What follows belongs to an exercise in optimizing a design on an open flow for a short achievable clock period and few clock cycles; a production flow would make more cautious choices. In this exercise RTL edits were held to simulation tests only and were not proved equivalent to the original. The series may have gaps, and a smaller design here may also do less where the tests do not look. No driver is modelled on the clock port, so clocking that relies on it looks cheaper here than on a real chip. Power figures rest on the tool's default switching activity, not on a simulated workload.

### flow/run.sh
#!/bin/bash
# synth_recipe.tcl (not shown) runs the flow's synth.tcl, then flattens the netlist and writes it again
# the make line also repeats each setting of config.mk as NAME=value (left out here)
make -C /OpenROAD-flow-scripts/flow DESIGN_CONFIG=/design/flow/config.mk WORK_HOME=/design/flow/orfs CLKGATE_MAP_FILE= SYNTH_SCRIPT=/design/flow/synth_recipe.tcl finish
### flow/config.mk
export PLATFORM = sky130hd
export DESIGN_NAME = riscvsingle
export DESIGN_NICKNAME = riscvsingle
export VERILOG_FILES = /design/flow/design.v
export SDC_FILE = /design/flow/constraint.sdc
export NUM_CORES = 4
export LEC_CHECK = 0
export ABC_CLOCK_PERIOD_IN_PS = 1500
export CAP_MARGIN = 20
export CORE_MARGIN = 2
export CORE_UTILIZATION = 40
export SETUP_SLACK_MARGIN = 5.0
export SLEW_MARGIN = 20
### flow/constraint.sdc
create_clock -name core_clock -period 10.0 [get_ports {clk}]
set_input_delay 2.0000 -clock core_clock [delete_from_list [all_inputs] [get_ports {clk}]]
set_output_delay 2.0000 -clock core_clock [all_outputs]
set_load 0.01 [all_outputs]
### flow/design.v
module adder(input [31:0] a, b,
	output [31:0] y);
	assign y = a + b;
endmodule
module mux2 #(parameter WIDTH = 8)
	(input logic [WIDTH-1:0] d0, d1,
	input logic s,
	output logic [WIDTH-1:0] y);
	assign y = s ? d1 : d0;
endmodule
module mux3 #(parameter WIDTH = 8)
	(input logic [WIDTH-1:0] d0, d1, d2, d3,
	input logic [1:0] s,
	output logic [WIDTH-1:0] y);
	assign y = s[1] ? (s[0] ? d3 : d2) : (s[0] ? d1 : d0);
endmodule
module flopr #(parameter WIDTH = 8)
	(input logic clk, reset,
	input logic [WIDTH-1:0]d,
	output logic [WIDTH-1:0]q);
	always_ff @(posedge clk, posedge reset)
		if (reset) q <= 0;
		else q <= d;
endmodule
module reg_file(input logic clk,
	input logic we3,
	input logic [4:0] a1, a2, a3,
	input logic [31:0] wd3,
	output logic [31:0] rd1, rd2);
	logic [31:0] rf[31:0];
	always_ff @(posedge clk)
	if (we3) rf[a3] <= wd3;
		assign rd1 = (a1 != 0) ? rf[a1] : 0;
		assign rd2 = (a2 != 0) ? rf[a2] : 0;
endmodule
module extend(input logic [31:7] instr,
	input logic [2:0] immsrc,
	output logic [31:0] immext);
	always_comb
	case(immsrc)
		3'b000: immext = {{20{instr[31]}}, instr[31:20]};
		3'b001: immext = {{20{instr[31]}}, instr[31:25],
		instr[11:7]};
		3'b010: immext = {{20{instr[31]}}, instr[7],
		instr[30:25], instr[11:8], 1'b0};
		3'b011: immext = {{12{instr[31]}}, instr[19:12],
		instr[20], instr[30:21], 1'b0};
		3'b100: immext = {instr[31:12], 12'b0};
		default: immext = 32'b0;  
	endcase
endmodule
module alu(input logic [31:0] srcA, input logic [31:0] srcB, input logic [2:0] cntrl,
 output logic [31:0] out, output logic zero);
    logic [31:0]tmp;
    always_comb
        begin
			tmp = srcA - srcB;
			case(cntrl)
				3'b000: out = srcA + srcB;  
				3'b001: out = tmp;  
				3'b011: out = srcA | srcB;  
				3'b010: out = srcA & srcB;  
				3'b101:							 
					begin
							out[31:1] = 31'h0;
							out[0] = (srcA[31] != srcB[31]) ? srcA[31] : tmp[31];
					end
				default: out = 32'h00000000;
			endcase
       if (out == 32'h00000000)
           zero = 1;
       else
           zero = 0;
    end
endmodule
module maindec(input logic [6:0] op,
	output logic [1:0] ResultSrc,
	output logic MemWrite,
	output logic Branch, ALUSrc,
	output logic RegWrite, Jump,
	output logic [2:0] ImmSrc,
	output logic [1:0] ALUOp);
	logic [11:0] controls;
	assign {RegWrite, ImmSrc, ALUSrc, MemWrite,
	ResultSrc, Branch, ALUOp, Jump} = controls;
	always_comb
		case(op)
			7'b0000011: controls = 12'b1_000_1_0_01_0_00_0;  
			7'b0100011: controls = 12'b0_001_1_1_00_0_00_0;  
			7'b0110011: controls = 12'b1_000_0_0_00_0_10_0;  
			7'b1100011: controls = 12'b0_010_0_0_00_1_01_0;  
			7'b0010011: controls = 12'b1_000_1_0_00_0_10_0;  
			7'b1101111: controls = 12'b1_011_0_0_10_0_00_1;  
			7'b0010111: controls = 12'b1_100_0_0_11_0_00_0;  
			default: controls = 12'b0_000_0_0_00_0_00_0;  
		endcase
endmodule
module aludec(input logic opb5,
	input logic [2:0] funct3,
	input logic funct7b5,
	input logic [1:0] ALUOp,
	output logic [2:0] ALUControl);
	logic RtypeSub;
	assign RtypeSub = funct7b5 & opb5;  
	always_comb
		case(ALUOp)
			2'b00: ALUControl = 3'b000;  
			2'b01: ALUControl = 3'b001;  
			default: case(funct3)  
			3'b000: if (RtypeSub)
			ALUControl = 3'b001;  
			else
			ALUControl = 3'b000;  
			3'b010: ALUControl = 3'b101;  
			3'b110: ALUControl = 3'b011;  
			3'b111: ALUControl = 3'b010;  
			default: ALUControl = 3'b000;  
		endcase
	endcase
endmodule
module controller(input logic [6:0] op,
	input logic [2:0] funct3,
	input logic funct7b5,
	input logic Zero,
	output logic [1:0] ResultSrc,
	output logic MemWrite,
	output logic PCSrc, ALUSrc,
	output logic RegWrite, Jump,
	output logic [2:0] ImmSrc,
	output logic [2:0] ALUControl);
	logic [1:0] ALUOp;
	logic Branch;
	maindec md(op, ResultSrc, MemWrite, Branch,
	ALUSrc, RegWrite, Jump, ImmSrc, ALUOp);
	aludec ad(op[5], funct3, funct7b5, ALUOp, ALUControl);
	assign PCSrc = Branch & Zero | Jump;
endmodule
module datapath(input logic clk, reset,
	input logic [1:0] ResultSrc,
	input logic PCSrc, ALUSrc,
	input logic RegWrite,
	input logic [2:0] ImmSrc,
	input logic [2:0] ALUControl,
	output logic Zero,
	output logic [31:0] PC,
	input logic [31:0] Instr,
	output logic [31:0] ALUResult, WriteData,
	input logic [31:0] ReadData);
	logic [31:0] PCNext, PCPlus4, PCTarget;
	logic [31:0] ImmExt;
	logic [31:0] SrcA, SrcB;
	logic [31:0] Result;
	flopr #(32) pcreg(clk, reset, PCNext, PC);
	adder pcadd4(PC, 32'd4, PCPlus4);
	adder pcaddbranch(PC, ImmExt, PCTarget);
	mux2 #(32) pcmux(PCPlus4, PCTarget, PCSrc, PCNext);
	reg_file rf(clk, RegWrite, Instr[19:15], Instr[24:20],
	Instr[11:7], Result, SrcA, WriteData);
	extend ext(Instr[31:7], ImmSrc, ImmExt);
	mux2 #(32) srcbmux(WriteData, ImmExt, ALUSrc, SrcB);
	alu alu1(SrcA, SrcB, ALUControl, ALUResult, Zero);
	mux3 #(32) resultmux( ALUResult, ReadData, PCPlus4, PCTarget,
	ResultSrc, Result);
endmodule
module riscvsingle(input logic clk, reset,
	output logic [31:0] PC,
	input logic [31:0] Instr,
	output logic MemWrite,
	output logic [31:0] ALUResult, WriteData,
	input logic [31:0] ReadData);
	logic [31:0] pcF;
	logic        vE, vM;
	logic [31:0] pcE, aE, bE, rs2E, offE;
	logic [4:0]  rs1E, rs2nE, rdE;
	logic        weE, lwE, swE, beqE, jalE;
	logic        subE, sltE, orE, andE;
	logic        fwdAE, fwdBE, fwdSE, ldAE, ldBE, immSelE;
	logic [31:0] resM, sdM;
	logic [4:0]  rdM;
	logic        weM, lwM, swM;
	logic [31:0] rf [1:31];
	logic [31:0] wdM;
	assign wdM = lwM ? ReadData : resM;
	always_ff @(posedge clk)
		if (vM & weM) rf[rdM] <= wdM;
	logic [6:0]  op;
	logic [2:0]  f3;
	logic [4:0]  rs1F, rs2F, rdF;
	assign op   = Instr[6:0];
	assign f3   = Instr[14:12];
	assign rs1F = Instr[19:15];
	assign rs2F = Instr[24:20];
	assign rdF  = Instr[11:7];
	logic isLw, isSw, isR, isI, isBeq, isJal, isAuipc;
	assign isLw    = (op == 7'b0000011);
	assign isSw    = (op == 7'b0100011);
	assign isR     = (op == 7'b0110011);
	assign isI     = (op == 7'b0010011);
	assign isBeq   = (op == 7'b1100011);
	assign isJal   = (op == 7'b1101111);
	assign isAuipc = (op == 7'b0010111);
	logic usesA, usesB, useImm, weF;
	assign usesA  = ~(isJal | isAuipc);
	assign usesB  = isR | isSw | isBeq;
	assign useImm = ~(isR | isBeq);
	assign weF    = (isLw | isR | isI | isJal | isAuipc) & (rdF != 5'd0);
	logic [31:0] immI, immS, immB, immJ, immU, immF;
	assign immI = {{20{Instr[31]}}, Instr[31:20]};
	assign immS = {{20{Instr[31]}}, Instr[31:25], Instr[11:7]};
	assign immB = {{20{Instr[31]}}, Instr[7], Instr[30:25], Instr[11:8], 1'b0};
	assign immJ = {{12{Instr[31]}}, Instr[19:12], Instr[20], Instr[30:21], 1'b0};
	assign immU = {Instr[31:12], 12'b0};
	always_comb
		if (isSw)        immF = immS;
		else if (isAuipc) immF = immU;
		else if (isJal)  immF = 32'd4;
		else             immF = immI;
	logic [31:0] rd1, rd2;
	always_comb begin
		if (vM & weM & (rdM == rs1F)) rd1 = wdM;
		else if (rs1F == 5'd0)        rd1 = 32'd0;
		else                          rd1 = rf[rs1F];
		if (vM & weM & (rdM == rs2F)) rd2 = wdM;
		else if (rs2F == 5'd0)        rd2 = 32'd0;
		else                          rd2 = rf[rs2F];
	end
	logic [31:0] srcA, srcB, sdE, sum, diff, resE, tgtE;
	logic        lt, eq, stall, redirect;
	assign srcA = fwdAE ? resM : aE;
	assign srcB = fwdBE ? resM : bE;
	assign sdE  = fwdSE ? resM : rs2E;
	assign sum  = srcA + srcB;
	assign diff = srcA - srcB;
	assign lt   = (srcA[31] != srcB[31]) ? srcA[31] : diff[31];
	assign eq   = (srcA == srcB);
	always_comb
		if (sltE)      resE = {31'd0, lt};
		else if (subE) resE = diff;
		else if (orE)  resE = srcA | srcB;
		else if (andE) resE = srcA & srcB;
		else           resE = sum;
	assign tgtE     = pcE + offE;
	assign stall    = vE & (ldAE | ldBE);
	assign redirect = vE & ~stall & (jalE | (beqE & eq));
	always_ff @(posedge clk, posedge reset)
		if (reset) begin
			pcF <= 32'd0;
			vE  <= 1'b0;
			vM  <= 1'b0;
		end else begin
			if (redirect)   pcF <= tgtE;
			else if (!stall) pcF <= pcF + 32'd4;
			if (!stall) vE <= ~redirect;
			vM <= vE & ~stall;
		end
	always_ff @(posedge clk)
		if (!stall) begin
			pcE   <= pcF;
			aE    <= usesA ? rd1 : pcF;
			bE    <= useImm ? immF : rd2;
			rs2E  <= rd2;
			immSelE <= useImm;
			offE  <= isBeq ? immB : immJ;
			rs1E  <= rs1F;
			rs2nE <= rs2F;
			rdE   <= rdF;
			weE   <= weF;
			lwE   <= isLw;
			swE   <= isSw;
			beqE  <= isBeq;
			jalE  <= isJal;
			subE  <= isR & Instr[30] & (f3 == 3'b000);
			sltE  <= (isR | isI) & (f3 == 3'b010);
			orE   <= (isR | isI) & (f3 == 3'b110);
			andE  <= (isR | isI) & (f3 == 3'b111);
			fwdAE <= usesA & vE & weE & ~lwE & (rdE == rs1F);
			fwdBE <= ~useImm & vE & weE & ~lwE & (rdE == rs2F);
			fwdSE <= vE & weE & ~lwE & (rdE == rs2F);
			ldAE  <= usesA & vE & weE & lwE & (rdE == rs1F);
			ldBE  <= usesB & vE & weE & lwE & (rdE == rs2F);
		end else begin
			if (ldAE) aE <= ReadData;
			if (ldBE & ~immSelE) bE <= ReadData;
			if (ldBE) rs2E <= ReadData;
			ldAE <= 1'b0;
			ldBE <= 1'b0;
			fwdAE <= 1'b0;
			fwdBE <= 1'b0;
			fwdSE <= 1'b0;
		end
	always_ff @(posedge clk) begin
		resM <= resE;
		sdM  <= sdE;
		rdM  <= rdE;
		weM  <= weE;
		lwM  <= lwE;
		swM  <= swE;
	end
	assign PC        = pcF;
	assign MemWrite  = vM & swM;
	assign ALUResult = resM;
	assign WriteData = sdM;
endmodule
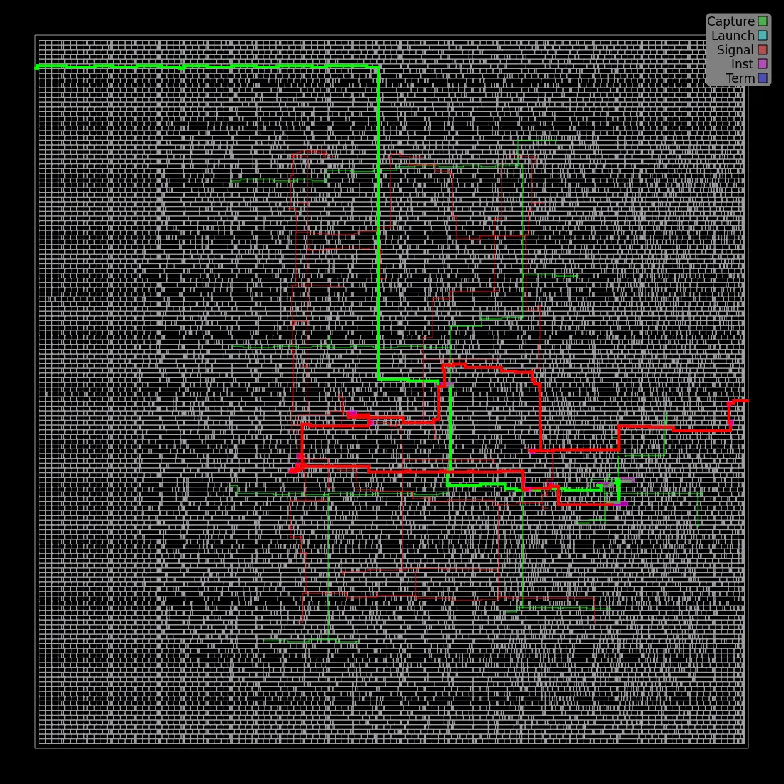
*Path with the least slack, run 1*
Period minus WS final: 5.00 ns
setup TNS: 0 ns
Util after Layout: 0.455
non-filler cells, final: 6,979

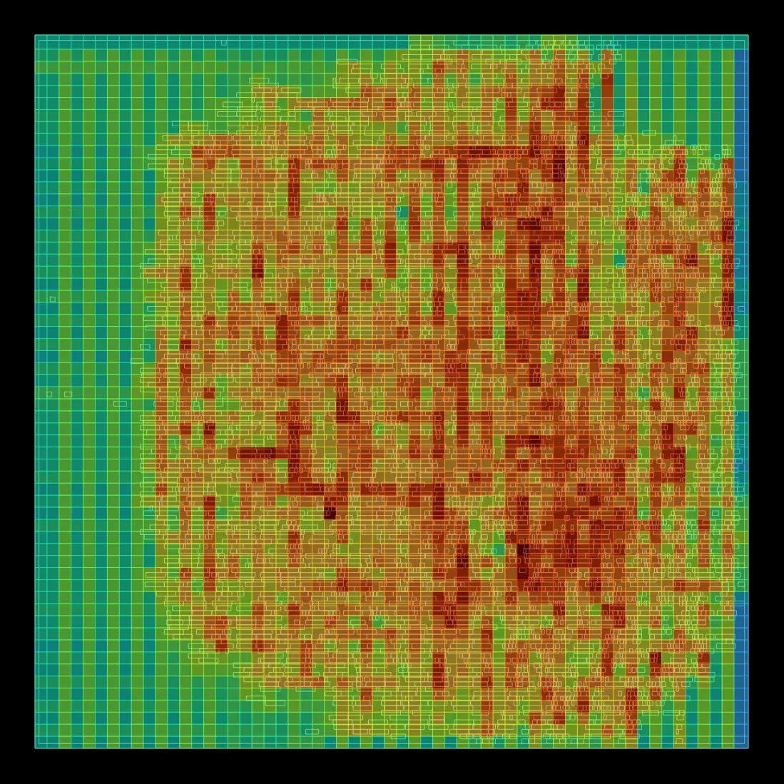
*Routing congestion map, run 1*
met1 usage: 0.343
met2 Use GR: 0.403
busiest grt layer: met2
Avg WL per Cell: 31.3 µm

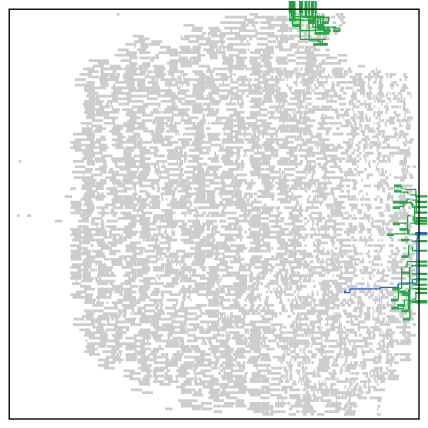
*Nets reached from selected ports, run 1*
(1 px per µm)
blue -> MemWrite  # bits 1, direction output, edge right, end cells 1, wire 128 µm
green -> WriteData  # bits 32, direction output, edge 19 right, 13 top, end cells 32, wire 1,010 µm
IO Count: 163
port bufs: 162

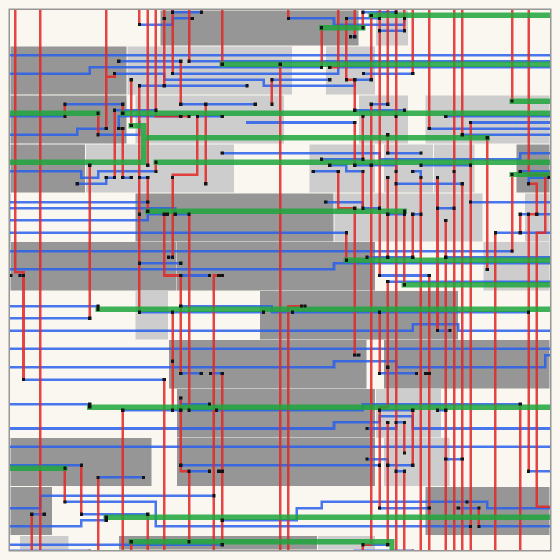
*Zoomed window, run 1*
Region (189, 108) to (219, 138) µm. Cells in grey, sequential cells in the stronger grey; small squares are vias.
red -> metal 2
green -> metal 3
blue -> metal 1
most frequent = edfxtp_1 (13), mux2i_1 (3), mux4_2 (3)
cells with their middle in the window = 28
sequential cells in the window = 13
netlist names of flops here include = rf (13)

==> reports/summary.txt, run 1 <==
Net count after synthesis - 4,836
Num CTS Buffers - 136
Yosys reg bits - 1,266
Non-clk invs - 156
DRT iter0 DRCs - 5,660
Clock buffers - 165
Biggest Area Class - registers
Commonest non-fill, non-tap cell in the layout - edfxtp_1
Post-Syn Instances - 4,640
Cell family with most CP delay - buffers and inverters
P_seq - 6.79 mW
Setup Skew - 0.0264 ns
Layout area overhead - 13.1%
Hold_buf cts - 0
Multi-In Gates - 2,876
Crit Reg-Reg Startpoint - fwdAE
Top Consumer - sequential cells
Worst-Skew Late Latency - 0.80 ns
Layout cells sized above 1 - 0.175
Critical Path Start - Instr[18]
Nonclk buf count - 253
Comb power frac - 0.185
Routability cong. - 0.937
Vias in the first global route - 42,600
Maximum fanout along the worst path - 24
Fmax - 200 MHz
N_taps - 2,175
Main synth FF type - edfxtp_1
Crit-path slowest cell - buf_4
Synth Cell Area - 65,400 µm²
Combinational power - 2.71 mW
Vias - 43,900
Post-Synth Adder-Cell Area - 0.0253
RSZ-0062 raised after global routing - no
Die ar. - 167,000 µm²
Status - no timing/DRC/antenna violations
Critical Path End Type - flop
CTS Root Cell - clkbuf_16
Termination of the worst setup path - aE[6]
FFs w/ async S/R, synth - 0.0269
Distinct cells, synth - 98
Syn avg cell area - 14.1 µm²
Initial core utilization - 0.402
Testbench counts for the RTL of run 1, summed over its fixed seeds: cycles 204,666.
-- run 1: Yosys cell counts (12+ instances only) --
library cell | n | area share
nor2b_1 | 49 | 0.0047
a22oi_1 | 67 | 0.0077
o211ai_1 | 18 | 0.0021
a211oi_1 | 94 | 0.011
nand4_1 | 26 | 0.0025
nand2_1 | 177 | 0.010
nor3_1 | 40 | 0.0031
and3_1 | 17 | 0.0016
a31oi_1 | 17 | 0.0016
xor2_1 | 22 | 0.0029
edfxtp_1 | 1155 | 0.53
nand3_1 | 40 | 0.0031
dfrtp_1 | 34 | 0.013
buf_6 | 12 | 0.0021
mux4_2 | 389 | 0.13
buf_4 | 25 | 0.0029
a21oi_1 | 305 | 0.023
dfxtp_1 | 77 | 0.024
o22ai_1 | 71 | 0.0068
nor2_1 | 339 | 0.019
mux2_2 | 48 | 0.0083
a21o_1 | 45 | 0.0052
xnor2_1 | 52 | 0.0070
nand2b_1 | 17 | 0.0016
a32oi_1 | 28 | 0.0037
o21ai_0 | 179 | 0.014
clkbuf_1 | 191 | 0.011
a221oi_1 | 65 | 0.0087
buf_2 | 75 | 0.0057
ha_1 | 126 | 0.024
buf_1 | 37 | 0.0021
o221ai_1 | 29 | 0.0039
mux2i_1 | 400 | 0.061
inv_1 | 153 | 0.0088
-- run 1: worst min path at each step --
stage          start  endpoint  slack [ns]  depth (start not counted)
6_report         swE       swM        0.35                          0
5_1_grt          swE       swM        0.35                          0
3_5_place_dp     swE       swM        0.33                          0
2_1_floorplan    swE       swM        0.32                          0
3_3_place_gp     swE       swM        0.33                          0
4_1_cts          swE       swM        0.35                          0
-- run 1: per-layer routing --
metal  up-vias  track usage  wire (µm)
met5         -            0          0
met4         0        0.101       9570
met3       411       0.0611      19800
met2      2209        0.403     101000
met1     22700        0.343      88000
li1      18600            -          -
-- run 1: sequential cells by signal (all words and copies together), names as in the netlist, 5 cells and up --
name and cells:
rs2E 32, rdM 5, bE 32, offE 20
rdE 5, pcE 32, pcF 32, sdM 32
resM 32, rf 992, aE 32
-- run 1: metrics by stage --
stage / power (mW) / hold slack, ns / cells / instance area (µm²)
floorplan: 8.36 / 0.323 / 4640 / 65400
global placement: 9.52 / 0.327 / 6725 / 69200
detailed placement: 9.54 / 0.334 / 6725 / 69300
CTS: 14.7 / 0.348 / 6975 / 73800
global route: 15.2 / 0.353 / 6976 / 73900
finish: 14.7 / 0.351 / 6979 / 74000
==> run 1 -> run 2 <==
--- a/flow/design.v
+++ b/flow/design.v
@@ -183,6 +183,17 @@
 	assign wdM = lwM ? ReadData : resM;
 	always_ff @(posedge clk)
 		if (vM & weM) rf[rdM] <= wdM;
+	localparam int IB = 3;           
+	localparam int TB = 10 - IB;     
+	localparam int NB = 1 << IB;
+	logic          bval [0:NB-1];
+	logic [1:0]    bcnt [0:NB-1];
+	logic [TB-1:0] btag [0:NB-1];
+	logic [IB-1:0] bidxF;
+	logic          bhitF, btakF;
+	assign bidxF = pcF[IB+1:2];
+	assign bhitF = bval[bidxF] & (btag[bidxF] == pcF[11:IB+2]);
+	assign btakF = bcnt[bidxF][1];
 	logic [6:0]  op;
 	logic [2:0]  f3;
 	logic [4:0]  rs1F, rs2F, rdF;
@@ -215,6 +226,13 @@
 		else if (isAuipc) immF = immU;
 		else if (isJal)  immF = 32'd4;
 		else             immF = immI;
+	logic        predF;
+	logic [31:0] tgtJF, tgtBF, pc4F, npcF;
+	assign predF = isJal | (isBeq & (bhitF ? btakF : Instr[31]));
+	assign tgtJF = pcF + immJ;
+	assign tgtBF = pcF + immB;
+	assign pc4F  = pcF + 32'd4;
+	assign npcF  = predF ? (isJal ? tgtJF : tgtBF) : pc4F;
 	logic [31:0] rd1, rd2;
 	always_comb begin
 		if (vM & weM & (rdM == rs1F)) rd1 = wdM;
@@ -239,17 +257,42 @@
 		else if (orE)  resE = srcA | srcB;
 		else if (andE) resE = srcA & srcB;
 		else           resE = sum;
+	logic [31:0] pc4E, nextE;
+	logic        takenE;
 	assign tgtE     = pcE + offE;
+	assign pc4E     = pcE + 32'd4;
+	assign takenE   = jalE | (beqE & eq);
+	assign nextE    = takenE ? tgtE : pc4E;
 	assign stall    = vE & (ldAE | ldBE);
-	assign redirect = vE & ~stall & (jalE | (beqE & eq));
+	assign redirect = vE & ~stall & (takenE ? (tgtE != pcF) : (pc4E != pcF));
+	logic [IB-1:0] bidxE;
+	logic          bmatchE, bupd;
+	assign bidxE   = pcE[IB+1:2];
+	assign bmatchE = bval[bidxE] & (btag[bidxE] == pcE[11:IB+2]);
+	assign bupd    = vE & ~stall & beqE;
+	always_ff @(posedge clk)
+		if (bupd) begin
+			btag[bidxE] <= pcE[11:IB+2];
+			if (!bmatchE)
+				bcnt[bidxE] <= takenE ? 2'b10 : 2'b01;
+			else if (takenE)
+				bcnt[bidxE] <= (bcnt[bidxE] == 2'b11) ? 2'b11 : bcnt[bidxE] + 2'b01;
+			else
+				bcnt[bidxE] <= (bcnt[bidxE] == 2'b00) ? 2'b00 : bcnt[bidxE] - 2'b01;
+		end
+	always_ff @(posedge clk, posedge reset)
+		if (reset) begin
+			for (int i = 0; i < NB; i++) bval[i] <= 1'b0;
+		end else if (bupd)
+			bval[bidxE] <= 1'b1;
 	always_ff @(posedge clk, posedge reset)
 		if (reset) begin
 			pcF <= 32'd0;
 			vE  <= 1'b0;
 			vM  <= 1'b0;
 		end else begin
-			if (redirect)   pcF <= tgtE;
-			else if (!stall) pcF <= pcF + 32'd4;
+			if (redirect)    pcF <= nextE;
+			else if (!stall) pcF <= npcF;
 			if (!stall) vE <= ~redirect;
 			vM <= vE & ~stall;
 		end
==> flow/flow/run.sh (new file) <==
#!/bin/bash
set -euo pipefail
bash standard.sh finish SETUP_SLACK_MARGIN=7.0 > orfs_make.log 2>&1
==> flow/standard.sh (new file) <==
#!/bin/bash
# synth_recipe.tcl (not shown) runs the flow's synth.tcl, then flattens the netlist and writes it again
# the make line also repeats each setting of config.mk as NAME=value (left out here)
make -C /OpenROAD-flow-scripts/flow DESIGN_CONFIG=/design/flow/config.mk WORK_HOME=/design/flow/orfs CLKGATE_MAP_FILE= SYNTH_SCRIPT=/design/flow/synth_recipe.tcl "${@:-finish}"
--- a/flow/config.mk
+++ b/flow/config.mk
@@ -8,6 +8,6 @@
 export ABC_CLOCK_PERIOD_IN_PS = 1500
 export CAP_MARGIN = 20
 export CORE_MARGIN = 2
-export CORE_UTILIZATION = 40
+export CORE_UTILIZATION = 50
 export SETUP_SLACK_MARGIN = 5.0
 export SLEW_MARGIN = 20
removed: flow/run.sh
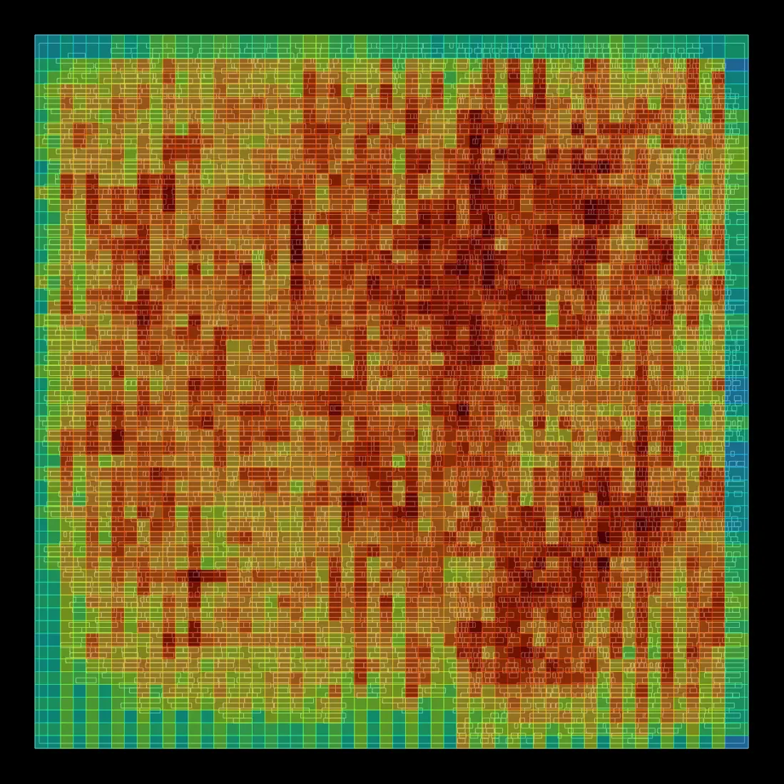
*Routing congestion map, run 2*
Avg WL per Cell: 35.9 µm
total track usage: 0.374
M3 GR Usage: 0.0863

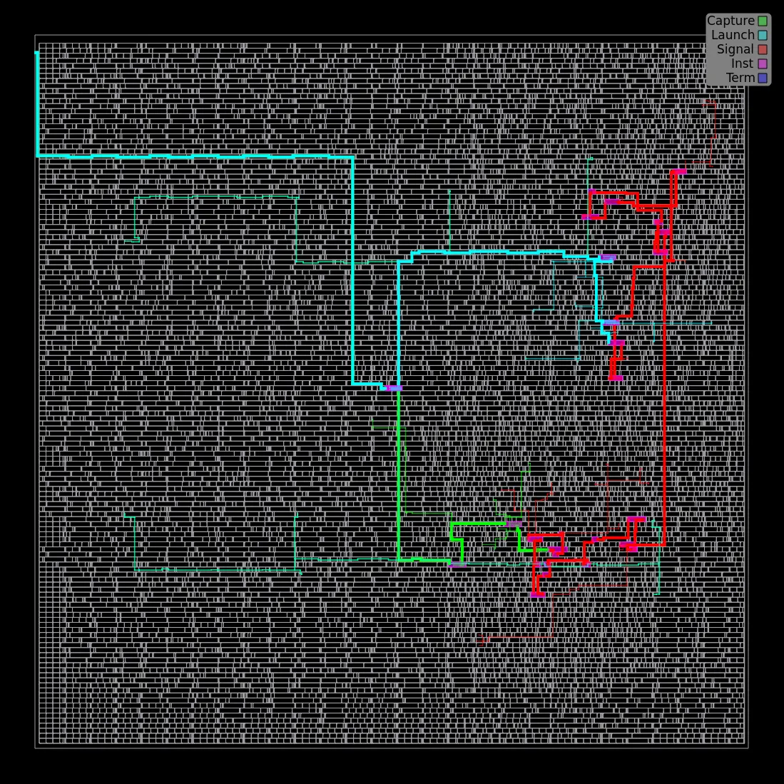
*Path with the least slack, run 2*
Period minus WS final: 5.19 ns
non-filler cells, final: 7,865
Util after Layout: 0.660

==> run 2 against run 1 <==
  * Fmax down 3.7%
  * Worst setup slack worse by 0.19 ns
  * Combinational power rose to 2.6 times the previous value
  * Still clean
  * Area after synthesis up 11%
  * First-iteration DRC count up 31%
  * Critical endpoint is now pcF[1]
  * Critical path type is now flop to flop
  * Final cell count up 13%
  * Via count up 23%
  * Wire length up 29%
==> reports/summary.txt, run 2 <==
M1 WL - 102,000 µm (was 88,000 µm)
Initial core utilization - 0.505 (was 0.402)
IO Count - 163 (unchanged)
DRT iter0 DRCs - 7,411 (was 5,660)
Layout cells sized above 1 - 0.401 (was 0.175)
Commonest cells in the netlist - edfxtp_1 (1,227), mux4_2 (561), nor2_1 (355) (was edfxtp_1 (1,155), mux2i_1 (400), mux4_2 (389))
Layout area overhead - 30.9% (was 13.1%)
Commonest non-fill, non-tap cell in the layout - edfxtp_1 (unchanged)
Cell family with most CP delay - simple AND/OR/NAND/NOR gates (was buffers and inverters)
Main area contributors after synthesis - edfxtp_1 (51%), mux4_2 (17%), mux2i_1 (4.0%), ha_1 (2.9%), dfxtp_1 (2.2%) (was edfxtp_1 (53%), mux4_2 (13%), mux2i_1 (6.1%), ha_1 (2.4%), dfxtp_1 (2.4%))
Synth Cell Area - 72,700 µm² (was 65,400 µm²)
Status - no timing/DRC/antenna violations (unchanged)
Routability cong. - 0.937 (about the same)
Design Area, Final - 95,100 µm² (was 74,000 µm²)
Max reg flops - 992 (unchanged)
Port bufs - 162 (unchanged)
RSZ-0062 raised after global routing - yes (was no)
Critical Path End Type - flop (unchanged)
Main synth FF type - edfxtp_1 (unchanged)
Post-Syn Instances - 5,145 (was 4,640)
Num CTS Buffers - 149 (was 136)
Met2 wire len - 131,000 µm (was 101,000 µm)
Setup Skew - 0.0481 ns (was 0.0264 ns)
Distinct cells, synth - 90 (was 98)
Largest regs - rf (992), btag (56)
Testbench counts for the RTL of run 2, summed over its fixed seeds: cycles 185,694.
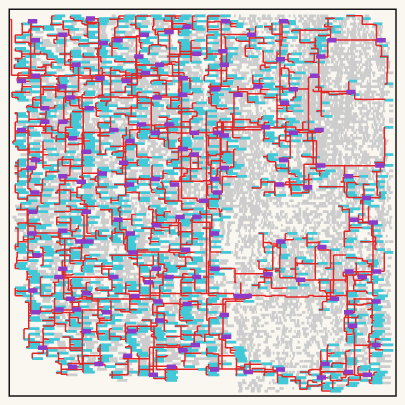
*Clock network drawn from the DEF, run 2*
(1 px per µm)
red -> clock wires  # length 16,900 µm
cyan -> flip-flops  # count 1,349
purple -> clock drivers  # count 149
flops lie = widely spread
routed clock nets = 150
Worst-Skew Late Latency: 0.80 ns
Power Clock: 5.72 mW

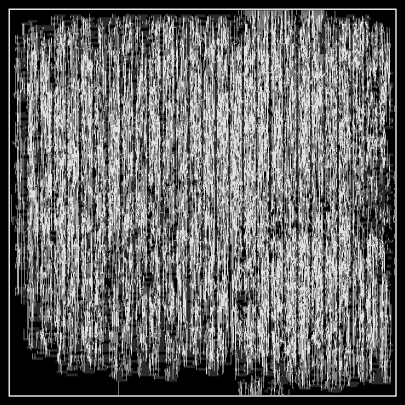
*Metal 2, run 2*
(1 px per µm)
longest straight run = 157 µm
main direction = vertical
wire length on this layer = 131 mm
share of all routed wire = 46%
vias: 54,000
wirelength, routed: 283,000 µm
met2 Use GR: 0.583

run 2: cell count changes in the layout (fill, tap and decap cells not counted), moves of 75 or more:
cell             change
a21oi_1             -86
buf_12              +91
buf_16             +103
buf_4              +333
buf_6              +162
clkdlybuf4s50_1    -104
mux2i_1            -233
mux2i_4             +95
mux4_2             +172
nand2_1             +75
o21ai_0            -108
xnor2_1             +75
run 2: kinds of logic after synthesis:
| family | Yosys count | synth area share |
|---|---|---|
| buffers and inverters | 551 | 0.0288 |
| xor gates and xnor gates | 203 | 0.0248 |
| DFF | 1349 | 0.544 |
| and+or+nand+nor | 993 | 0.0640 |
| adders and majority gates | 172 | 0.0301 |
| muxes | 913 | 0.223 |
| AOI/OAI and AO/OA | 964 | 0.0854 |
run 2: cell type report:
type	count	area, µm²
multi-input combinational	3250	35600
timing repair buffer	904	11500
antenna	2	5.00
sequential	1349	39700
fill	10000	48900
clock buffer	189	3970
tap	1903	2380
clock inverter	77	1090
timing repair inverter	15	113
inverter	176	744
run 2: report_power, final:
part           switching (mW)  internal [mW]  leakage (nW)
logic                    4.01           2.93          18.6
clock network            2.39           3.33          2.43
registers               0.395           6.95          12.5
total                    6.79           13.2          33.5
run 2: worst paths after layout:
path	from	to	slack [ns]	cells after the start
worst max register to register	fwdBE	pcF[1]	4.81	20
worst max-delay path	fwdBE	pcF[1]	4.81	20
max in group asynchronous	reset	pcF[27]	7.78	3
worst min register to register	swE	swM	0.34	0
min in group asynchronous	reset	bval[4]	1.69	3
worst min-delay path	swE	swM	0.34	0
run 2: timing repair:
item | 4_1_cts | 5_1_grt
endpoints found under the setup margin | 1116 | 615
cloned | 101 | 12
buffers inserted | 365 | 171
gates resized for setup | 1366 | 315
pin swaps | 171 | 163
run 2: per-stage QoR:
stage,instances,power [mW],utilization
3_3_place_gp,6947,12.4,0.537
2_1_floorplan,5145,10.6,-
6_report,7865,20.0,0.660
3_5_place_dp,6947,12.4,0.537
4_1_cts,7679,19.4,0.638
5_1_grt,7864,20.6,0.660
run 2: metal layers:
| layer | track usage | up-vias |
|---|---|---|
| met1 | 0.486 | 27700 |
| met3 | 0.0863 | 784 |
| li1 | - | 22000 |
| met4 | 0.206 | 4 |
| met2 | 0.583 | 3500 |
| met5 | 0 | - |
### Nets reached from selected ports, run 2

(1 px per µm)
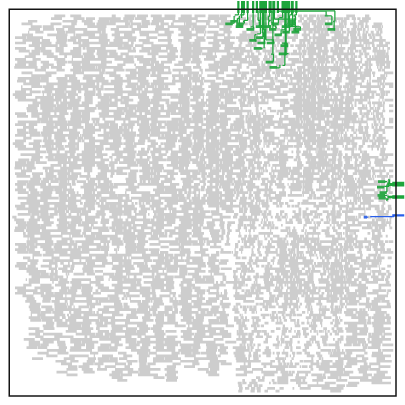

## Run 3: files that changed since run 2, shown whole
==> flow/design.v <==
module adder(input [31:0] a, b,
	output [31:0] y);
	assign y = a + b;
endmodule
module mux2 #(parameter WIDTH = 8)
	(input logic [WIDTH-1:0] d0, d1,
	input logic s,
	output logic [WIDTH-1:0] y);
	assign y = s ? d1 : d0;
endmodule
module mux3 #(parameter WIDTH = 8)
	(input logic [WIDTH-1:0] d0, d1, d2, d3,
	input logic [1:0] s,
	output logic [WIDTH-1:0] y);
	assign y = s[1] ? (s[0] ? d3 : d2) : (s[0] ? d1 : d0);
endmodule
module flopr #(parameter WIDTH = 8)
	(input logic clk, reset,
	input logic [WIDTH-1:0]d,
	output logic [WIDTH-1:0]q);
	always_ff @(posedge clk, posedge reset)
		if (reset) q <= 0;
		else q <= d;
endmodule
module reg_file(input logic clk,
	input logic we3,
	input logic [4:0] a1, a2, a3,
	input logic [31:0] wd3,
	output logic [31:0] rd1, rd2);
	logic [31:0] rf[31:0];
	always_ff @(posedge clk)
	if (we3) rf[a3] <= wd3;
		assign rd1 = (a1 != 0) ? rf[a1] : 0;
		assign rd2 = (a2 != 0) ? rf[a2] : 0;
endmodule
module extend(input logic [31:7] instr,
	input logic [2:0] immsrc,
	output logic [31:0] immext);
	always_comb
	case(immsrc)
		3'b000: immext = {{20{instr[31]}}, instr[31:20]};
		3'b001: immext = {{20{instr[31]}}, instr[31:25],
		instr[11:7]};
		3'b010: immext = {{20{instr[31]}}, instr[7],
		instr[30:25], instr[11:8], 1'b0};
		3'b011: immext = {{12{instr[31]}}, instr[19:12],
		instr[20], instr[30:21], 1'b0};
		3'b100: immext = {instr[31:12], 12'b0};
		default: immext = 32'b0;  
	endcase
endmodule
module alu(input logic [31:0] srcA, input logic [31:0] srcB, input logic [2:0] cntrl,
 output logic [31:0] out, output logic zero);
    logic [31:0]tmp;
    always_comb
        begin
			tmp = srcA - srcB;
			case(cntrl)
				3'b000: out = srcA + srcB;  
				3'b001: out = tmp;  
				3'b011: out = srcA | srcB;  
				3'b010: out = srcA & srcB;  
				3'b101:							 
					begin
							out[31:1] = 31'h0;
							out[0] = (srcA[31] != srcB[31]) ? srcA[31] : tmp[31];
					end
				default: out = 32'h00000000;
			endcase
       if (out == 32'h00000000)
           zero = 1;
       else
           zero = 0;
    end
endmodule
module maindec(input logic [6:0] op,
	output logic [1:0] ResultSrc,
	output logic MemWrite,
	output logic Branch, ALUSrc,
	output logic RegWrite, Jump,
	output logic [2:0] ImmSrc,
	output logic [1:0] ALUOp);
	logic [11:0] controls;
	assign {RegWrite, ImmSrc, ALUSrc, MemWrite,
	ResultSrc, Branch, ALUOp, Jump} = controls;
	always_comb
		case(op)
			7'b0000011: controls = 12'b1_000_1_0_01_0_00_0;  
			7'b0100011: controls = 12'b0_001_1_1_00_0_00_0;  
			7'b0110011: controls = 12'b1_000_0_0_00_0_10_0;  
			7'b1100011: controls = 12'b0_010_0_0_00_1_01_0;  
			7'b0010011: controls = 12'b1_000_1_0_00_0_10_0;  
			7'b1101111: controls = 12'b1_011_0_0_10_0_00_1;  
			7'b0010111: controls = 12'b1_100_0_0_11_0_00_0;  
			default: controls = 12'b0_000_0_0_00_0_00_0;  
		endcase
endmodule
module aludec(input logic opb5,
	input logic [2:0] funct3,
	input logic funct7b5,
	input logic [1:0] ALUOp,
	output logic [2:0] ALUControl);
	logic RtypeSub;
	assign RtypeSub = funct7b5 & opb5;  
	always_comb
		case(ALUOp)
			2'b00: ALUControl = 3'b000;  
			2'b01: ALUControl = 3'b001;  
			default: case(funct3)  
			3'b000: if (RtypeSub)
			ALUControl = 3'b001;  
			else
			ALUControl = 3'b000;  
			3'b010: ALUControl = 3'b101;  
			3'b110: ALUControl = 3'b011;  
			3'b111: ALUControl = 3'b010;  
			default: ALUControl = 3'b000;  
		endcase
	endcase
endmodule
module controller(input logic [6:0] op,
	input logic [2:0] funct3,
	input logic funct7b5,
	input logic Zero,
	output logic [1:0] ResultSrc,
	output logic MemWrite,
	output logic PCSrc, ALUSrc,
	output logic RegWrite, Jump,
	output logic [2:0] ImmSrc,
	output logic [2:0] ALUControl);
	logic [1:0] ALUOp;
	logic Branch;
	maindec md(op, ResultSrc, MemWrite, Branch,
	ALUSrc, RegWrite, Jump, ImmSrc, ALUOp);
	aludec ad(op[5], funct3, funct7b5, ALUOp, ALUControl);
	assign PCSrc = Branch & Zero | Jump;
endmodule
module datapath(input logic clk, reset,
	input logic [1:0] ResultSrc,
	input logic PCSrc, ALUSrc,
	input logic RegWrite,
	input logic [2:0] ImmSrc,
	input logic [2:0] ALUControl,
	output logic Zero,
	output logic [31:0] PC,
	input logic [31:0] Instr,
	output logic [31:0] ALUResult, WriteData,
	input logic [31:0] ReadData);
	logic [31:0] PCNext, PCPlus4, PCTarget;
	logic [31:0] ImmExt;
	logic [31:0] SrcA, SrcB;
	logic [31:0] Result;
	flopr #(32) pcreg(clk, reset, PCNext, PC);
	adder pcadd4(PC, 32'd4, PCPlus4);
	adder pcaddbranch(PC, ImmExt, PCTarget);
	mux2 #(32) pcmux(PCPlus4, PCTarget, PCSrc, PCNext);
	reg_file rf(clk, RegWrite, Instr[19:15], Instr[24:20],
	Instr[11:7], Result, SrcA, WriteData);
	extend ext(Instr[31:7], ImmSrc, ImmExt);
	mux2 #(32) srcbmux(WriteData, ImmExt, ALUSrc, SrcB);
	alu alu1(SrcA, SrcB, ALUControl, ALUResult, Zero);
	mux3 #(32) resultmux( ALUResult, ReadData, PCPlus4, PCTarget,
	ResultSrc, Result);
endmodule
module riscvsingle(input logic clk, reset,
	output logic [31:0] PC,
	input logic [31:0] Instr,
	output logic MemWrite,
	output logic [31:0] ALUResult, WriteData,
	input logic [31:0] ReadData);
	logic [31:0] pcF, pcO;    
	logic        vE, vM;
	logic [31:0] pcE, aE, bE, rs2E, tgtE, pc4E;
	logic [4:0]  rdE;
	logic        weE, lwE, swE, beqE, brE, predE;
	logic        subE, sltE, orE, andE;
	logic [31:0] resM, sdM;
	logic [4:0]  rdM;
	logic        weM, lwM, memwM;
	logic [31:0] rf [1:31];
	logic [31:0] wdM;
	assign wdM = lwM ? ReadData : resM;
	always_ff @(posedge clk)
		for (int i = 1; i < 32; i++)
			if (vM & weM & (rdM == 5'(i))) rf[i] <= wdM;
	localparam int IB = 3;           
	localparam int TB = 10 - IB;     
	localparam int NB = 1 << IB;
	logic          bval [0:NB-1];
	logic [1:0]    bcnt [0:NB-1];
	logic [TB-1:0] btag [0:NB-1];
	logic [IB-1:0] bidxF;
	logic          bhitF, btakF;
	assign bidxF = pcF[IB+1:2];
	assign bhitF = bval[bidxF] & (btag[bidxF] == pcF[11:IB+2]);
	assign btakF = bcnt[bidxF][1];
	logic [6:0]  op;
	logic [2:0]  f3;
	logic [4:0]  rs1F, rs2F, rdF;
	assign op   = Instr[6:0];
	assign f3   = Instr[14:12];
	assign rs1F = Instr[19:15];
	assign rs2F = Instr[24:20];
	assign rdF  = Instr[11:7];
	logic isLw, isSw, isR, isI, isBeq, isJal, isAuipc;
	assign isLw    = (op == 7'b0000011);
	assign isSw    = (op == 7'b0100011);
	assign isR     = (op == 7'b0110011);
	assign isI     = (op == 7'b0010011);
	assign isBeq   = (op == 7'b1100011);
	assign isJal   = (op == 7'b1101111);
	assign isAuipc = (op == 7'b0010111);
	logic usesA, usesB, useImm, weF;
	assign usesA  = ~(isJal | isAuipc);
	assign usesB  = isR | isSw | isBeq;
	assign useImm = ~(isR | isBeq);
	assign weF    = (isLw | isR | isI | isJal | isAuipc) & (rdF != 5'd0);
	logic [31:0] immB;
	assign immB = {{20{Instr[31]}}, Instr[7], Instr[30:25], Instr[11:8], 1'b0};
	logic        predF;
	logic [31:0] tgtBF, pc4F, npcF;
	f_next fnext(.pc(pcF), .instr(Instr), .bhit(bhitF), .btak(btakF),
	             .npc(npcF), .tgtB(tgtBF), .pc4(pc4F), .pred(predF));
	logic [32*31-1:0] rfv;
	always_comb
		for (int i = 1; i < 32; i++) rfv[32*(i-1) +: 32] = rf[i];
	logic [31:0] opA, opB, rd2;
	f_read fread(.instr(Instr), .pc(pcF), .rf(rfv), .wd(wdM), .wa(rdM), .we(vM & weM),
	             .opA(opA), .opB(opB), .rd2(rd2));
	logic xw, xl, mA, mB, fA, fB, fS;
	assign xw = vE & weE & ~lwE;
	assign xl = vE & weE & lwE;
	assign mA = (rdE == rs1F);
	assign mB = (rdE == rs2F);
	assign fA = usesA & xw & mA;
	assign fB = ~useImm & xw & mB;
	assign fS = xw & mB;
	logic ldhaz;
	assign ldhaz = xl & ((usesA & mA) | (usesB & mB));
	logic [31:0] srcA, srcB, sdE, resE;
	logic        eq, redirect;
	assign srcA = aE;
	assign srcB = bE;
	assign sdE  = rs2E;
	e_alu alu(.a(srcA), .b(srcB), .sub(subE), .slt(sltE), .orr(orE), .andd(andE),
	          .res(resE), .eq(eq));
	logic [31:0] nextE;
	logic        takenE;
	assign takenE   = beqE & eq;
	assign nextE    = predE ? pc4E : tgtE;
	assign redirect = vE & brE & (eq ^ predE);
	logic [IB-1:0] bidxE;
	logic          bmatchE, bupd;
	assign bidxE   = pcE[IB+1:2];
	assign bmatchE = bval[bidxE] & (btag[bidxE] == pcE[11:IB+2]);
	assign bupd    = vE & beqE;
	always_ff @(posedge clk)
		if (bupd) begin
			btag[bidxE] <= pcE[11:IB+2];
			if (!bmatchE)
				bcnt[bidxE] <= takenE ? 2'b10 : 2'b01;
			else if (takenE)
				bcnt[bidxE] <= (bcnt[bidxE] == 2'b11) ? 2'b11 : bcnt[bidxE] + 2'b01;
			else
				bcnt[bidxE] <= (bcnt[bidxE] == 2'b00) ? 2'b00 : bcnt[bidxE] - 2'b01;
		end
	always_ff @(posedge clk, posedge reset)
		if (reset) begin
			for (int i = 0; i < NB; i++) bval[i] <= 1'b0;
		end else if (bupd)
			bval[bidxE] <= 1'b1;
	always_ff @(posedge clk, posedge reset)
		if (reset) begin
			pcF <= 32'd0;
			pcO <= 32'd0;
			vE  <= 1'b0;
			vM  <= 1'b0;
			memwM <= 1'b0;
		end else begin
			if (redirect)    pcF <= nextE;
			else if (!ldhaz) pcF <= npcF;
			if (redirect)    pcO <= nextE;
			else if (!ldhaz) pcO <= npcF;
			vE <= ~redirect & ~ldhaz;
			vM <= vE;
			memwM <= vE & swE;
		end
	always_ff @(posedge clk) begin
		pcE   <= pcF;
		aE    <= fA ? resE : opA;
		bE    <= fB ? resE : opB;
		rs2E  <= fS ? resE : rd2;
		tgtE  <= tgtBF;
		pc4E  <= pc4F;
		predE <= predF;
		rdE   <= rdF;
		weE   <= weF;
		lwE   <= isLw;
		swE   <= isSw;
		beqE  <= isBeq;
		brE   <= isBeq & (immB != 32'd4) & (rs1F != rs2F);
		subE  <= isR & Instr[30] & (f3 == 3'b000);
		sltE  <= (isR | isI) & (f3 == 3'b010);
		orE   <= (isR | isI) & (f3 == 3'b110);
		andE  <= (isR | isI) & (f3 == 3'b111);
	end
	always_ff @(posedge clk) begin
		resM <= resE;
		sdM  <= sdE;
		rdM  <= rdE;
		weM  <= weE;
		lwM  <= lwE;
	end
	assign PC        = pcO;
	assign MemWrite  = memwM;
	assign ALUResult = resM;
	assign WriteData = sdM;
endmodule
module f_next(input logic [31:0] pc, instr,
	input logic bhit, btak,
	output logic [31:0] npc, tgtB, pc4,
	output logic pred);
	logic        isBeq, isJal, selJ, selB, selN;
	logic [31:0] immB, immJ, tgtJ;
	logic [13:0] lowB;
	logic [21:0] lowJ;
	logic [18:0] hiB, hiBp, hiBm;
	logic [10:0] hiJ, hiJp, hiJm;
	logic        bSame, bUp, bDn, jSame, jUp, jDn;
	assign isBeq = (instr[6:0] == 7'b1100011);
	assign isJal = (instr[6:0] == 7'b1101111);
	assign immB  = {{20{instr[31]}}, instr[7], instr[30:25], instr[11:8], 1'b0};
	assign immJ  = {{12{instr[31]}}, instr[19:12], instr[20], instr[30:21], 1'b0};
	assign lowB  = {1'b0, pc[12:0]} + {1'b0, immB[12:0]};
	assign lowJ  = {1'b0, pc[20:0]} + {1'b0, immJ[20:0]};
	assign hiB   = pc[31:13];
	assign hiBp  = hiB + 19'd1;
	assign hiBm  = hiB - 19'd1;
	assign hiJ   = pc[31:21];
	assign hiJp  = hiJ + 11'd1;
	assign hiJm  = hiJ - 11'd1;
	assign bUp   = ~instr[31] & lowB[13];
	assign bDn   = instr[31] & ~lowB[13];
	assign bSame = ~(bUp | bDn);
	assign jUp   = ~instr[31] & lowJ[21];
	assign jDn   = instr[31] & ~lowJ[21];
	assign jSame = ~(jUp | jDn);
	assign tgtB  = {({19{bSame}} & hiB) | ({19{bUp}} & hiBp) | ({19{bDn}} & hiBm), lowB[12:0]};
	assign tgtJ  = {({11{jSame}} & hiJ) | ({11{jUp}} & hiJp) | ({11{jDn}} & hiJm), lowJ[20:0]};
	assign pc4   = pc + 32'd4;
	assign selJ  = isJal;
	assign selB  = isBeq & ((instr[19:15] == instr[24:20]) | (bhit ? btak : instr[31]));
	assign selN  = ~(selJ | selB);
	assign pred  = selJ | selB;
	assign npc   = ({32{selJ}} & tgtJ) | ({32{selB}} & tgtB) | ({32{selN}} & pc4);
endmodule
module f_read(input logic [31:0] instr, pc,
	input logic [32*31-1:0] rf,
	input logic [31:0] wd,
	input logic [4:0] wa,
	input logic we,
	output logic [31:0] opA, opB, rd2);
	logic [6:0]  op;
	logic [4:0]  rs1, rs2;
	logic        isSw, isR, isBeq, isJal, isAuipc, usesA, useImm;
	logic [31:0] r1, r2, rd1, imm;
	assign op      = instr[6:0];
	assign rs1     = instr[19:15];
	assign rs2     = instr[24:20];
	assign isSw    = (op == 7'b0100011);
	assign isR     = (op == 7'b0110011);
	assign isBeq   = (op == 7'b1100011);
	assign isJal   = (op == 7'b1101111);
	assign isAuipc = (op == 7'b0010111);
	assign usesA   = ~(isJal | isAuipc);
	assign useImm  = ~(isR | isBeq);
	logic [32*32-1:0] rfz;
	assign rfz = {rf, 32'd0};
	always_comb begin
		r1 = rfz[32*rs1 +: 32];
		r2 = rfz[32*rs2 +: 32];
		rd1 = (we & (wa == rs1)) ? wd : r1;
		rd2 = (we & (wa == rs2)) ? wd : r2;
		if (isSw)         imm = {{20{instr[31]}}, instr[31:25], instr[11:7]};
		else if (isAuipc) imm = {instr[31:12], 12'b0};
		else if (isJal)   imm = 32'd4;
		else              imm = {{20{instr[31]}}, instr[31:20]};
	end
	assign opA = usesA ? rd1 : pc;
	assign opB = useImm ? imm : rd2;
endmodule
module e_alu(input logic [31:0] a, b,
	input logic sub, slt, orr, andd,
	output logic [31:0] res,
	output logic eq);
	logic [31:0] sum, diff;
	logic        lt;
	assign sum  = a + b;
	assign diff = a - b;
	assign lt   = (a[31] != b[31]) ? a[31] : diff[31];
	assign eq   = (a == b);
	always_comb
		if (slt)       res = {31'd0, lt};
		else if (sub)  res = diff;
		else if (orr)  res = a | b;
		else if (andd) res = a & b;
		else           res = sum;
endmodule
==> flow/flow/run.sh <==
#!/bin/bash
# Standard ORFS layout with changes to how it is made only (the SDC and its
# clock period are unchanged):
#  - no full/half-adder cells in synthesis (ADDER_MAP_FILE empty), so abc maps
#    the adders' logic itself; registers are untouched by this;
set -euo pipefail
here=$(pwd)
bash standard.sh finish ADDER_MAP_FILE= SETUP_SLACK_MARGIN=5.5 \
  POST_CTS_TCL=$here/flow/post_cts.tcl PRE_GLOBAL_ROUTE_TCL=$here/flow/pre_grt.tcl \
  > orfs_make.log 2>&1
==> flow/flow/post_cts.tcl <==
# Further setup repair after CTS, in steps, then legalize.
foreach m {6.0 6.5 7.0} {
  log_cmd repair_timing -setup -setup_margin $m -repair_tns 100 -verbose
}
detailed_placement
check_placement -verbose
==> flow/flow/pre_grt.tcl <==
# Global-route timing repair aims at the same tighter target.
set ::env(SETUP_SLACK_MARGIN) 7.0
==> flow/config.mk <==
export PLATFORM = sky130hd
export DESIGN_NAME = riscvsingle
export DESIGN_NICKNAME = riscvsingle
export VERILOG_FILES = /design/flow/design.v
export SDC_FILE = /design/flow/constraint.sdc
export NUM_CORES = 4
export LEC_CHECK = 0
export ABC_CLOCK_PERIOD_IN_PS = 1500
export CAP_MARGIN = 20
export CORE_MARGIN = 2
export CORE_UTILIZATION = 35
export SETUP_SLACK_MARGIN = 5.0
export SLEW_MARGIN = 20
export SYNTH_HIERARCHICAL = 1
export SYNTH_MINIMUM_KEEP_SIZE = 0
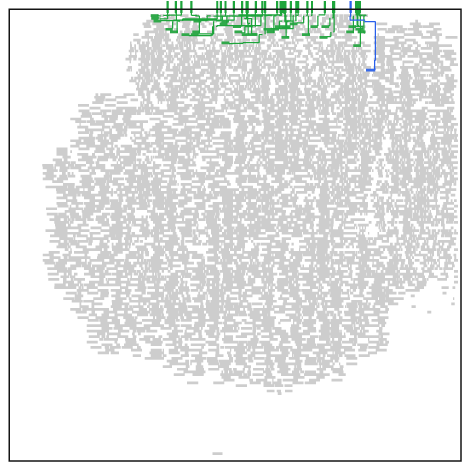
*Nets reached from selected ports, run 3*
(1 px per µm)
blue -> MemWrite  # bits 1, direction output, edge top, end cells 1, wire 85.2 µm
green -> WriteData  # bits 32, direction output, edge top, end cells 32, wire 1,140 µm

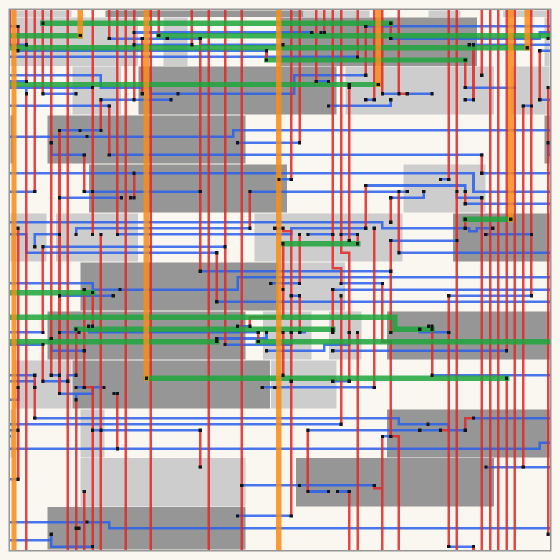
*Zoomed window, run 3*
Region (210, 120) to (240, 150) µm. Cells in grey, sequential cells in the stronger grey; small squares are vias.
green -> metal 3
red -> metal 2
blue -> metal 1
orange -> metal 4
netlist names of flops here include = rf (11)
cells with their middle in the window = 25
most frequent = edfxtp_1 (11)
sequential cells in the window = 11

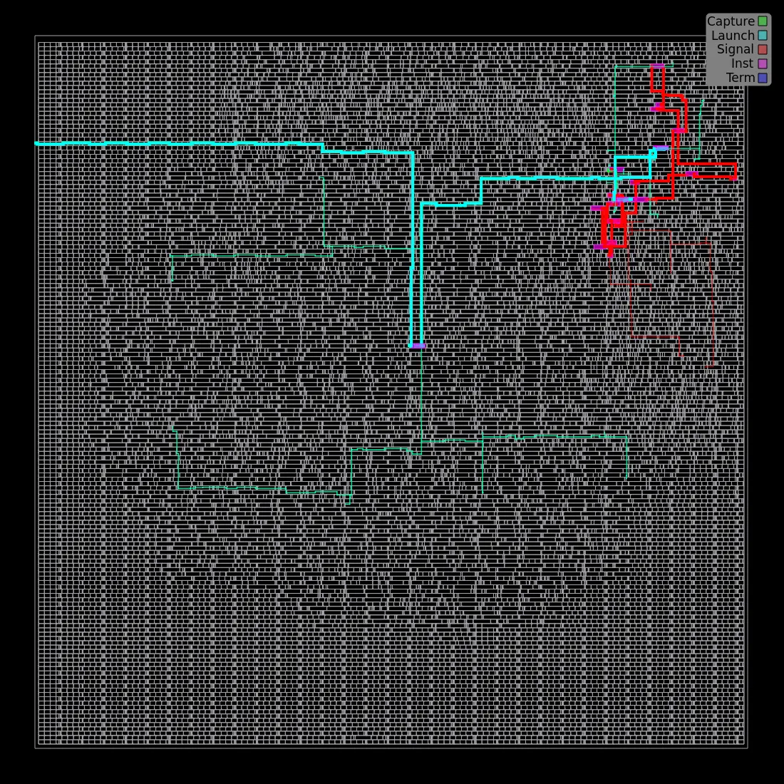
*Path with the least slack, run 3*
Util after Layout: 0.460
non-filler cells, final: 8,569
Period minus WS final: 4.20 ns
setup ws final: 5.80 ns

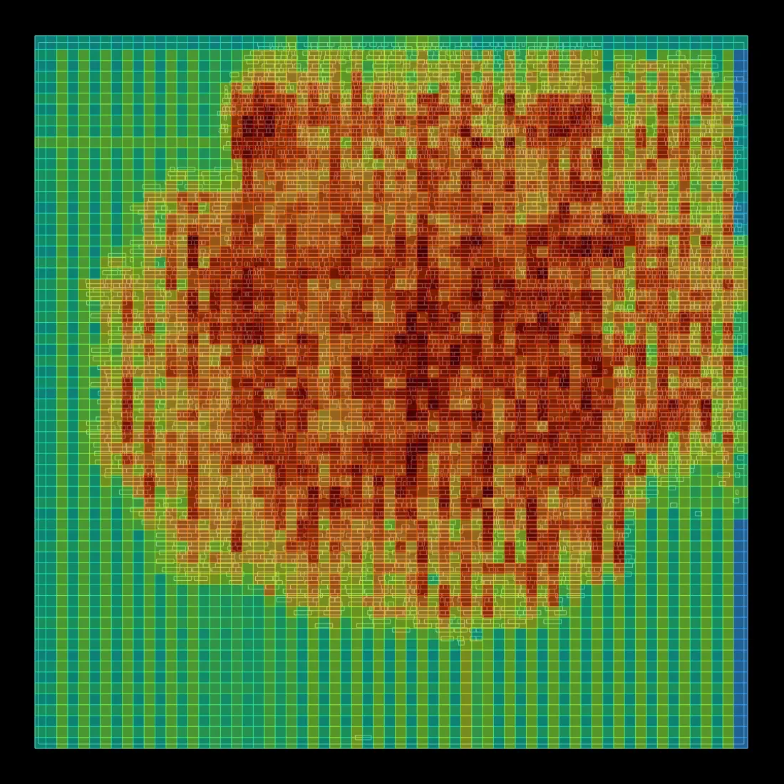
*Routing congestion map, run 3*
Avg WL per Cell: 34.1 µm
M3 GR Usage: 0.0805
met1 usage: 0.345
total track usage: 0.274
met2 Use GR: 0.411

==> run 3 against run 2 <==
  * Clock power shrank 5.4%
  * Register-to-register slack improved by 0.99 ns
  * Utilization shrank 20 points
  * Via count is 2.1% higher
  * Count of clock-buffer cells in the layout grew 12
  * Flip-flop and latch count increased by 14
  * Critical path depth down 2
  * Highest routed layer unchanged
  * Still clean on timing, DRC and antenna
==> reports/summary.txt, run 3 <==
Commonest non-fill, non-tap cell in the layout - edfxtp_1 (unchanged)
Setup TNS - 0 ns (unchanged)
Reg with most FFs - rf (unchanged)
Switch share - 0.310 (was 0.340)
Largest family of logic cells by synthesized area - multiplexers (unchanged)
Distinct cells, synth - 114 (was 90)
Yosys reg bits - 1,363 (was 1,349)
Syn avg cell area - 13.3 µm² (was 14.1 µm²)
Post-Syn Instances - 5,224 (was 5,145)
Pint - 11.7 mW (was 13.2 mW)
Crit-path slowest cell - dfrtp_4 (was or4_4)
RSZ-0062 raised after global routing - yes (unchanged)
Wirelength, routed - 293,000 µm (was 283,000 µm)
XOR/XNOR Fraction of Synth Area - 0.0263 (was 0.0248)
Share of the synthesized area in the top cell type - 0.458 (was 0.507)
Post-Synth Adder-Cell Area - 0.00630 (was 0.0301)
Layout cells sized above 1 - 0.398 (was 0.401)
Clk pwr share - 0.318 (was 0.286)
Main synth FF type - edfxtp_1 (unchanged)
Post-Synth Simple-Gate Area - 0.0733 (was 0.0640)
Sw power - 5.28 mW (was 6.79 mW)
FFs w/ async S/R, synth - 0.0315 (was 0.0311)
Yosys top cell by area - edfxtp_1 (unchanged)
Port bufs - 162 (unchanged)
Compound-Gate Fraction of Synth Area - 0.114 (was 0.0854)
Synth Cell Area - 69,700 µm² (was 72,700 µm²)
Largest regs - rf (992), btag (56) (unchanged)
Net count after synthesis - 5,290 (was 5,383)
Fmax - 238 MHz (was 193 MHz)
Comb power frac - 0.273 (was 0.347)
DRT iter0 DRCs - 8,572 (was 7,411)
Vias in the first global route - 52,500 (was 51,700)
Fin Hold WS - 0.325 ns (was 0.345 ns)
Worst-Skew Late Latency - 0.81 ns (was 0.80 ns)
Final Power - 17.0 mW (was 20.0 mW)
Status - no timing/DRC/antenna violations (unchanged)
Mux cell area share after synthesis - 0.199 (was 0.223)
Layout area overhead - 30.3% (was 30.9%)
Die ar. - 203,000 µm² (was 148,000 µm²)
Vias - 55,100 (was 54,000)
Testbench counts for the RTL of run 3, summed over its fixed seeds: cycles 184,432.
## run 3: cell count changes after synthesis, sizes merged, moves of 54 or more
cell / delta
mux2i: +135
dfxtp: +176
ha: -167
a22oi: +143
mux2: +178
a221oi: +54
mux4: -256
edfxtp: -163
inv: -105
nor2b: +62
buf: +97
nor2: -121
## run 3: per-layer routing
layer  track usage  wire, µm  part of all wire
met5       0.00758       278           0.00095
met4         0.173     23000             0.078
met3        0.0805     38500              0.13
met2         0.411    127000              0.43
met1         0.345    104000              0.36
## run 3: cell type report
| class | count | area, µm² |
|---|---|---|
| multi-input combinational | 3366 | 33600 |
| clock buffer | 201 | 4090 |
| antenna | 9 | 22.5 |
| tap | 2640 | 3300 |
| inverter | 70 | 269 |
| clock inverter | 67 | 572 |
| sequential | 1363 | 38400 |
| fill | 17000 | 107000 |
| timing repair buffer | 853 | 10600 |
## run 3: per-module statistics from Yosys (local to each module, per instance)
module	cells	copies in the design	flops+latches	cell area, µm²
riscvsingle	1912	1	1363	42900
f_read	1883	1	0	18000
e_alu	810	1	0	4940
f_next	619	1	0	3960
## run 3: power groups by stage
stage	sequential (mW)	combinational, mW	clock, mW
global placement	7.13	3.09	0
floorplan	6.94	2.11	0
finish	6.95	4.64	5.41
global route	6.98	4.81	5.63
detailed placement	7.14	3.11	0
## run 3: worst max-delay path: cells and delay by family, from the launching register on
kind	cells	cell delay [ns]
buffers and inverters	6	0.87
XOR/XNOR	2	0.40
flip-flops	1	0.52
AO/OA/AOI/OAI	3	0.58
AND/OR/NAND/NOR	3	0.62
multiplexers	4	1.11
## run 3: final timing paths
| path | from | to | slack, ns | cells after the start |
|---|---|---|---|---|
| max reg2reg | pcO[2] | pcO[1] | 5.80 | 18 |
| min in group asynchronous | reset | pcO[26] | 1.71 | 3 |
| max | pcO[2] | pcO[1] | 5.80 | 18 |
| min | rs2E[3] | sdM[3] | 0.32 | 0 |
| min reg2reg | rs2E[3] | sdM[3] | 0.32 | 0 |
| max in group asynchronous | reset | pcO[2] | 7.71 | 3 |
## run 3: metrics by stage
step	utilization	instance area, µm²
after floorplan	-	69800
after global placement	0.375	74100
after detailed placement	0.375	74100
after global routing	0.460	90900
final	0.460	90900
==> run 3 -> run 4 <==
--- a/flow/design.v
+++ b/flow/design.v
@@ -183,17 +183,20 @@
 	always_ff @(posedge clk)
 		for (int i = 1; i < 32; i++)
 			if (vM & weM & (rdM == 5'(i))) rf[i] <= wdM;
-	localparam int IB = 3;           
+	localparam int IB = 4;           
 	localparam int TB = 10 - IB;     
 	localparam int NB = 1 << IB;
 	logic          bval [0:NB-1];
-	logic [1:0]    bcnt [0:NB-1];
+	logic          bdir [0:NB-1];
+	logic [2:0]    brun [0:NB-1];
+	logic [2:0]    btrip [0:NB-1];
+	logic          btv  [0:NB-1];
 	logic [TB-1:0] btag [0:NB-1];
 	logic [IB-1:0] bidxF;
 	logic          bhitF, btakF;
 	assign bidxF = pcF[IB+1:2];
 	assign bhitF = bval[bidxF] & (btag[bidxF] == pcF[11:IB+2]);
-	assign btakF = bcnt[bidxF][1];
+	assign btakF = (btv[bidxF] & (brun[bidxF] == btrip[bidxF])) ? ~bdir[bidxF] : bdir[bidxF];
 	logic [6:0]  op;
 	logic [2:0]  f3;
 	logic [4:0]  rs1F, rs2F, rdF;
@@ -253,16 +256,21 @@
 	logic          bmatchE, bupd;
 	assign bidxE   = pcE[IB+1:2];
 	assign bmatchE = bval[bidxE] & (btag[bidxE] == pcE[11:IB+2]);
-	assign bupd    = vE & beqE;
+	assign bupd    = vE & brE;
 	always_ff @(posedge clk)
 		if (bupd) begin
 			btag[bidxE] <= pcE[11:IB+2];
-			if (!bmatchE)
-				bcnt[bidxE] <= takenE ? 2'b10 : 2'b01;
-			else if (takenE)
-				bcnt[bidxE] <= (bcnt[bidxE] == 2'b11) ? 2'b11 : bcnt[bidxE] + 2'b01;
-			else
-				bcnt[bidxE] <= (bcnt[bidxE] == 2'b00) ? 2'b00 : bcnt[bidxE] - 2'b01;
+			if (!bmatchE) begin
+				bdir[bidxE]  <= takenE;
+				brun[bidxE]  <= 3'd1;
+				btv[bidxE]   <= 1'b0;
+			end else if (takenE == bdir[bidxE]) begin
+				if (brun[bidxE] != 3'd7) brun[bidxE] <= brun[bidxE] + 3'd1;
+			end else begin
+				btrip[bidxE] <= brun[bidxE];
+				btv[bidxE]   <= (brun[bidxE] != 3'd7);
+				brun[bidxE]  <= 3'd0;
+			end
 		end
 	always_ff @(posedge clk, posedge reset)
 		if (reset) begin
--- a/flow/config.mk
+++ b/flow/config.mk
@@ -8,7 +8,8 @@
 export ABC_CLOCK_PERIOD_IN_PS = 1500
 export CAP_MARGIN = 20
 export CORE_MARGIN = 2
-export CORE_UTILIZATION = 35
+export CORE_UTILIZATION = 45
+export PLACE_DENSITY = 0.5
 export SETUP_SLACK_MARGIN = 5.0
 export SLEW_MARGIN = 20
 export SYNTH_HIERARCHICAL = 1
==> run 4 against run 3 <==
  * Largest cell class unchanged
  * Utilization is 12 points higher
  * Critical path type unchanged
  * Hold slack worse by 0.0029 ns
  * Clock skew fell by 0.0025 ns
  * Largest power group unchanged
  * Still clean on timing, DRC and antenna
  * Critical endpoint is now pcO[18]
  * Wire length grew 8.1%
  * Critical path depth rose by 1
==> reports/summary.txt, run 4 <==
Power per cell area - 200 nW/µm² (was 187 nW/µm²)
Largest regs - rf (992), btag (96) (was rf (992), btag (56))
Final Cycle Share - 0.450 (was 0.420)
Yosys reg bits - 1,523 (was 1,363)
Critical Path Source Type - flop (unchanged)
Count leader, synth - edfxtp_1 (unchanged)
Vias - 56,200 (was 55,100)
Cell Area, Placed - 80,900 µm² (was 74,100 µm²)
DRT iter0 DRCs - 7,487 (was 8,572)
Fin Hold WS - 0.322 ns (was 0.325 ns)
Leakage - 34.4 nW (was 32.1 nW)
Crit-path slowest cell - or4_1 (was dfrtp_4)
Die ar. - 174,000 µm² (was 203,000 µm²)
Status - no timing/DRC/antenna violations (unchanged)
Port bufs - 162 (unchanged)
Routability cong. - 0.921 (was 0.920)
Wirelength, routed - 316,000 µm (was 293,000 µm)
Placed cell count - 7,611 (was 7,732)
Share of the synthesized area in the top cell type - 0.475 (was 0.458)
Setup TNS - 0 ns (unchanged)
Commonest non-fill, non-tap cell in the layout - edfxtp_1 (unchanged)
DRC errors left - 0 (unchanged)
Main area contributors after synthesis - edfxtp_1 (47%), mux4_2 (12%), dfxtp_1 (6.7%), mux2i_1 (4.6%), mux2_2 (3.7%) (was edfxtp_1 (46%), mux4_2 (9.7%), dfxtp_1 (7.3%), mux2i_1 (6.1%), mux2_2 (3.9%))
FFs w/ async S/R, synth - 0.0335 (was 0.0315)
FP Rows - 151 (was 163)
CTS tree - done (unchanged)
IO Count - 163 (unchanged)
Total track usage - 0.357 (was 0.274)
Min-Delay Path Class - flop to flop (unchanged)
Critical Path End Type - flop (unchanged)
Maximum fanout along the worst path - 5 (was 6)
Fmax - 222 MHz (was 238 MHz)
Post-Syn Instances - 5,528 (was 5,224)
Worst-Skew Late Latency - 0.85 ns (was 0.81 ns)
Vias in the first global route - 54,400 (was 52,500)
RSZ-0062 raised after global routing - yes (unchanged)
Distinct cells, synth - 113 (was 114)
Synth Cell Area - 76,900 µm² (was 69,700 µm²)
Yosys top cell by area - edfxtp_1 (unchanged)
Vert. Die Dim - 417 µm (was 450 µm)
Main synth FF type - edfxtp_1 (unchanged)
Fillers - 13,400 (was 17,000)
Max reg flops - 992 (unchanged)
Layout cells sized above 1 - 0.393 (was 0.398)
Die X-Extent - 417 µm (was 450 µm)
Reg with most FFs - rf (unchanged)
Commonest cells in the netlist - edfxtp_1 (1,216), mux4_2 (420), mux2i_1 (357) (was edfxtp_1 (1,064), mux2i_1 (425), mux4_2 (301))
Final Power - 19.5 mW (was 17.0 mW)
Largest net degree at the start of global routing - 65 (was 66)
Initial core utilization - 0.454 (was 0.353)
Design Area, Final - 97,800 µm² (was 90,900 µm²)
Syn avg cell area - 13.9 µm² (was 13.3 µm²)
Net count after synthesis - 5,594 (was 5,290)
Layout area overhead - 27.2% (was 30.3%)
Testbench counts for the RTL of run 4, summed over its fixed seeds: cycles 182,778.
[run 4: cell types whose count changed after synthesis, moves of 24 or more]
cell and change:
a21oi_1 +25, a31oi_1 +27, clkbuf_1 +27, edfxtp_1 +152, mux2i_1 -68, mux4_2 +119, nand2_1 +24, nand3_1 -24
nor2_1 +39, o2111ai_1 -29
[run 4: report_power, final]
part / leakage, nW / switching [mW] / internal, mW
Clock: 2.68 / 2.67 / 3.63
Sequential: 13.8 / 0.297 / 7.47
Combinational: 17.9 / 3.12 / 2.32
[run 4: worst paths after layout]
kind / cells past startpoint / startpoint / endpoint / slack (ns)
hold / removal: 0 / rs2E[24] / sdM[24] / 0.32
max in group asynchronous: 3 / reset / pcO[23] / 7.62
hold reg to reg: 0 / rs2E[24] / sdM[24] / 0.32
setup reg to reg: 19 / pcO[2] / pcO[18] / 5.50
min in group asynchronous: 3 / reset / bval[13] / 1.72
setup / recovery: 19 / pcO[2] / pcO[18] / 5.50
[run 4: cells by family after synthesis]
| family | Yosys count | synth area share |
|---|---|---|
| mux | 1036 | 0.209 |
| fa+ha+maj | 42 | 0.00571 |
| flops | 1523 | 0.558 |
| simple gates | 1061 | 0.0699 |
| compound gates | 1111 | 0.100 |
| buf+inv | 535 | 0.0323 |
| xor+xnor | 220 | 0.0251 |
[run 4: modules after synthesis, one instance, submodules excluded]
module	flops+latches	cells	cell area [µm²]
f_read	0	1773	17700
e_alu	0	810	4940
riscvsingle	1523	2326	50300
f_next	0	619	3960
[run 4: layer usage]
metal  GRT usage  share of wire
met5           0       0.000085
met4       0.181          0.060
met3      0.0623          0.082
met2       0.569           0.47
met1       0.472           0.39
[run 4: layout make-up]
| type | instances | area (µm²) | share of cell area |
|---|---|---|---|
| clock inverters | 86 | 880 | 0.00899 |
| repair buffers | 802 | 10000 | 0.102 |
| well taps | 2218 | 2780 | 0.0284 |
| flip-flops and latches | 1523 | 43200 | 0.441 |
| diodes | 3 | 7.51 | 0.0000767 |
| multi-input cells | 3473 | 36000 | 0.368 |
| clock buffers | 229 | 4640 | 0.0474 |
| inverters | 82 | 317 | 0.00324 |
[run 4: critical path: cells and delay by family (launching register included)]
family,cells,cell delay (ns)
AOI/OAI and AO/OA,7,1.06
muxes,3,0.90
and+or+nand+nor,4,1.08
xor gates and xnor gates,2,0.44
DFF,1,0.50
buffers and inverters,3,0.36
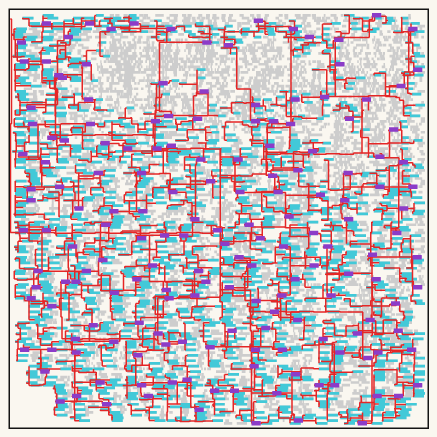
*Clock network drawn from the DEF, run 4*
(1 px per µm)
red -> clock wires  # length 20,000 µm
cyan -> flip-flops  # count 1,523
purple -> clock drivers  # count 172
flops lie = widely spread
Clk pwr share: 0.323
Setup Skew: 0.0422 ns

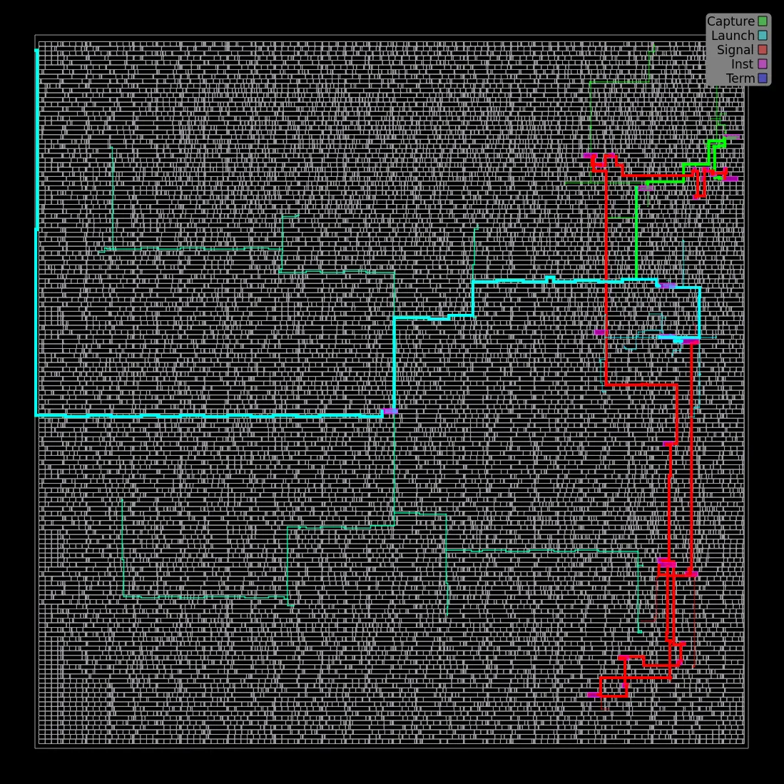
*Path with the least slack, run 4*
non-filler cells, final: 8,416
Util after Layout: 0.577
setup ws final: 5.50 ns
Period minus WS final: 4.50 ns

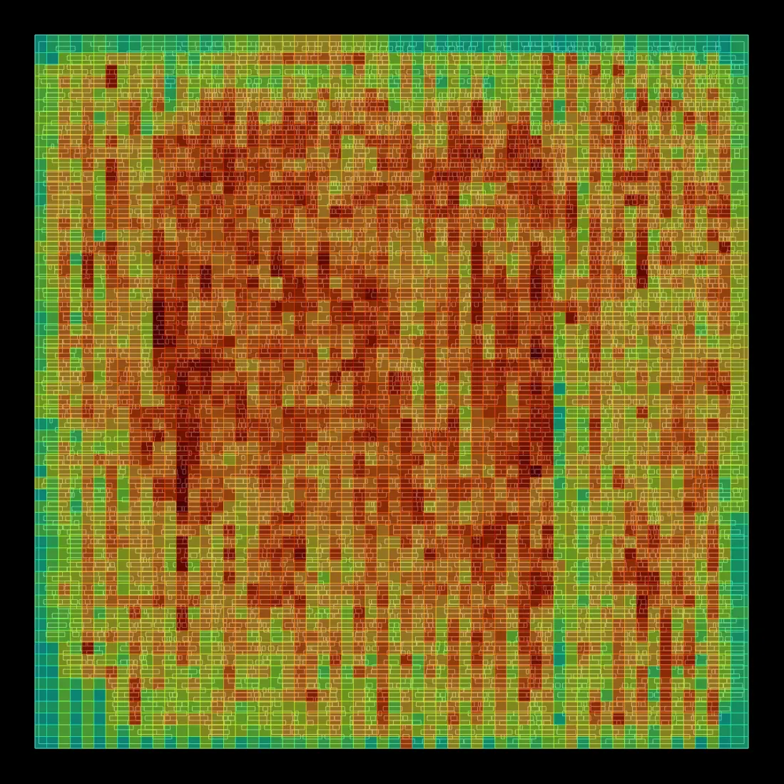
*Routing congestion map, run 4*
met1 usage: 0.472
met2 Use GR: 0.569
M3 GR Usage: 0.0623
Avg WL per Cell: 37.6 µm

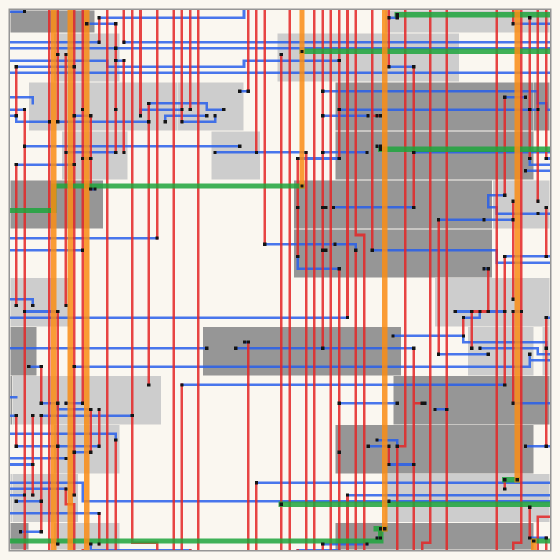
*Zoomed window, run 4*
Region (194, 110) to (224, 140) µm. Cells in grey, sequential cells in the stronger grey; small squares are vias.
red -> metal 2
green -> metal 3
orange -> metal 4
blue -> metal 1
sequential cells in the window = 8
most frequent = edfxtp_1 (8), mux2i_1 (5), mux4_2 (3)
netlist names of flops here include = rf (8)
cells with their middle in the window = 22

### Metal 2, run 4

(1 px per µm)
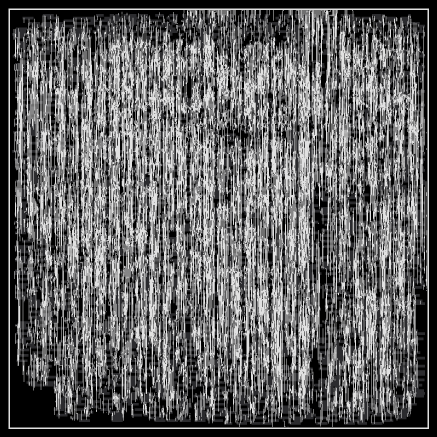

==> run 4 -> run 5 <==
--- a/flow/design.v
+++ b/flow/design.v
@@ -168,7 +168,7 @@
 	output logic MemWrite,
 	output logic [31:0] ALUResult, WriteData,
 	input logic [31:0] ReadData);
-	logic [31:0] pcF, pcO;    
+	logic [31:0] pcF, pcOn;   
 	logic        vE, vM;
 	logic [31:0] pcE, aE, bE, rs2E, tgtE, pc4E;
 	logic [4:0]  rdE;
@@ -192,11 +192,18 @@
 	logic [2:0]    btrip [0:NB-1];
 	logic          btv  [0:NB-1];
 	logic [TB-1:0] btag [0:NB-1];
-	logic [IB-1:0] bidxF;
+	logic          bpred [0:NB-1];   
+	logic [NB*TB-1:0] btagv;
+	logic [NB-1:0] bvalv, bpredv;
+	always_comb
+		for (int i = 0; i < NB; i++) begin
+			btagv[TB*i +: TB] = btag[i];
+			bvalv[i]  = bval[i];
+			bpredv[i] = bpred[i];
+		end
 	logic          bhitF, btakF;
-	assign bidxF = pcF[IB+1:2];
-	assign bhitF = bval[bidxF] & (btag[bidxF] == pcF[11:IB+2]);
-	assign btakF = (btv[bidxF] & (brun[bidxF] == btrip[bidxF])) ? ~bdir[bidxF] : bdir[bidxF];
+	bp_look #(.IB(IB), .TB(TB)) blook(.pc(pcF[11:2]), .tag(btagv), .val(bvalv), .pred(bpredv),
+	                                  .hit(bhitF), .tak(btakF));
 	logic [6:0]  op;
 	logic [2:0]  f3;
 	logic [4:0]  rs1F, rs2F, rdF;
@@ -257,20 +264,33 @@
 	assign bidxE   = pcE[IB+1:2];
 	assign bmatchE = bval[bidxE] & (btag[bidxE] == pcE[11:IB+2]);
 	assign bupd    = vE & brE;
+	logic          ndir, ntv;
+	logic [2:0]    nrun, ntrip;
+	always_comb begin
+		ndir  = bdir[bidxE];
+		nrun  = brun[bidxE];
+		ntrip = btrip[bidxE];
+		ntv   = btv[bidxE];
+		if (!bmatchE) begin
+			ndir = takenE;
+			nrun = 3'd1;
+			ntv  = 1'b0;
+		end else if (takenE == bdir[bidxE]) begin
+			if (brun[bidxE] != 3'd7) nrun = brun[bidxE] + 3'd1;
+		end else begin
+			ntrip = brun[bidxE];
+			ntv   = (brun[bidxE] != 3'd7);
+			nrun  = 3'd0;
+		end
+	end
 	always_ff @(posedge clk)
 		if (bupd) begin
-			btag[bidxE] <= pcE[11:IB+2];
-			if (!bmatchE) begin
-				bdir[bidxE]  <= takenE;
-				brun[bidxE]  <= 3'd1;
-				btv[bidxE]   <= 1'b0;
-			end else if (takenE == bdir[bidxE]) begin
-				if (brun[bidxE] != 3'd7) brun[bidxE] <= brun[bidxE] + 3'd1;
-			end else begin
-				btrip[bidxE] <= brun[bidxE];
-				btv[bidxE]   <= (brun[bidxE] != 3'd7);
-				brun[bidxE]  <= 3'd0;
-			end
+			btag[bidxE]  <= pcE[11:IB+2];
+			bdir[bidxE]  <= ndir;
+			brun[bidxE]  <= nrun;
+			btrip[bidxE] <= ntrip;
+			btv[bidxE]   <= ntv;
+			bpred[bidxE] <= (ntv & (nrun == ntrip)) ? ~ndir : ndir;
 		end
 	always_ff @(posedge clk, posedge reset)
 		if (reset) begin
@@ -280,15 +300,14 @@
 	always_ff @(posedge clk, posedge reset)
 		if (reset) begin
 			pcF <= 32'd0;
-			pcO <= 32'd0;
+			pcOn <= 32'hffffffff;
 			vE  <= 1'b0;
 			vM  <= 1'b0;
 			memwM <= 1'b0;
 		end else begin
 			if (redirect)    pcF <= nextE;
 			else if (!ldhaz) pcF <= npcF;
-			if (redirect)    pcO <= nextE;
-			else if (!ldhaz) pcO <= npcF;
+			pcOn <= ~(redirect ? nextE : (ldhaz ? pcF : npcF));
 			vE <= ~redirect & ~ldhaz;
 			vM <= vE;
 			memwM <= vE & swE;
@@ -319,7 +338,7 @@
 		weM  <= weE;
 		lwM  <= lwE;
 	end
-	assign PC        = pcO;
+	assign PC        = ~pcOn;
 	assign MemWrite  = memwM;
 	assign ALUResult = resM;
 	assign WriteData = sdM;
@@ -414,3 +433,15 @@
 		else if (andd) res = a & b;
 		else           res = sum;
 endmodule
+module bp_look #(parameter int IB = 4, parameter int TB = 6)
+	(input logic [9:0] pc,
+	input logic [(1<<IB)*TB-1:0] tag,
+	input logic [(1<<IB)-1:0] val, pred,
+	output logic hit, tak);
+	logic [(1<<IB)-1:0] hitv;
+	always_comb
+		for (int i = 0; i < (1<<IB); i++)
+			hitv[i] = val[i] & (tag[TB*i +: TB] == pc[9:IB]);
+	assign hit = hitv[pc[IB-1:0]];
+	assign tak = pred[pc[IB-1:0]];
+endmodule
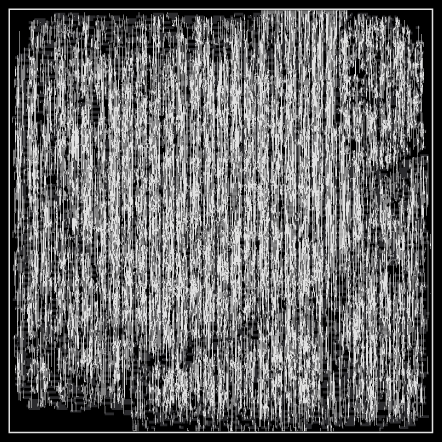
*Metal 2, run 5*
(1 px per µm)
wire length on this layer = 159 mm
nets with wire on the layer = 5,713
share of all routed wire = 46%
wirelength, routed: 349,000 µm
met2 Use GR: 0.602
vias: 58,900

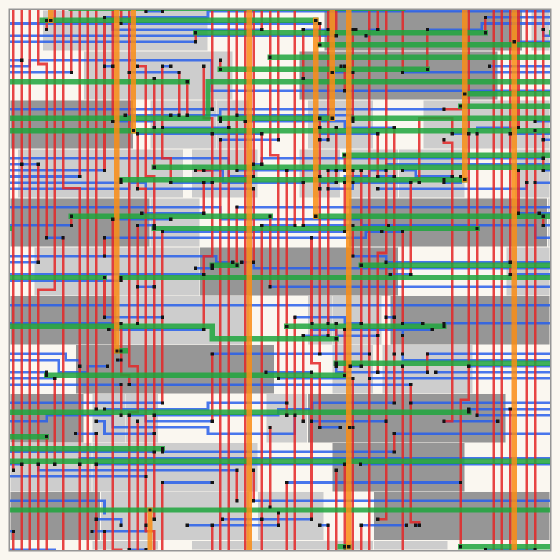
*Zoomed window, run 5*
Region (196, 111) to (226, 141) µm. Cells in grey, sequential cells in the stronger grey; small squares are vias.
blue -> metal 1
orange -> metal 4
red -> metal 2
green -> metal 3
most frequent = edfxtp_1 (11), mux2i_1 (5), clkbuf_16 (4)
netlist names of flops here include = rf (11), rdM (1)
sequential cells in the window = 12
cells with their middle in the window = 38

==> run 5 against run 4 <==
  * Count of clock-buffer cells in the layout grew 8
  * Area after synthesis increased by 2.1%
  * Clock power grew 2%
  * First-iteration DRC count increased by 10%
  * Synthesized cell count increased by 2.9%
  * Highest routed layer unchanged
==> reports/summary.txt, run 5 <==
Critical Path End Type - flop (unchanged)
Vert. Die Dim - 422 µm (was 417 µm)
Period minus WS final - 3.98 ns (was 4.50 ns)
Post-Syn Instances - 5,689 (was 5,528)
FFs w/ async S/R, synth - 0.0528 (was 0.0335)
Count leader, synth - edfxtp_1 (unchanged)
Leakage - 35.9 nW (was 34.4 nW)
Util after Layout - 0.585 (was 0.577)
Maximum fanout along the worst path - 7 (was 5)
Synth Cell Area - 78,500 µm² (was 76,900 µm²)
Final Power - 20.9 mW (was 19.5 mW)
Avg WL per Cell - 39.5 µm (was 37.6 µm)
Critical Path Source Type - flop (unchanged)
Power per cell area - 206 nW/µm² (was 200 nW/µm²)
Placed cell count - 7,939 (was 7,611)
Die X-Extent - 422 µm (was 417 µm)
Fillers - 13,700 (was 13,400)
Reg with most FFs - rf (unchanged)
Largest regs - rf (992), btag (96) (unchanged)
Layout cells sized above 1 - 0.406 (was 0.393)
Setup Skew - 0.0376 ns (was 0.0422 ns)
Status - no timing/DRC/antenna violations (unchanged)
Initial core utilization - 0.452 (was 0.454)
Main synth FF type - edfxtp_1 (unchanged)
Main area contributors after synthesis - edfxtp_1 (47%), mux4_2 (9.6%), dfxtp_1 (6.5%), mux2i_1 (5.8%), mux2_2 (3.6%) (was edfxtp_1 (47%), mux4_2 (12%), dfxtp_1 (6.7%), mux2i_1 (4.6%), mux2_2 (3.7%))
Min-Delay Path Class - flop to flop (unchanged)
Commonest cells in the netlist - edfxtp_1 (1,232), mux2i_1 (458), mux4_2 (333) (was edfxtp_1 (1,216), mux4_2 (420), mux2i_1 (357))
Commonest non-fill, non-tap cell in the layout - edfxtp_1 (unchanged)
Die ar. - 178,000 µm² (was 174,000 µm²)
Max reg flops - 992 (unchanged)
Distinct cells, synth - 129 (was 113)
DRT iter0 DRCs - 8,266 (was 7,487)
Port bufs - 162 (unchanged)
Final Cycle Share - 0.398 (was 0.450)
Vias in the first global route - 57,200 (was 54,400)
Yosys reg bits - 1,571 (was 1,523)
R2r setup slk - 6.02 ns (was 5.50 ns)
Setup TNS - 0 ns (unchanged)
Worst-Skew Late Latency - 0.84 ns (was 0.85 ns)
Yosys top cell by area - edfxtp_1 (unchanged)
Largest net degree at the start of global routing - 57 (was 65)
Routability cong. - 0.897 (was 0.921)
Fmax - 251 MHz (was 222 MHz)
CTS tree - done (unchanged)
Testbench counts for the RTL of run 5, summed over its fixed seeds: cycles 182,778.
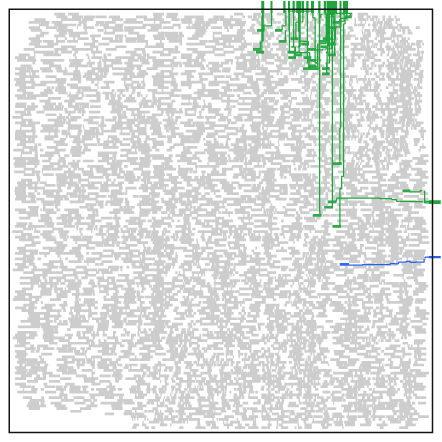
*Nets reached from selected ports, run 5*
(1 px per µm)
green -> WriteData  # bits 32, direction output, edge 30 top, 2 right, end cells 32, wire 2,080 µm
blue -> MemWrite  # bits 1, direction output, edge right, end cells 1, wire 90.9 µm

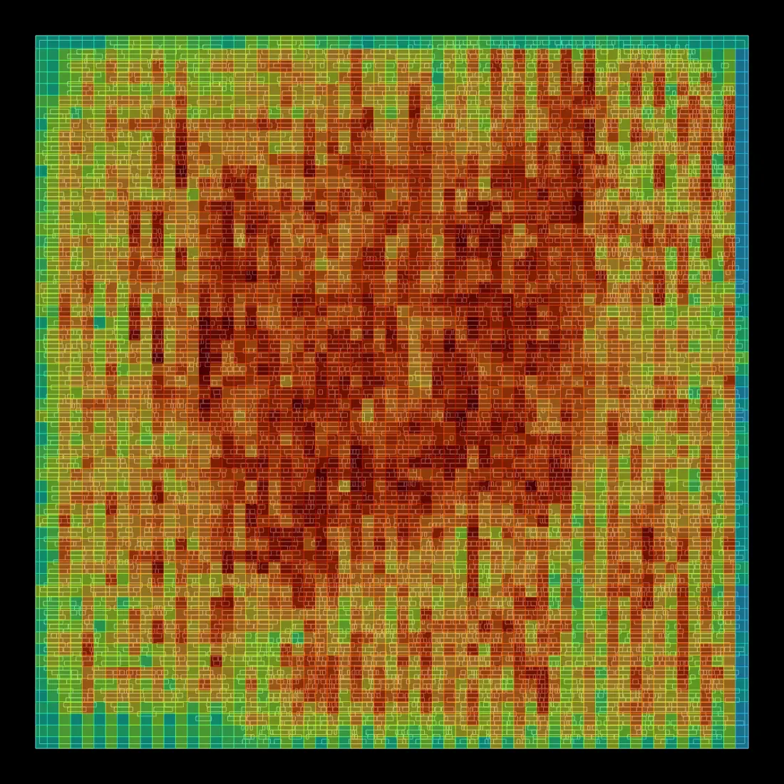
*Routing congestion map, run 5*
met1 usage: 0.485
M3 GR Usage: 0.0875

==> run 5: changes by cell type in the layout (fill, tap and decap cells not counted), moves of 28 or more <==
cell,before,now
nor2b_1,66,38
nor2_1,178,218
buf_4,322,363
xnor2_1,108,157
a211oi_1,49,21
clkbuf_16,236,265
dfstp_2,0,32
nor2_4,86,44
inv_2,5,49
nand3_1,54,88
mux2i_1,353,434
mux4_2,420,333
a21oi_1,188,148
buf_6,208,249
==> run 5: worst paths after layout <==
| check | to | cells after the start | start |
|---|---|---|---|
| max in group asynchronous | pcF[11] | 3 | reset |
| hold / removal | sdM[1] | 0 | rs2E[1] |
| setup / recovery | pcF[13] | 20 | pcF[7] |
| min in group asynchronous | bval[11] | 2 | reset |
| setup reg to reg | pcF[13] | 20 | pcF[7] |
| hold reg to reg | sdM[1] | 0 | rs2E[1] |
==> run 5: area by class of cell <==
cell class,count,area [µm²],share of cell area
repair buffers,914,11500,0.113
flip-flops and latches,1571,44500,0.438
inverters,129,508,0.00500
clock inverters,82,726,0.00714
multi-input cells,3553,36500,0.359
well taps,2325,2910,0.0286
clock buffers,237,4890,0.0481
diodes,7,17.5,0.000172
repair inverters,1,11.3,0.000111
==> run 5: per-module statistics from Yosys (local to each module, per instance), excerpt <==
| module | copies in the design | cells | cell area, µm² |
|---|---|---|---|
| f_read | 1 | 1883 | 18000 |
| e_alu | 1 | 810 | 4940 |
| riscvsingle | 1 | 2244 | 50300 |
| f_next | 1 | 575 | 3810 |
==> run 5: kinds of logic after synthesis <==
logic type,synth area share
adder cells (fa/ha/maj),0.00504
multiplexers,0.195
XOR/XNOR,0.0337
AO/OA/AOI/OAI,0.0971
buffers and inverters,0.0356
flip-flops,0.564
AND/OR/NAND/NOR,0.0698
==> run 5: metal layers <==
metal / up-vias / GRT usage / wire length, µm
met4: 12 / 0.230 / 25400
met5: - / 0 / 87
met2: 3657 / 0.602 / 159000
met1: 30500 / 0.485 / 130000
met3: 1003 / 0.0875 / 33500
li1: 23800 / - / -
==> run 5: power breakdown <==
group | switching, mW | total [mW] | internal, mW
clock | 2.73 | 6.45 | 3.72
combinational | 3.49 | 6.21 | 2.72
sequential | 0.486 | 8.28 | 7.79
==> run 5: stage by stage <==
step / hold WS (ns) / instance area [µm²]
final: 0.316 / 102000
after global routing: 0.334 / 102000
after floorplan: 0.310 / 78500
after global placement: 0.311 / 82800
after detailed placement: 0.312 / 82900
==> run 5 -> run 6 <==
==> flow/flow/run.sh (replaced) <==
#!/bin/bash
# Standard ORFS layout with changes to how it is made only (the SDC and its
# clock period are unchanged):
#  - synthesis: the standard flow's script, with no full/half-adder cells (ADDER_MAP_FILE
#    empty) and abc mapping by flow/abc_map.script (flow/synth.tcl); registers
#    are untouched by either;
set -euo pipefail
here=$(pwd)
export MY_ABC_SCRIPT=$here/flow/abc_map.script
export FLOW_SYNTH_TCL=$here/synth_recipe.tcl
bash standard.sh finish ADDER_MAP_FILE= SETUP_SLACK_MARGIN=5.5 \
  SYNTH_SCRIPT=$here/flow/synth.tcl \
  POST_CTS_TCL=$here/flow/post_cts.tcl PRE_GLOBAL_ROUTE_TCL=$here/flow/pre_grt.tcl \
  > orfs_make.log 2>&1
==> flow/flow/abc_map.script (new file) <==
strash
dch -f
map
topo
stime -c
buffer -c
upsize -c
dnsize -c
==> flow/flow/synth.tcl (new file) <==
# The standard flow's synthesis script, with abc mapping the logic by flow/abc_map.script
# (ABC's dch + map, then buffering and sizing) in place of ORFS's speed script.
# abc maps only combinational logic: the registers are those of the standard
# synthesis.
proc abc {args} {
  set i [lsearch -exact $args -script]
  if {$i >= 0} {
    lset args [expr {$i + 1}] $::env(MY_ABC_SCRIPT)
  }
  yosys abc {*}$args
}
source $::env(FLOW_SYNTH_TCL)
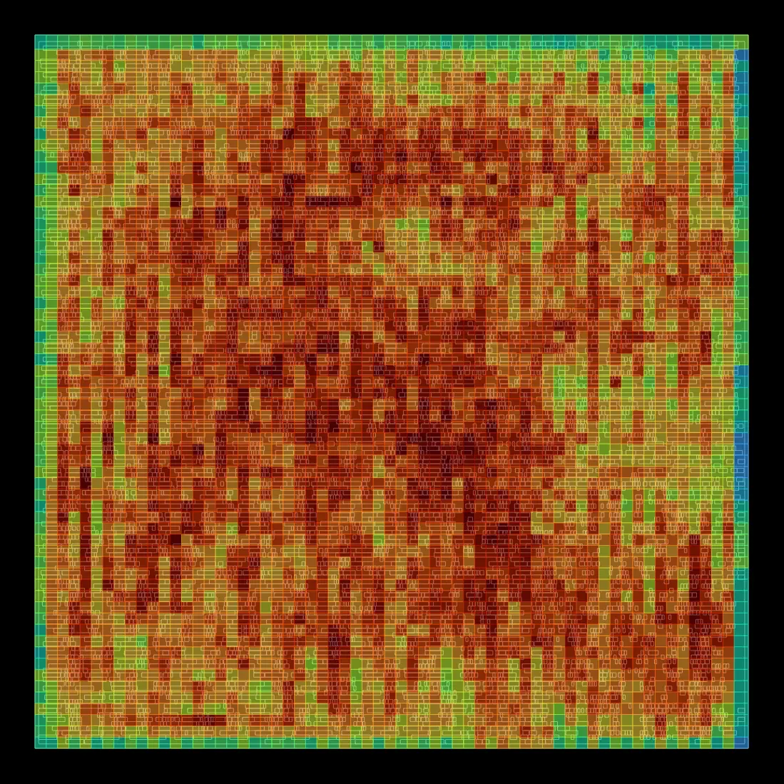
*Routing congestion map, run 6*
met1 usage: 0.544
met2 Use GR: 0.659
Avg WL per Cell: 36.0 µm
Util after Layout: 0.588
M3 GR Usage: 0.120

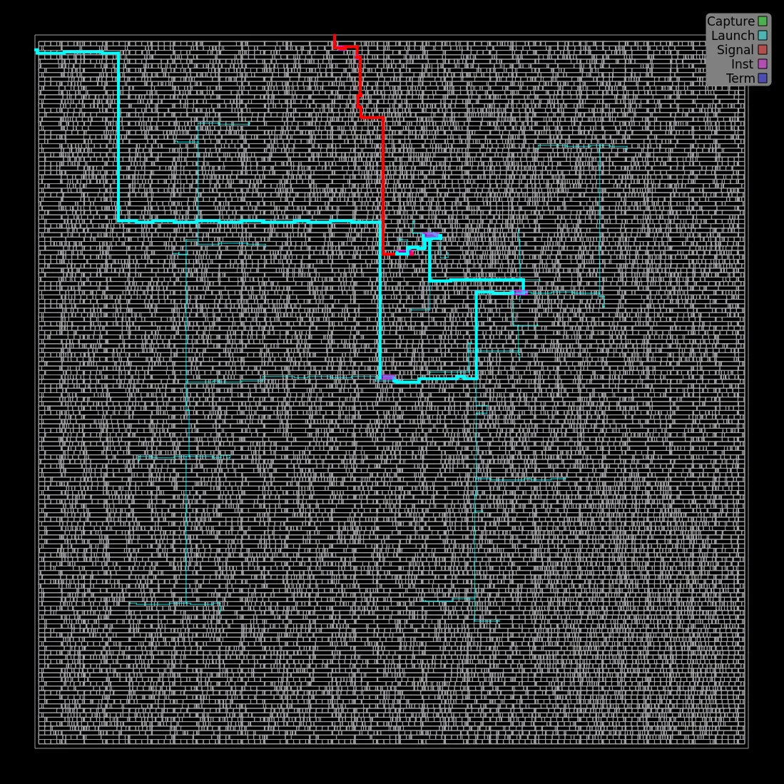
*Path with the least slack, run 6*
setup ws final: 6.35 ns
Period minus WS final: 3.65 ns
non-filler cells, final: 12,200

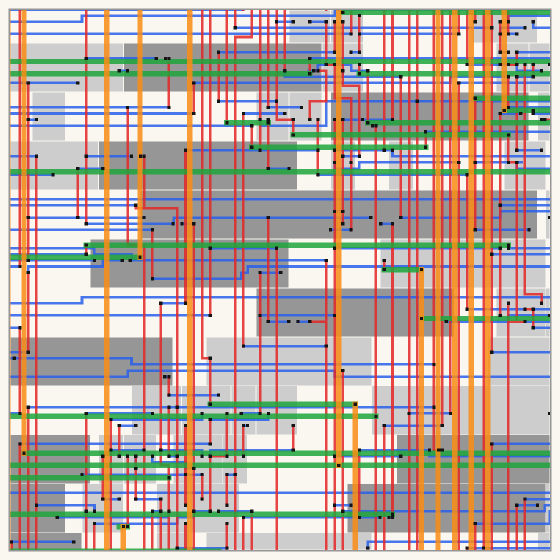
*Zoomed window, run 6*
Region (203, 116) to (233, 146) µm. Cells in grey, sequential cells in the stronger grey; small squares are vias.
blue -> metal 1
orange -> metal 4
red -> metal 2
green -> metal 3
sequential cells in the window = 10
most frequent = edfxtp_1 (10), nand3_1 (5), clkbuf_16 (4)
netlist names of flops here include = rf (10)
cells with their middle in the window = 41

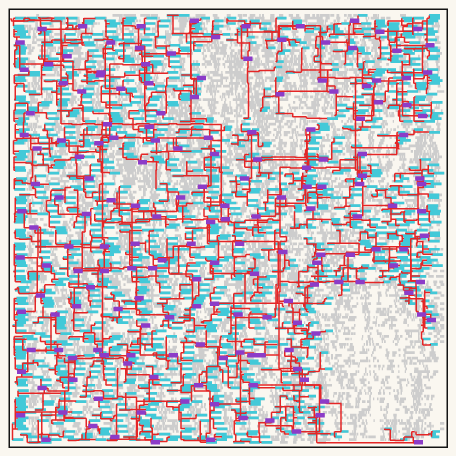
*Clock network drawn from the DEF, run 6*
(1 px per µm)
purple -> clock drivers  # count 177
cyan -> flip-flops  # count 1,571
red -> clock wires  # length 21.6 mm
flops lie = widely spread
Worst-Skew Late Latency: 0.89 ns
Power Clock: 6.54 mW
Clk pwr share: 0.291
Setup Skew: 0.0554 ns

==> run 6 against run 5 <==
  * Wire length increased by 26%
  * Sequential share of layout area decreased by 3.1 points
  * Still clean on timing, DRC and antenna
  * Critical path depth decreased by 18
  * Highest routed layer unchanged
==> reports/summary.txt, run 6 <==
FFs w/ async S/R, synth - 0.0528 (unchanged)
Cell Area, Placed - 87,800 µm² (was 82,900 µm²)
Routability cong. - 0.989 (was 0.897)
Die ar. - 190,000 µm² (was 178,000 µm²)
Largest net degree at the start of global routing - 75 (was 57)
FP Rows - 158 (was 153)
Switch share - 0.373 (was 0.320)
Status - no timing/DRC/antenna violations (unchanged)
Main synth FF type - edfxtp_1 (unchanged)
Vias - 81,700 (was 58,900)
Fillers - 15,800 (was 13,700)
Fin Hold WS - 0.318 ns (was 0.316 ns)
Fmax - 274 MHz (was 251 MHz)
Total track usage - 0.438 (was 0.383)
Port bufs - 162 (unchanged)
Commonest cells in the netlist - edfxtp_1 (1,232), nand2_1 (1,187), nand3_1 (948) (was edfxtp_1 (1,232), mux2i_1 (458), mux4_2 (333))
Net count after synthesis - 9,135 (was 5,755)
Die X-Extent - 436 µm (was 422 µm)
CTS tree - done (unchanged)
IO Count - 163 (unchanged)
Maximum fanout along the worst path - 1 (was 7)
Final Cycle Share - 0.365 (was 0.398)
RR Endpoint - pcF[4] (was pcF[13])
Comb power frac - 0.342 (was 0.297)
Count leader, synth - edfxtp_1 (unchanged)
RSZ-0062 raised after global routing - yes (unchanged)
Main area contributors after synthesis - edfxtp_1 (44%), dfxtp_1 (6.1%), o211ai_1 (6.0%), nand3_1 (5.6%), nand2_1 (5.3%) (was edfxtp_1 (47%), mux4_2 (9.6%), dfxtp_1 (6.5%), mux2i_1 (5.8%), mux2_2 (3.6%))
Design Area, Final - 109,000 µm² (was 102,000 µm²)
DRT iter0 DRCs - 12,200 (was 8,266)
run 6: kinds of logic after synthesis:
family,share of synthesized area
buf+inv,0.0651
compound gates,0.191
xor+xnor,0.0104
simple gates,0.196
mux,0.0124
flops,0.526
run 6: cell type report:
class | count | area share
flip-flops and latches | 1571 | 0.407
inverters | 639 | 0.0252
well taps | 2480 | 0.0284
repair buffers | 915 | 0.117
clock buffers | 238 | 0.0451
multi-input cells | 6236 | 0.367
repair inverters | 20 | 0.00258
clock inverters | 90 | 0.00715
diodes | 9 | 0.000206
run 6: worst max-delay path by stage:
stage	from	depth (start not counted)	to	slack (ns)
2_1_floorplan	rdM[3]	4	rf[24][0]	5.76
3_3_place_gp	Instr[15]	11	aE[18]	3.61
3_5_place_dp	Instr[15]	11	aE[18]	3.62
5_1_grt	pcF[7]	20	pcF[4]	6.34
6_report	pcOn[30]	2	PC[30]	6.35
run 6: critical path: stages (launching register included):
cell and delay (ns):
dfstp_2 0.62, inv_2 0.06, buf_6 0.12
run 6: metrics by stage:
| step | instances | setup WS, ns | util |
|---|---|---|---|
| 5_1_grt | 12200 | 6.34 | 0.588 |
| 3_5_place_dp | 11300 | 3.62 | 0.473 |
| 2_1_floorplan | 9069 | 5.76 | - |
| 6_report | 12200 | 6.35 | 0.588 |
| 3_3_place_gp | 11300 | 3.61 | 0.473 |
run 6: Yosys stat by module, one instance, submodules excluded, excerpt:
module | area [µm²] | cells inside | flip-flops and latches | times used
riscvsingle | 50800 | 2799 | 1571 | 1
f_next | 4860 | 875 | 0 | 1
f_read | 21100 | 3986 | 0 | 1
e_alu | 5730 | 1124 | 0 | 1
run 6: per-layer routing:
layer | share of wire | up-vias | GRT usage | wire length (µm)
li1 | - | 34000 | - | -
met1 | 0.36 | 39700 | 0.544 | 157000
met2 | 0.43 | 6232 | 0.659 | 190000
met3 | 0.12 | 1760 | 0.120 | 53700
met4 | 0.089 | 16 | 0.315 | 38900
met5 | 0.00026 | - | 0 | 115
run 6: power groups by stage:
stage / registers [mW] / logic [mW] / clock network (mW)
3_5_place_dp: 8.31 / 5.65 / 0
3_3_place_gp: 8.31 / 5.62 / 0
5_1_grt: 8.28 / 7.97 / 6.80
6_report: 8.27 / 7.70 / 6.54
2_1_floorplan: 8.19 / 3.46 / 0
### Metal 2, run 6

(1 px per µm)
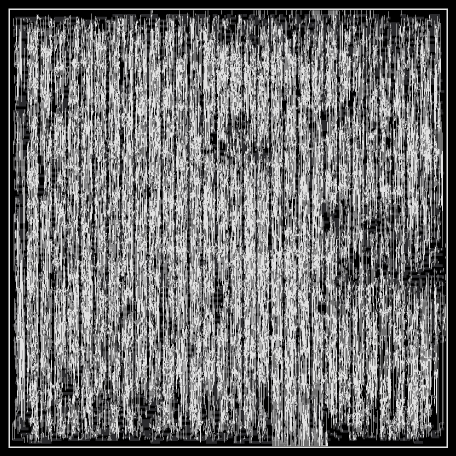

==> run 6 -> run 7 <==
--- a/flow/design.v
+++ b/flow/design.v
@@ -168,7 +168,7 @@
 	output logic MemWrite,
 	output logic [31:0] ALUResult, WriteData,
 	input logic [31:0] ReadData);
-	logic [31:0] pcF, pcOn;   
+	logic [31:0] pcF;
 	logic        vE, vM;
 	logic [31:0] pcE, aE, bE, rs2E, tgtE, pc4E;
 	logic [4:0]  rdE;
@@ -300,18 +300,19 @@
 	always_ff @(posedge clk, posedge reset)
 		if (reset) begin
 			pcF <= 32'd0;
-			pcOn <= 32'hffffffff;
 			vE  <= 1'b0;
 			vM  <= 1'b0;
 			memwM <= 1'b0;
 		end else begin
 			if (redirect)    pcF <= nextE;
 			else if (!ldhaz) pcF <= npcF;
-			pcOn <= ~(redirect ? nextE : (ldhaz ? pcF : npcF));
 			vE <= ~redirect & ~ldhaz;
 			vM <= vE;
 			memwM <= vE & swE;
 		end
+	logic [31:0] pcO;
+	always_ff @(posedge clk)
+		pcO <= reset ? 32'd0 : (redirect ? nextE : (ldhaz ? pcF : npcF));
 	always_ff @(posedge clk) begin
 		pcE   <= pcF;
 		aE    <= fA ? resE : opA;
@@ -338,7 +339,7 @@
 		weM  <= weE;
 		lwM  <= lwE;
 	end
-	assign PC        = ~pcOn;
+	assign PC        = pcO;
 	assign MemWrite  = memwM;
 	assign ALUResult = resM;
 	assign WriteData = sdM;
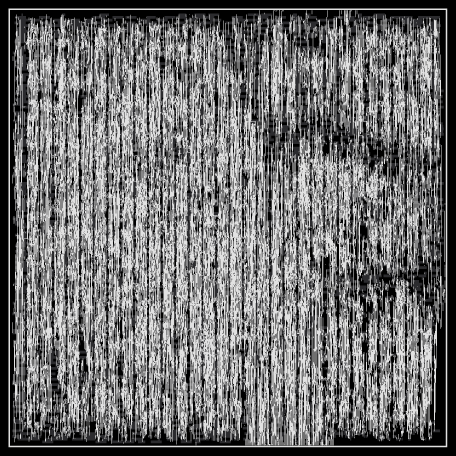
*Metal 2, run 7*
(1 px per µm)
share of all routed wire = 42%
longest straight run = 169 µm
met2 Use GR: 0.644
vias: 83,000
wirelength, routed: 449,000 µm

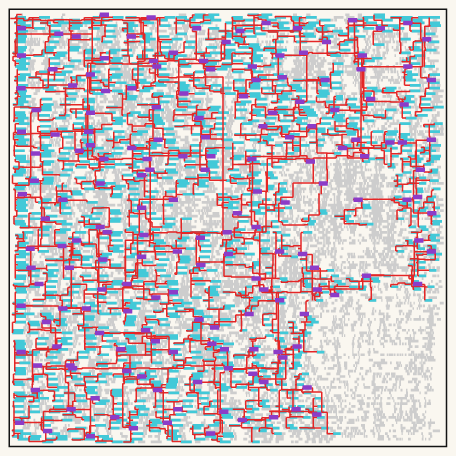
*Clock network drawn from the DEF, run 7*
(1 px per µm)
red -> clock wires  # length 21.1 mm
purple -> clock drivers  # count 175
cyan -> flip-flops  # count 1,571
flops lie = widely spread
routed clock nets = 176
Power Clock: 6.27 mW
Clk pwr share: 0.280

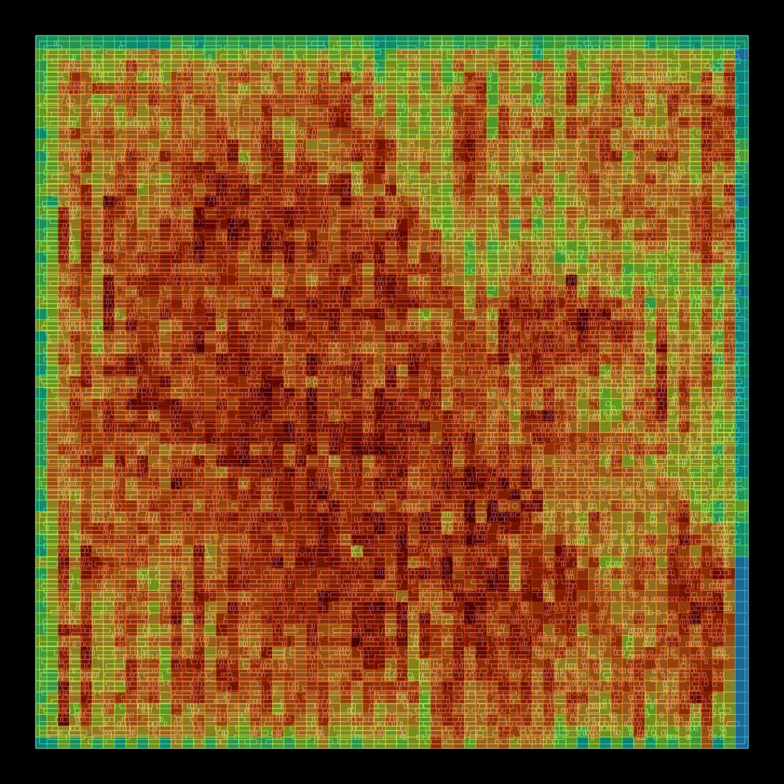
*Routing congestion map, run 7*
Avg WL per Cell: 36.8 µm
met1 usage: 0.562
total track usage: 0.437
Util after Layout: 0.586
M3 GR Usage: 0.118

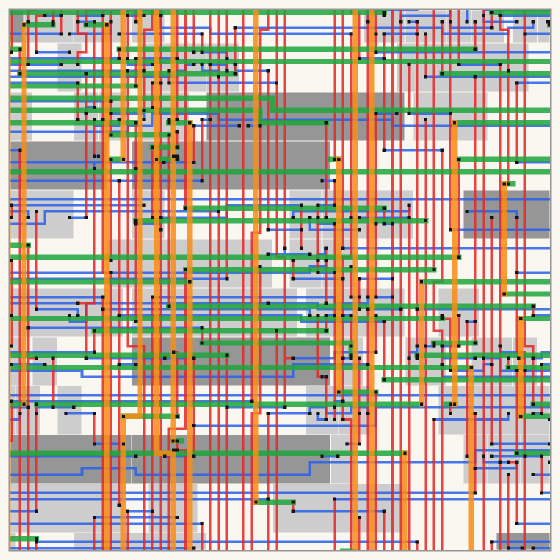
*Zoomed window, run 7*
Region (203, 116) to (233, 146) µm. Cells in grey, sequential cells in the stronger grey; small squares are vias.
orange -> metal 4
green -> metal 3
red -> metal 2
blue -> metal 1
netlist names of flops here include = rf (5), bE (1)
most frequent = nand2_1 (6)
cells with their middle in the window = 54
sequential cells in the window = 6

==> run 7 against run 6 <==
  * Wire length grew 2.2%
  * Count of clock-buffer cells in the layout grew 12
  * Utilization shrank 0.21 points
  * Area after synthesis shrank 0.27%
  * Sequential power shrank 0.8%
  * Clock power shrank 4.1%
  * Die area shrank 0.27%
  * Critical path depth grew 15
  * Design area shrank 0.47%
  * Flip-flop and latch count is the same
  * Register-to-register slack gained 0.10 ns
  * Largest power group unchanged
==> reports/summary.txt, run 7 <==
Setup ws final - 6.47 ns (was 6.35 ns)
Reg with most FFs - rf (unchanged)
Synth Cell Area - 83,900 µm² (was 84,200 µm²)
IO Count - 163 (unchanged)
Fin Hold WS - 0.323 ns (was 0.318 ns)
Setup TNS - 0 ns (unchanged)
Placed cell count - 11,200 (was 11,300)
Port bufs - 162 (unchanged)
Bufs and invs on worst path - 5 (was 2)
CP cell instances - buf_12 > buf_16 > clkinv_16 > nand2_4 > nand4_1 > buf_4 > nor3_4 > nand4_4 > nand3_4 > nand4_1 > o211ai_1 > nand2_1 > o21ai_1 > inv_1 > nand2_1 > o211ai_1 > a21oi_1 (was inv_2 > buf_6)
Count leader, synth - nand2_1 (was edfxtp_1)
Setup Skew - 0.0403 ns (was 0.0554 ns)
Maximum fanout along the worst path - 6 (was 1)
Initial core utilization - 0.453 (about the same)
Largest net degree at the start of global routing - 89 (was 75)
Crit-path slowest cell - nand4_4 (was dfstp_2)
FP Rows - 158 (unchanged)
Syn avg cell area - 9.28 µm² (about the same)
Net count after synthesis - 9,108 (was 9,135)
Main area contributors after synthesis - edfxtp_1 (44%), dfxtp_1 (6.9%), o211ai_1 (6.4%), nand3_1 (5.7%), nand2_1 (5.5%) (was edfxtp_1 (44%), dfxtp_1 (6.1%), o211ai_1 (6.0%), nand3_1 (5.6%), nand2_1 (5.3%))
Final Power - 22.4 mW (was 22.5 mW)
DRC errors left - 0 (unchanged)
Max reg flops - 992 (unchanged)
Vias in the first global route - 75,200 (was 75,600)
Slowest stage delay, CP - 0.27 ns (was 0.62 ns)
Cell family with most CP delay - simple AND/OR/NAND/NOR gates (was flip-flops)
Commonest cells in the netlist - nand2_1 (1,233), edfxtp_1 (1,232), nand3_1 (952) (was edfxtp_1 (1,232), nand2_1 (1,187), nand3_1 (948))
Critical Path End Type - flop (was output port)
Status - no timing/DRC/antenna violations (unchanged)
Yosys reg bits - 1,571 (unchanged)
CTS Sinks - 1,571 (unchanged)
Layout cells sized above 1 - 0.249 (was 0.255)
Layout area overhead - 29.4% (was 29.7%)
Fillers - 15,800 (about the same)
Min-Delay Path Class - flop to flop (unchanged)
Vert. Die Dim - 436 µm (about the same)
Power per cell area - 206 nW/µm² (about the same)
Non-filler cells, final - 12,200 (about the same)
Leakage - 39.9 nW (was 40.0 nW)
DRT iter0 DRCs - 14,400 (was 12,200)
Main synth FF type - edfxtp_1 (unchanged)
Critical Path Source Type - input pin (was flop)
Cell Area, Placed - 87,500 µm² (was 87,800 µm²)
WS Path Type - input pin to flop (was flop to output port)
Die X-Extent - 436 µm (about the same)
Share of the synthesized area in the top cell type - 0.441 (was 0.440)
Worst-Skew Late Latency - 0.88 ns (was 0.89 ns)
Largest regs - rf (992), btag (96) (unchanged)
Yosys top cell by area - edfxtp_1 (unchanged)
Die ar. - 190,000 µm² (about the same)
Commonest non-fill, non-tap cell in the layout - edfxtp_1 (unchanged)
Post-Syn Instances - 9,042 (was 9,069)
Routability cong. - 0.994 (was 0.989)
RSZ-0062 raised after global routing - yes (unchanged)
Distinct cells, synth - 98 (unchanged)
Testbench counts for the RTL of run 7, summed over its fixed seeds: cycles 182,778.
==> run 7: cell types whose count changed after synthesis, moves of 32 or more <==
cell      previous run  this run
dfstp_2             32         0
dfxtp_1            256       288
or2_2               94       126
nor2_1             771       683
nand2_1           1187      1233
o211ai_1           677       711
==> run 7: final timing paths <==
kind	startpoint	to	slack, ns	depth (start not counted)
min in group asynchronous	reset	pcF[11]	2.06	4
setup reg to reg	pcF[2]	pcO[2]	6.50	20
max in group asynchronous	reset	bval[14]	7.32	4
setup / recovery	Instr[31]	pcO[27]	6.47	17
hold reg to reg	rs2E[20]	sdM[20]	0.32	0
hold / removal	rs2E[20]	sdM[20]	0.32	0
==> run 7: routing by layer <==
layer / part of all wire / GRT usage / up-vias
met5: 0.00049 / 0.00655 / -
met4: 0.084 / 0.292 / 8
met3: 0.13 / 0.118 / 1792
met2: 0.42 / 0.644 / 6804
met1: 0.36 / 0.562 / 40400
li1: - / - / 34000
==> run 7: cell type report <==
cell class	count	area [µm²]	area share
sequential	1571	44300	0.408
multi-input combinational	6232	39800	0.366
timing repair buffer	952	13100	0.121
clock buffer	250	4860	0.0447
tap	2480	3100	0.0286
inverter	611	2660	0.0244
clock inverter	66	495	0.00456
timing repair inverter	20	255	0.00235
antenna	15	37.5	0.000346
==> run 7: logic make-up after synthesis <==
group / Yosys count / share of synthesized area
DFF: 1571 / 0.525
xor gates and xnor gates: 97 / 0.0104
muxes: 96 / 0.0124
and+or+nand+nor: 3554 / 0.197
buffers and inverters: 1252 / 0.0644
AOI/OAI and AO/OA: 2472 / 0.191
==> run 7: where the power goes <==
group	switching, mW	total, mW	internal [mW]
Sequential	0.370	8.20	7.83
Clock	2.79	6.27	3.48
Combinational	5.29	7.91	2.63
==> run 7: worst reg2reg max path, delay by kind of cell, from the launching register on <==
family          cells  cell delay, ns
flops               1            0.42
compound gates      8            1.55
buf+inv             5            0.69
simple gates        7            0.77
==> run 7: modules after synthesis, one instance, submodules excluded, excerpt <==
module	cell area [µm²]	cells	flip-flops and latches
f_read	21100	3986	0
riscvsingle	50600	2772	1571
e_alu	5730	1124	0
f_next	4860	875	0
### Nets reached from selected ports, run 7

(1 px per µm)
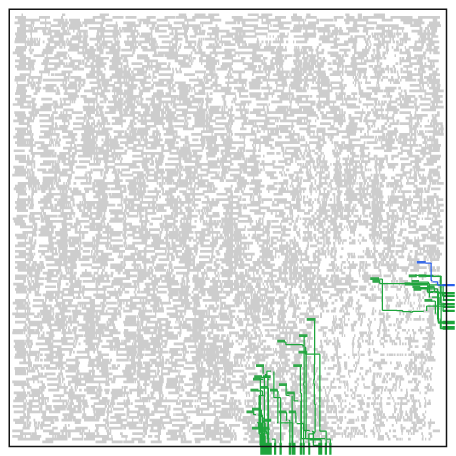

--- run 8: outline of the changes from run 7 ---
flow/design.v: 448 -> 459 lines; modules unchanged: 13
  riscvsingle: edited, 182 -> 180 lines
  f_next: edited, 38 -> 51 lines
  bp_look: edited, 12 -> 12 lines
==> module bp_look as of run 8 <==
module bp_look #(parameter int IB = 4, parameter int TB = 6)
	(input logic [9:0] pc,
	input logic [(1<<IB)*TB-1:0] tag,
	input logic [(1<<IB)-1:0] val, pred,
	output logic hit, tak);
	logic [(1<<IB)-1:0] hitv;
	always_comb
		for (int i = 0; i < (1<<IB); i++)
			hitv[i] = val[i] & (tag[TB*i +: TB] == pc[IB+TB-1:IB]);
	assign hit = hitv[pc[IB-1:0]];
	assign tak = pred[pc[IB-1:0]];
endmodule
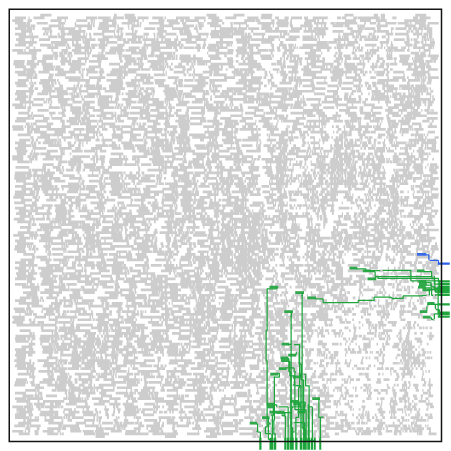
*Nets reached from selected ports, run 8*
(1 px per µm)
blue -> MemWrite  # bits 1, direction output, edge right, end cells 1, wire 21.1 µm
green -> WriteData  # bits 32, direction output, edge 20 bottom, 12 right, end cells 32, wire 2,040 µm

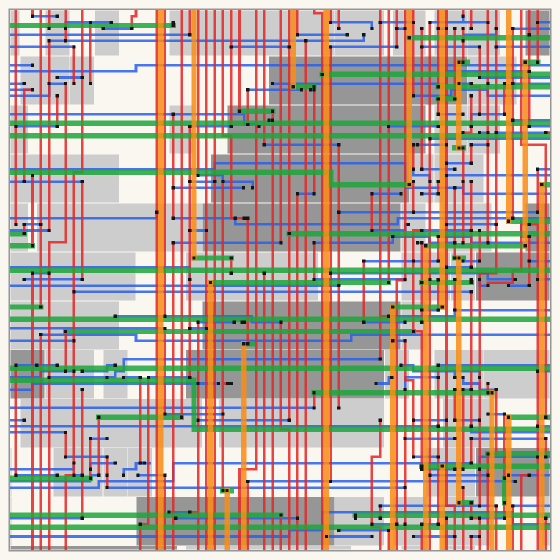
*Zoomed window, run 8*
Region (200, 114) to (230, 144) µm. Cells in grey, sequential cells in the stronger grey; small squares are vias.
red -> metal 2
orange -> metal 4
blue -> metal 1
green -> metal 3
sequential cells in the window = 7
netlist names of flops here include = rf (7)
cells with their middle in the window = 47
most frequent = o211ai_1 (10), nand2_1 (8), edfxtp_1 (7)

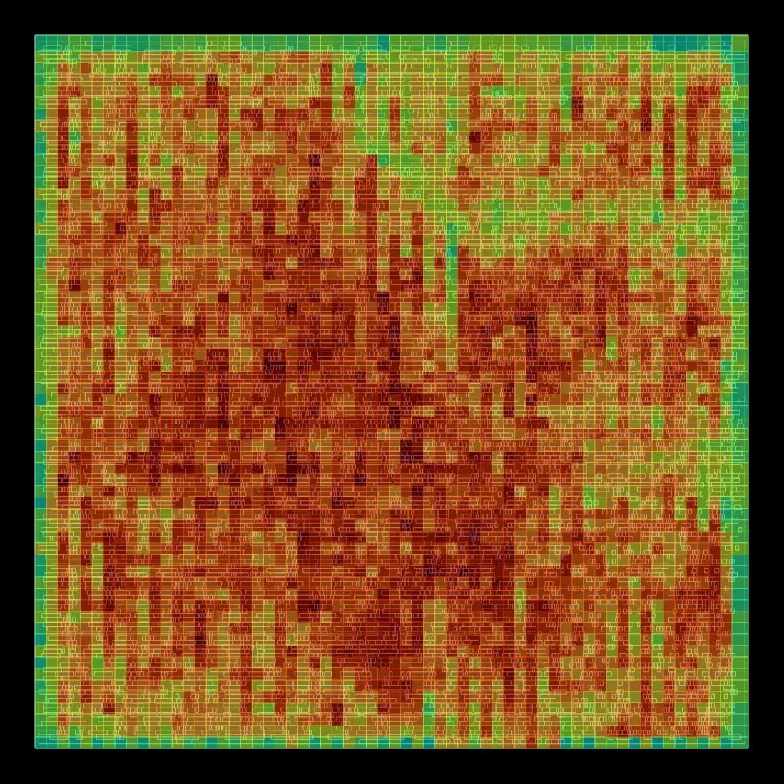
*Routing congestion map, run 8*
M3 GR Usage: 0.138
met2 Use GR: 0.642
met1 usage: 0.574
total track usage: 0.444

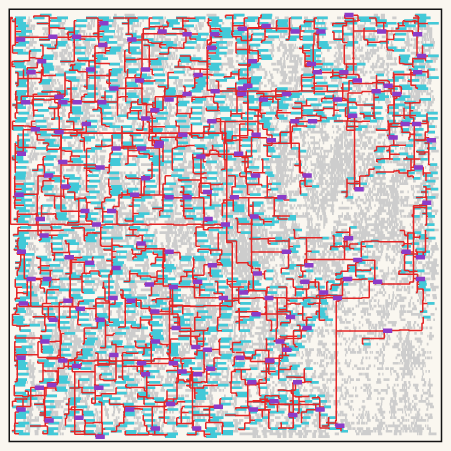
*Clock network drawn from the DEF, run 8*
(1 px per µm)
red -> clock wires  # length 20.6 mm
cyan -> flip-flops  # count 1,537
purple -> clock drivers  # count 174
flops lie = widely spread
Clk pwr share: 0.293
Power Clock: 6.45 mW
Setup Skew: 0.0534 ns
Worst-Skew Late Latency: 0.85 ns

==> run 8 against run 7 <==
  * Non-clock buffer count increased by 35
  * Count of clock-buffer cells in the layout decreased by 24
  * Combinational power is 4.6% lower
  * Wire length is 4.0% lower
  * Critical endpoint is now aE[19]
  * Largest power group unchanged
  * Final cell count decreased by 1.4%
  * Utilization grew 0.94 points
  * Via count down 2.0%
  * Hold slack improved by 0.0024 ns
  * Sequential share of layout area shrank 0.59 points
  * First-iteration DRC count shrank 9.2%
  * Clock power is 3% higher
  * Fmax shrank 0.36%
==> reports/summary.txt, run 8 <==
DRT iter0 DRCs - 13,000 (was 14,400)
Vias - 81,300 (was 83,000)
IO Count - 163 (unchanged)
Main area contributors after synthesis - edfxtp_1 (44%), dfxtp_1 (7.0%), o211ai_1 (6.2%), nand3_1 (5.8%), nand2_1 (5.4%) (was edfxtp_1 (44%), dfxtp_1 (6.9%), o211ai_1 (6.4%), nand3_1 (5.7%), nand2_1 (5.5%))
Leakage - 39.9 nW (about the same)
Min-Delay Path Class - flop to flop (unchanged)
Util after Layout - 0.595 (was 0.586)
Vias in the first global route - 74,400 (was 75,200)
Count leader, synth - edfxtp_1 (was nand2_1)
Final Power - 22.0 mW (was 22.4 mW)
Hold_sp - rs2E[13] (was rs2E[20])
M1 WL - 158,000 µm (was 162,000 µm)
WS Path Type - input pin to flop (unchanged)
Post-Syn Instances - 8,945 (was 9,042)
Busiest grt layer - met2 (unchanged)
Period minus WS final - 3.54 ns (was 3.53 ns)
Crit Reg-Reg Startpoint - pcF[12] (was pcF[2])
Met2 wire len - 179,000 µm (was 189,000 µm)
Routability cong. - 0.991 (was 0.994)
Main synth FF type - edfxtp_1 (unchanged)
Status - no timing/DRC/antenna violations (unchanged)
Non-filler cells, final - 12,000 (was 12,200)
Vert. Die Dim - 431 µm (was 436 µm)
Power per cell area - 205 nW/µm² (was 206 nW/µm²)
Critical Path End Type - flop (unchanged)
Commonest non-fill, non-tap cell in the layout - edfxtp_1 (unchanged)
Final Cycle Share - 0.354 (was 0.353)
Testbench counts for the RTL of run 8, summed over its fixed seeds: cycles 182,778.
==> run 8: how the worst max path moves through the flow <==
| stage | endpoint | slack [ns] |
|---|---|---|
| finish | aE[19] | 6.46 |
| floorplan | pcO[21] | 6.16 |
| global placement | bE[0] | 2.70 |
| global route | pcO[24] | 6.40 |
| detailed placement | bE[0] | 3.49 |
==> run 8: critical path: stages <==
cell,delay [ns]
buf_16,0.18
buf_12,0.15
clkinv_16,0.06
buf_16,0.16
nand2_4,0.07
nand3_2,0.09
a211oi_2,0.14
nand3b_1,0.20
buf_6,0.18
buf_12,0.14
buf_12,0.14
buf_6,0.11
nand3_4,0.17
a21oi_4,0.12
mux2_4,0.28
==> run 8: layout make-up <==
cell class	instances	area, µm²
Timing Repair Buffer	987	13700
Multi-Input combinational cell	6161	39200
Clock buffer	226	4780
Timing Repair inverter	19	245
Sequential cell	1537	43300
Fill cell	15200	73300
Tap cell	2370	2970
Inverter	625	2690
Clock inverter	95	851
Antenna cell	4	10.0
==> run 8: per-module statistics from Yosys, one instance, submodules excluded, excerpt <==
| module | cells inside | times used | cell area, µm² | flops+latches |
|---|---|---|---|---|
| e_alu | 1124 | 1 | 5730 | 0 |
| riscvsingle | 2592 | 1 | 48500 | 1537 |
| f_read | 3986 | 1 | 21100 | 0 |
| f_next | 1038 | 1 | 5430 | 0 |
==> run 8: where the power goes <==
group,total [mW],internal [mW],switching [mW],leakage (nW)
sequential,8.05,7.67,0.384,13.7
clock,6.45,3.66,2.79,2.77
combinational,7.55,2.52,5.03,23.3
==> run 8: cell families after synthesis <==
family	synth area share
AND/OR/NAND/NOR	0.197
AO/OA/AOI/OAI	0.193
flip-flops	0.525
buffers and inverters	0.0654
XOR/XNOR	0.0103
multiplexers	0.00893

==> notes/layouts.md <==
Pictures saved along the way, in no particular order.

Clock network drawn from the DEF.
(1 px per µm)
shot_01.png
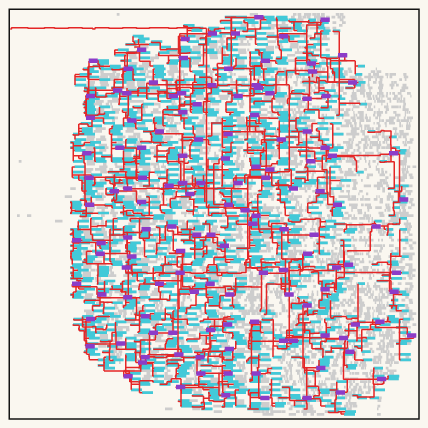
shot_02.png
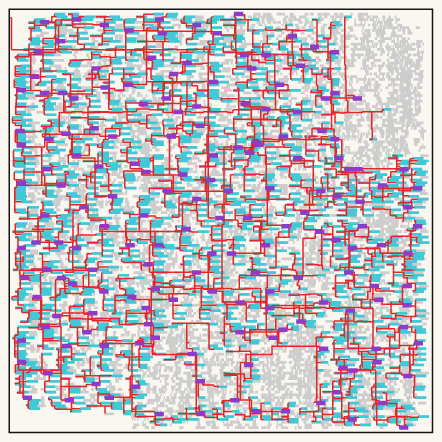
shot_03.png
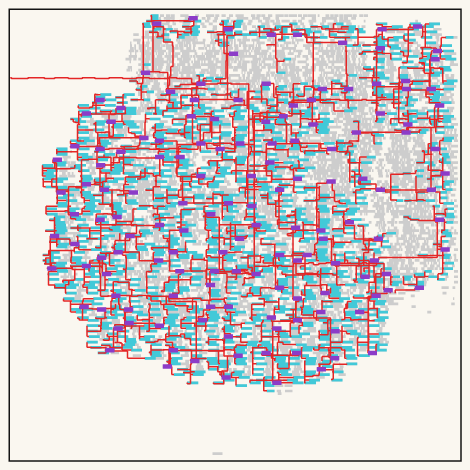
shot_02.png comes from run 5.
shot_03.png comes from run 3.
shot_01.png comes from run 1.
- most sequential cells: shot_02.png


==> gallery <==
Metal 2.
(1 px per µm)
picture 1
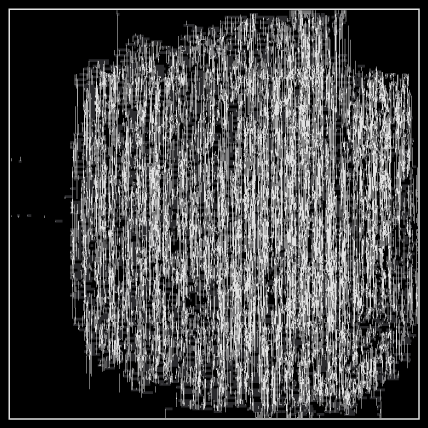
picture 2
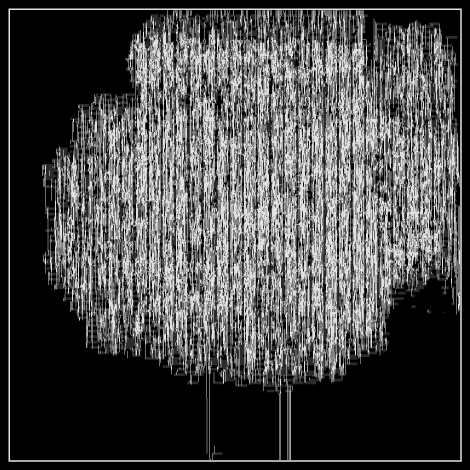
picture 3
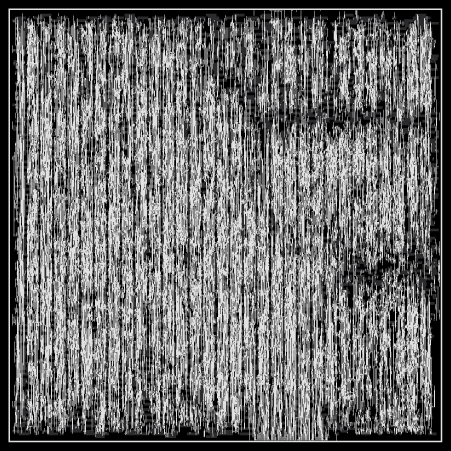
For run 1, see picture 1.
For run 3, see picture 2.
For run 8, see picture 3.

Key to picture 2:
longest straight run = 148 µm
main direction = vertical

## port drivers added, routing unchanged
The flow's constraints put no driver on any port. The routed layouts listed below were extracted and timed again, unchanged, in two steps.
Step 1: set_driving_cell puts a clkbuf_16 on clk and a buf_2 on each other input, an assumption about the parent block.
Step 2 moves the port delays by t, midway between the first and last clock arrival at a register: inputs arrive t later, outputs are due t later. That takes back most of the time a late clock gives input paths.
Slacks: no drivers / after step 1 / after step 2; pairs: no drivers / after step 1.
| run | shift t [ns] | setup slack, ns | latest minus earliest clock arrival (ns) | cell pins on the clock port's net |
|---|---|---|---|---|
| run 1 | 0.873 | 4.998 / 5.058 / 4.185 | 0.030 / 0.030 | 1 |
| run 2 | 0.871 | 4.808 / 4.808 / 3.988 | 0.060 / 0.061 | 1 |
| run 3 | 0.871 | 5.798 / 5.789 / 4.918 | 0.045 / 0.045 | 1 |
| run 4 | 0.919 | 5.497 / 5.497 / 4.820 | 0.047 / 0.048 | 1 |
| run 5 | 0.918 | 6.023 / 5.831 / 4.913 | 0.039 / 0.039 | 1 |
| run 6 | 0.965 | 6.350 / 6.193 / 5.228 | 0.059 / 0.059 | 1 |
| run 7 | 0.966 | 6.468 / 6.117 / 5.152 | 0.041 / 0.041 | 1 |
| run 8 | 0.913 | 6.455 / 6.171 / 5.258 | 0.055 / 0.054 | 1 |
After both steps setup and hold are still met in every run listed. The setup slack of run 7, which loses most, moves by -0.351 ns with the drivers and by -1.316 ns with both steps.
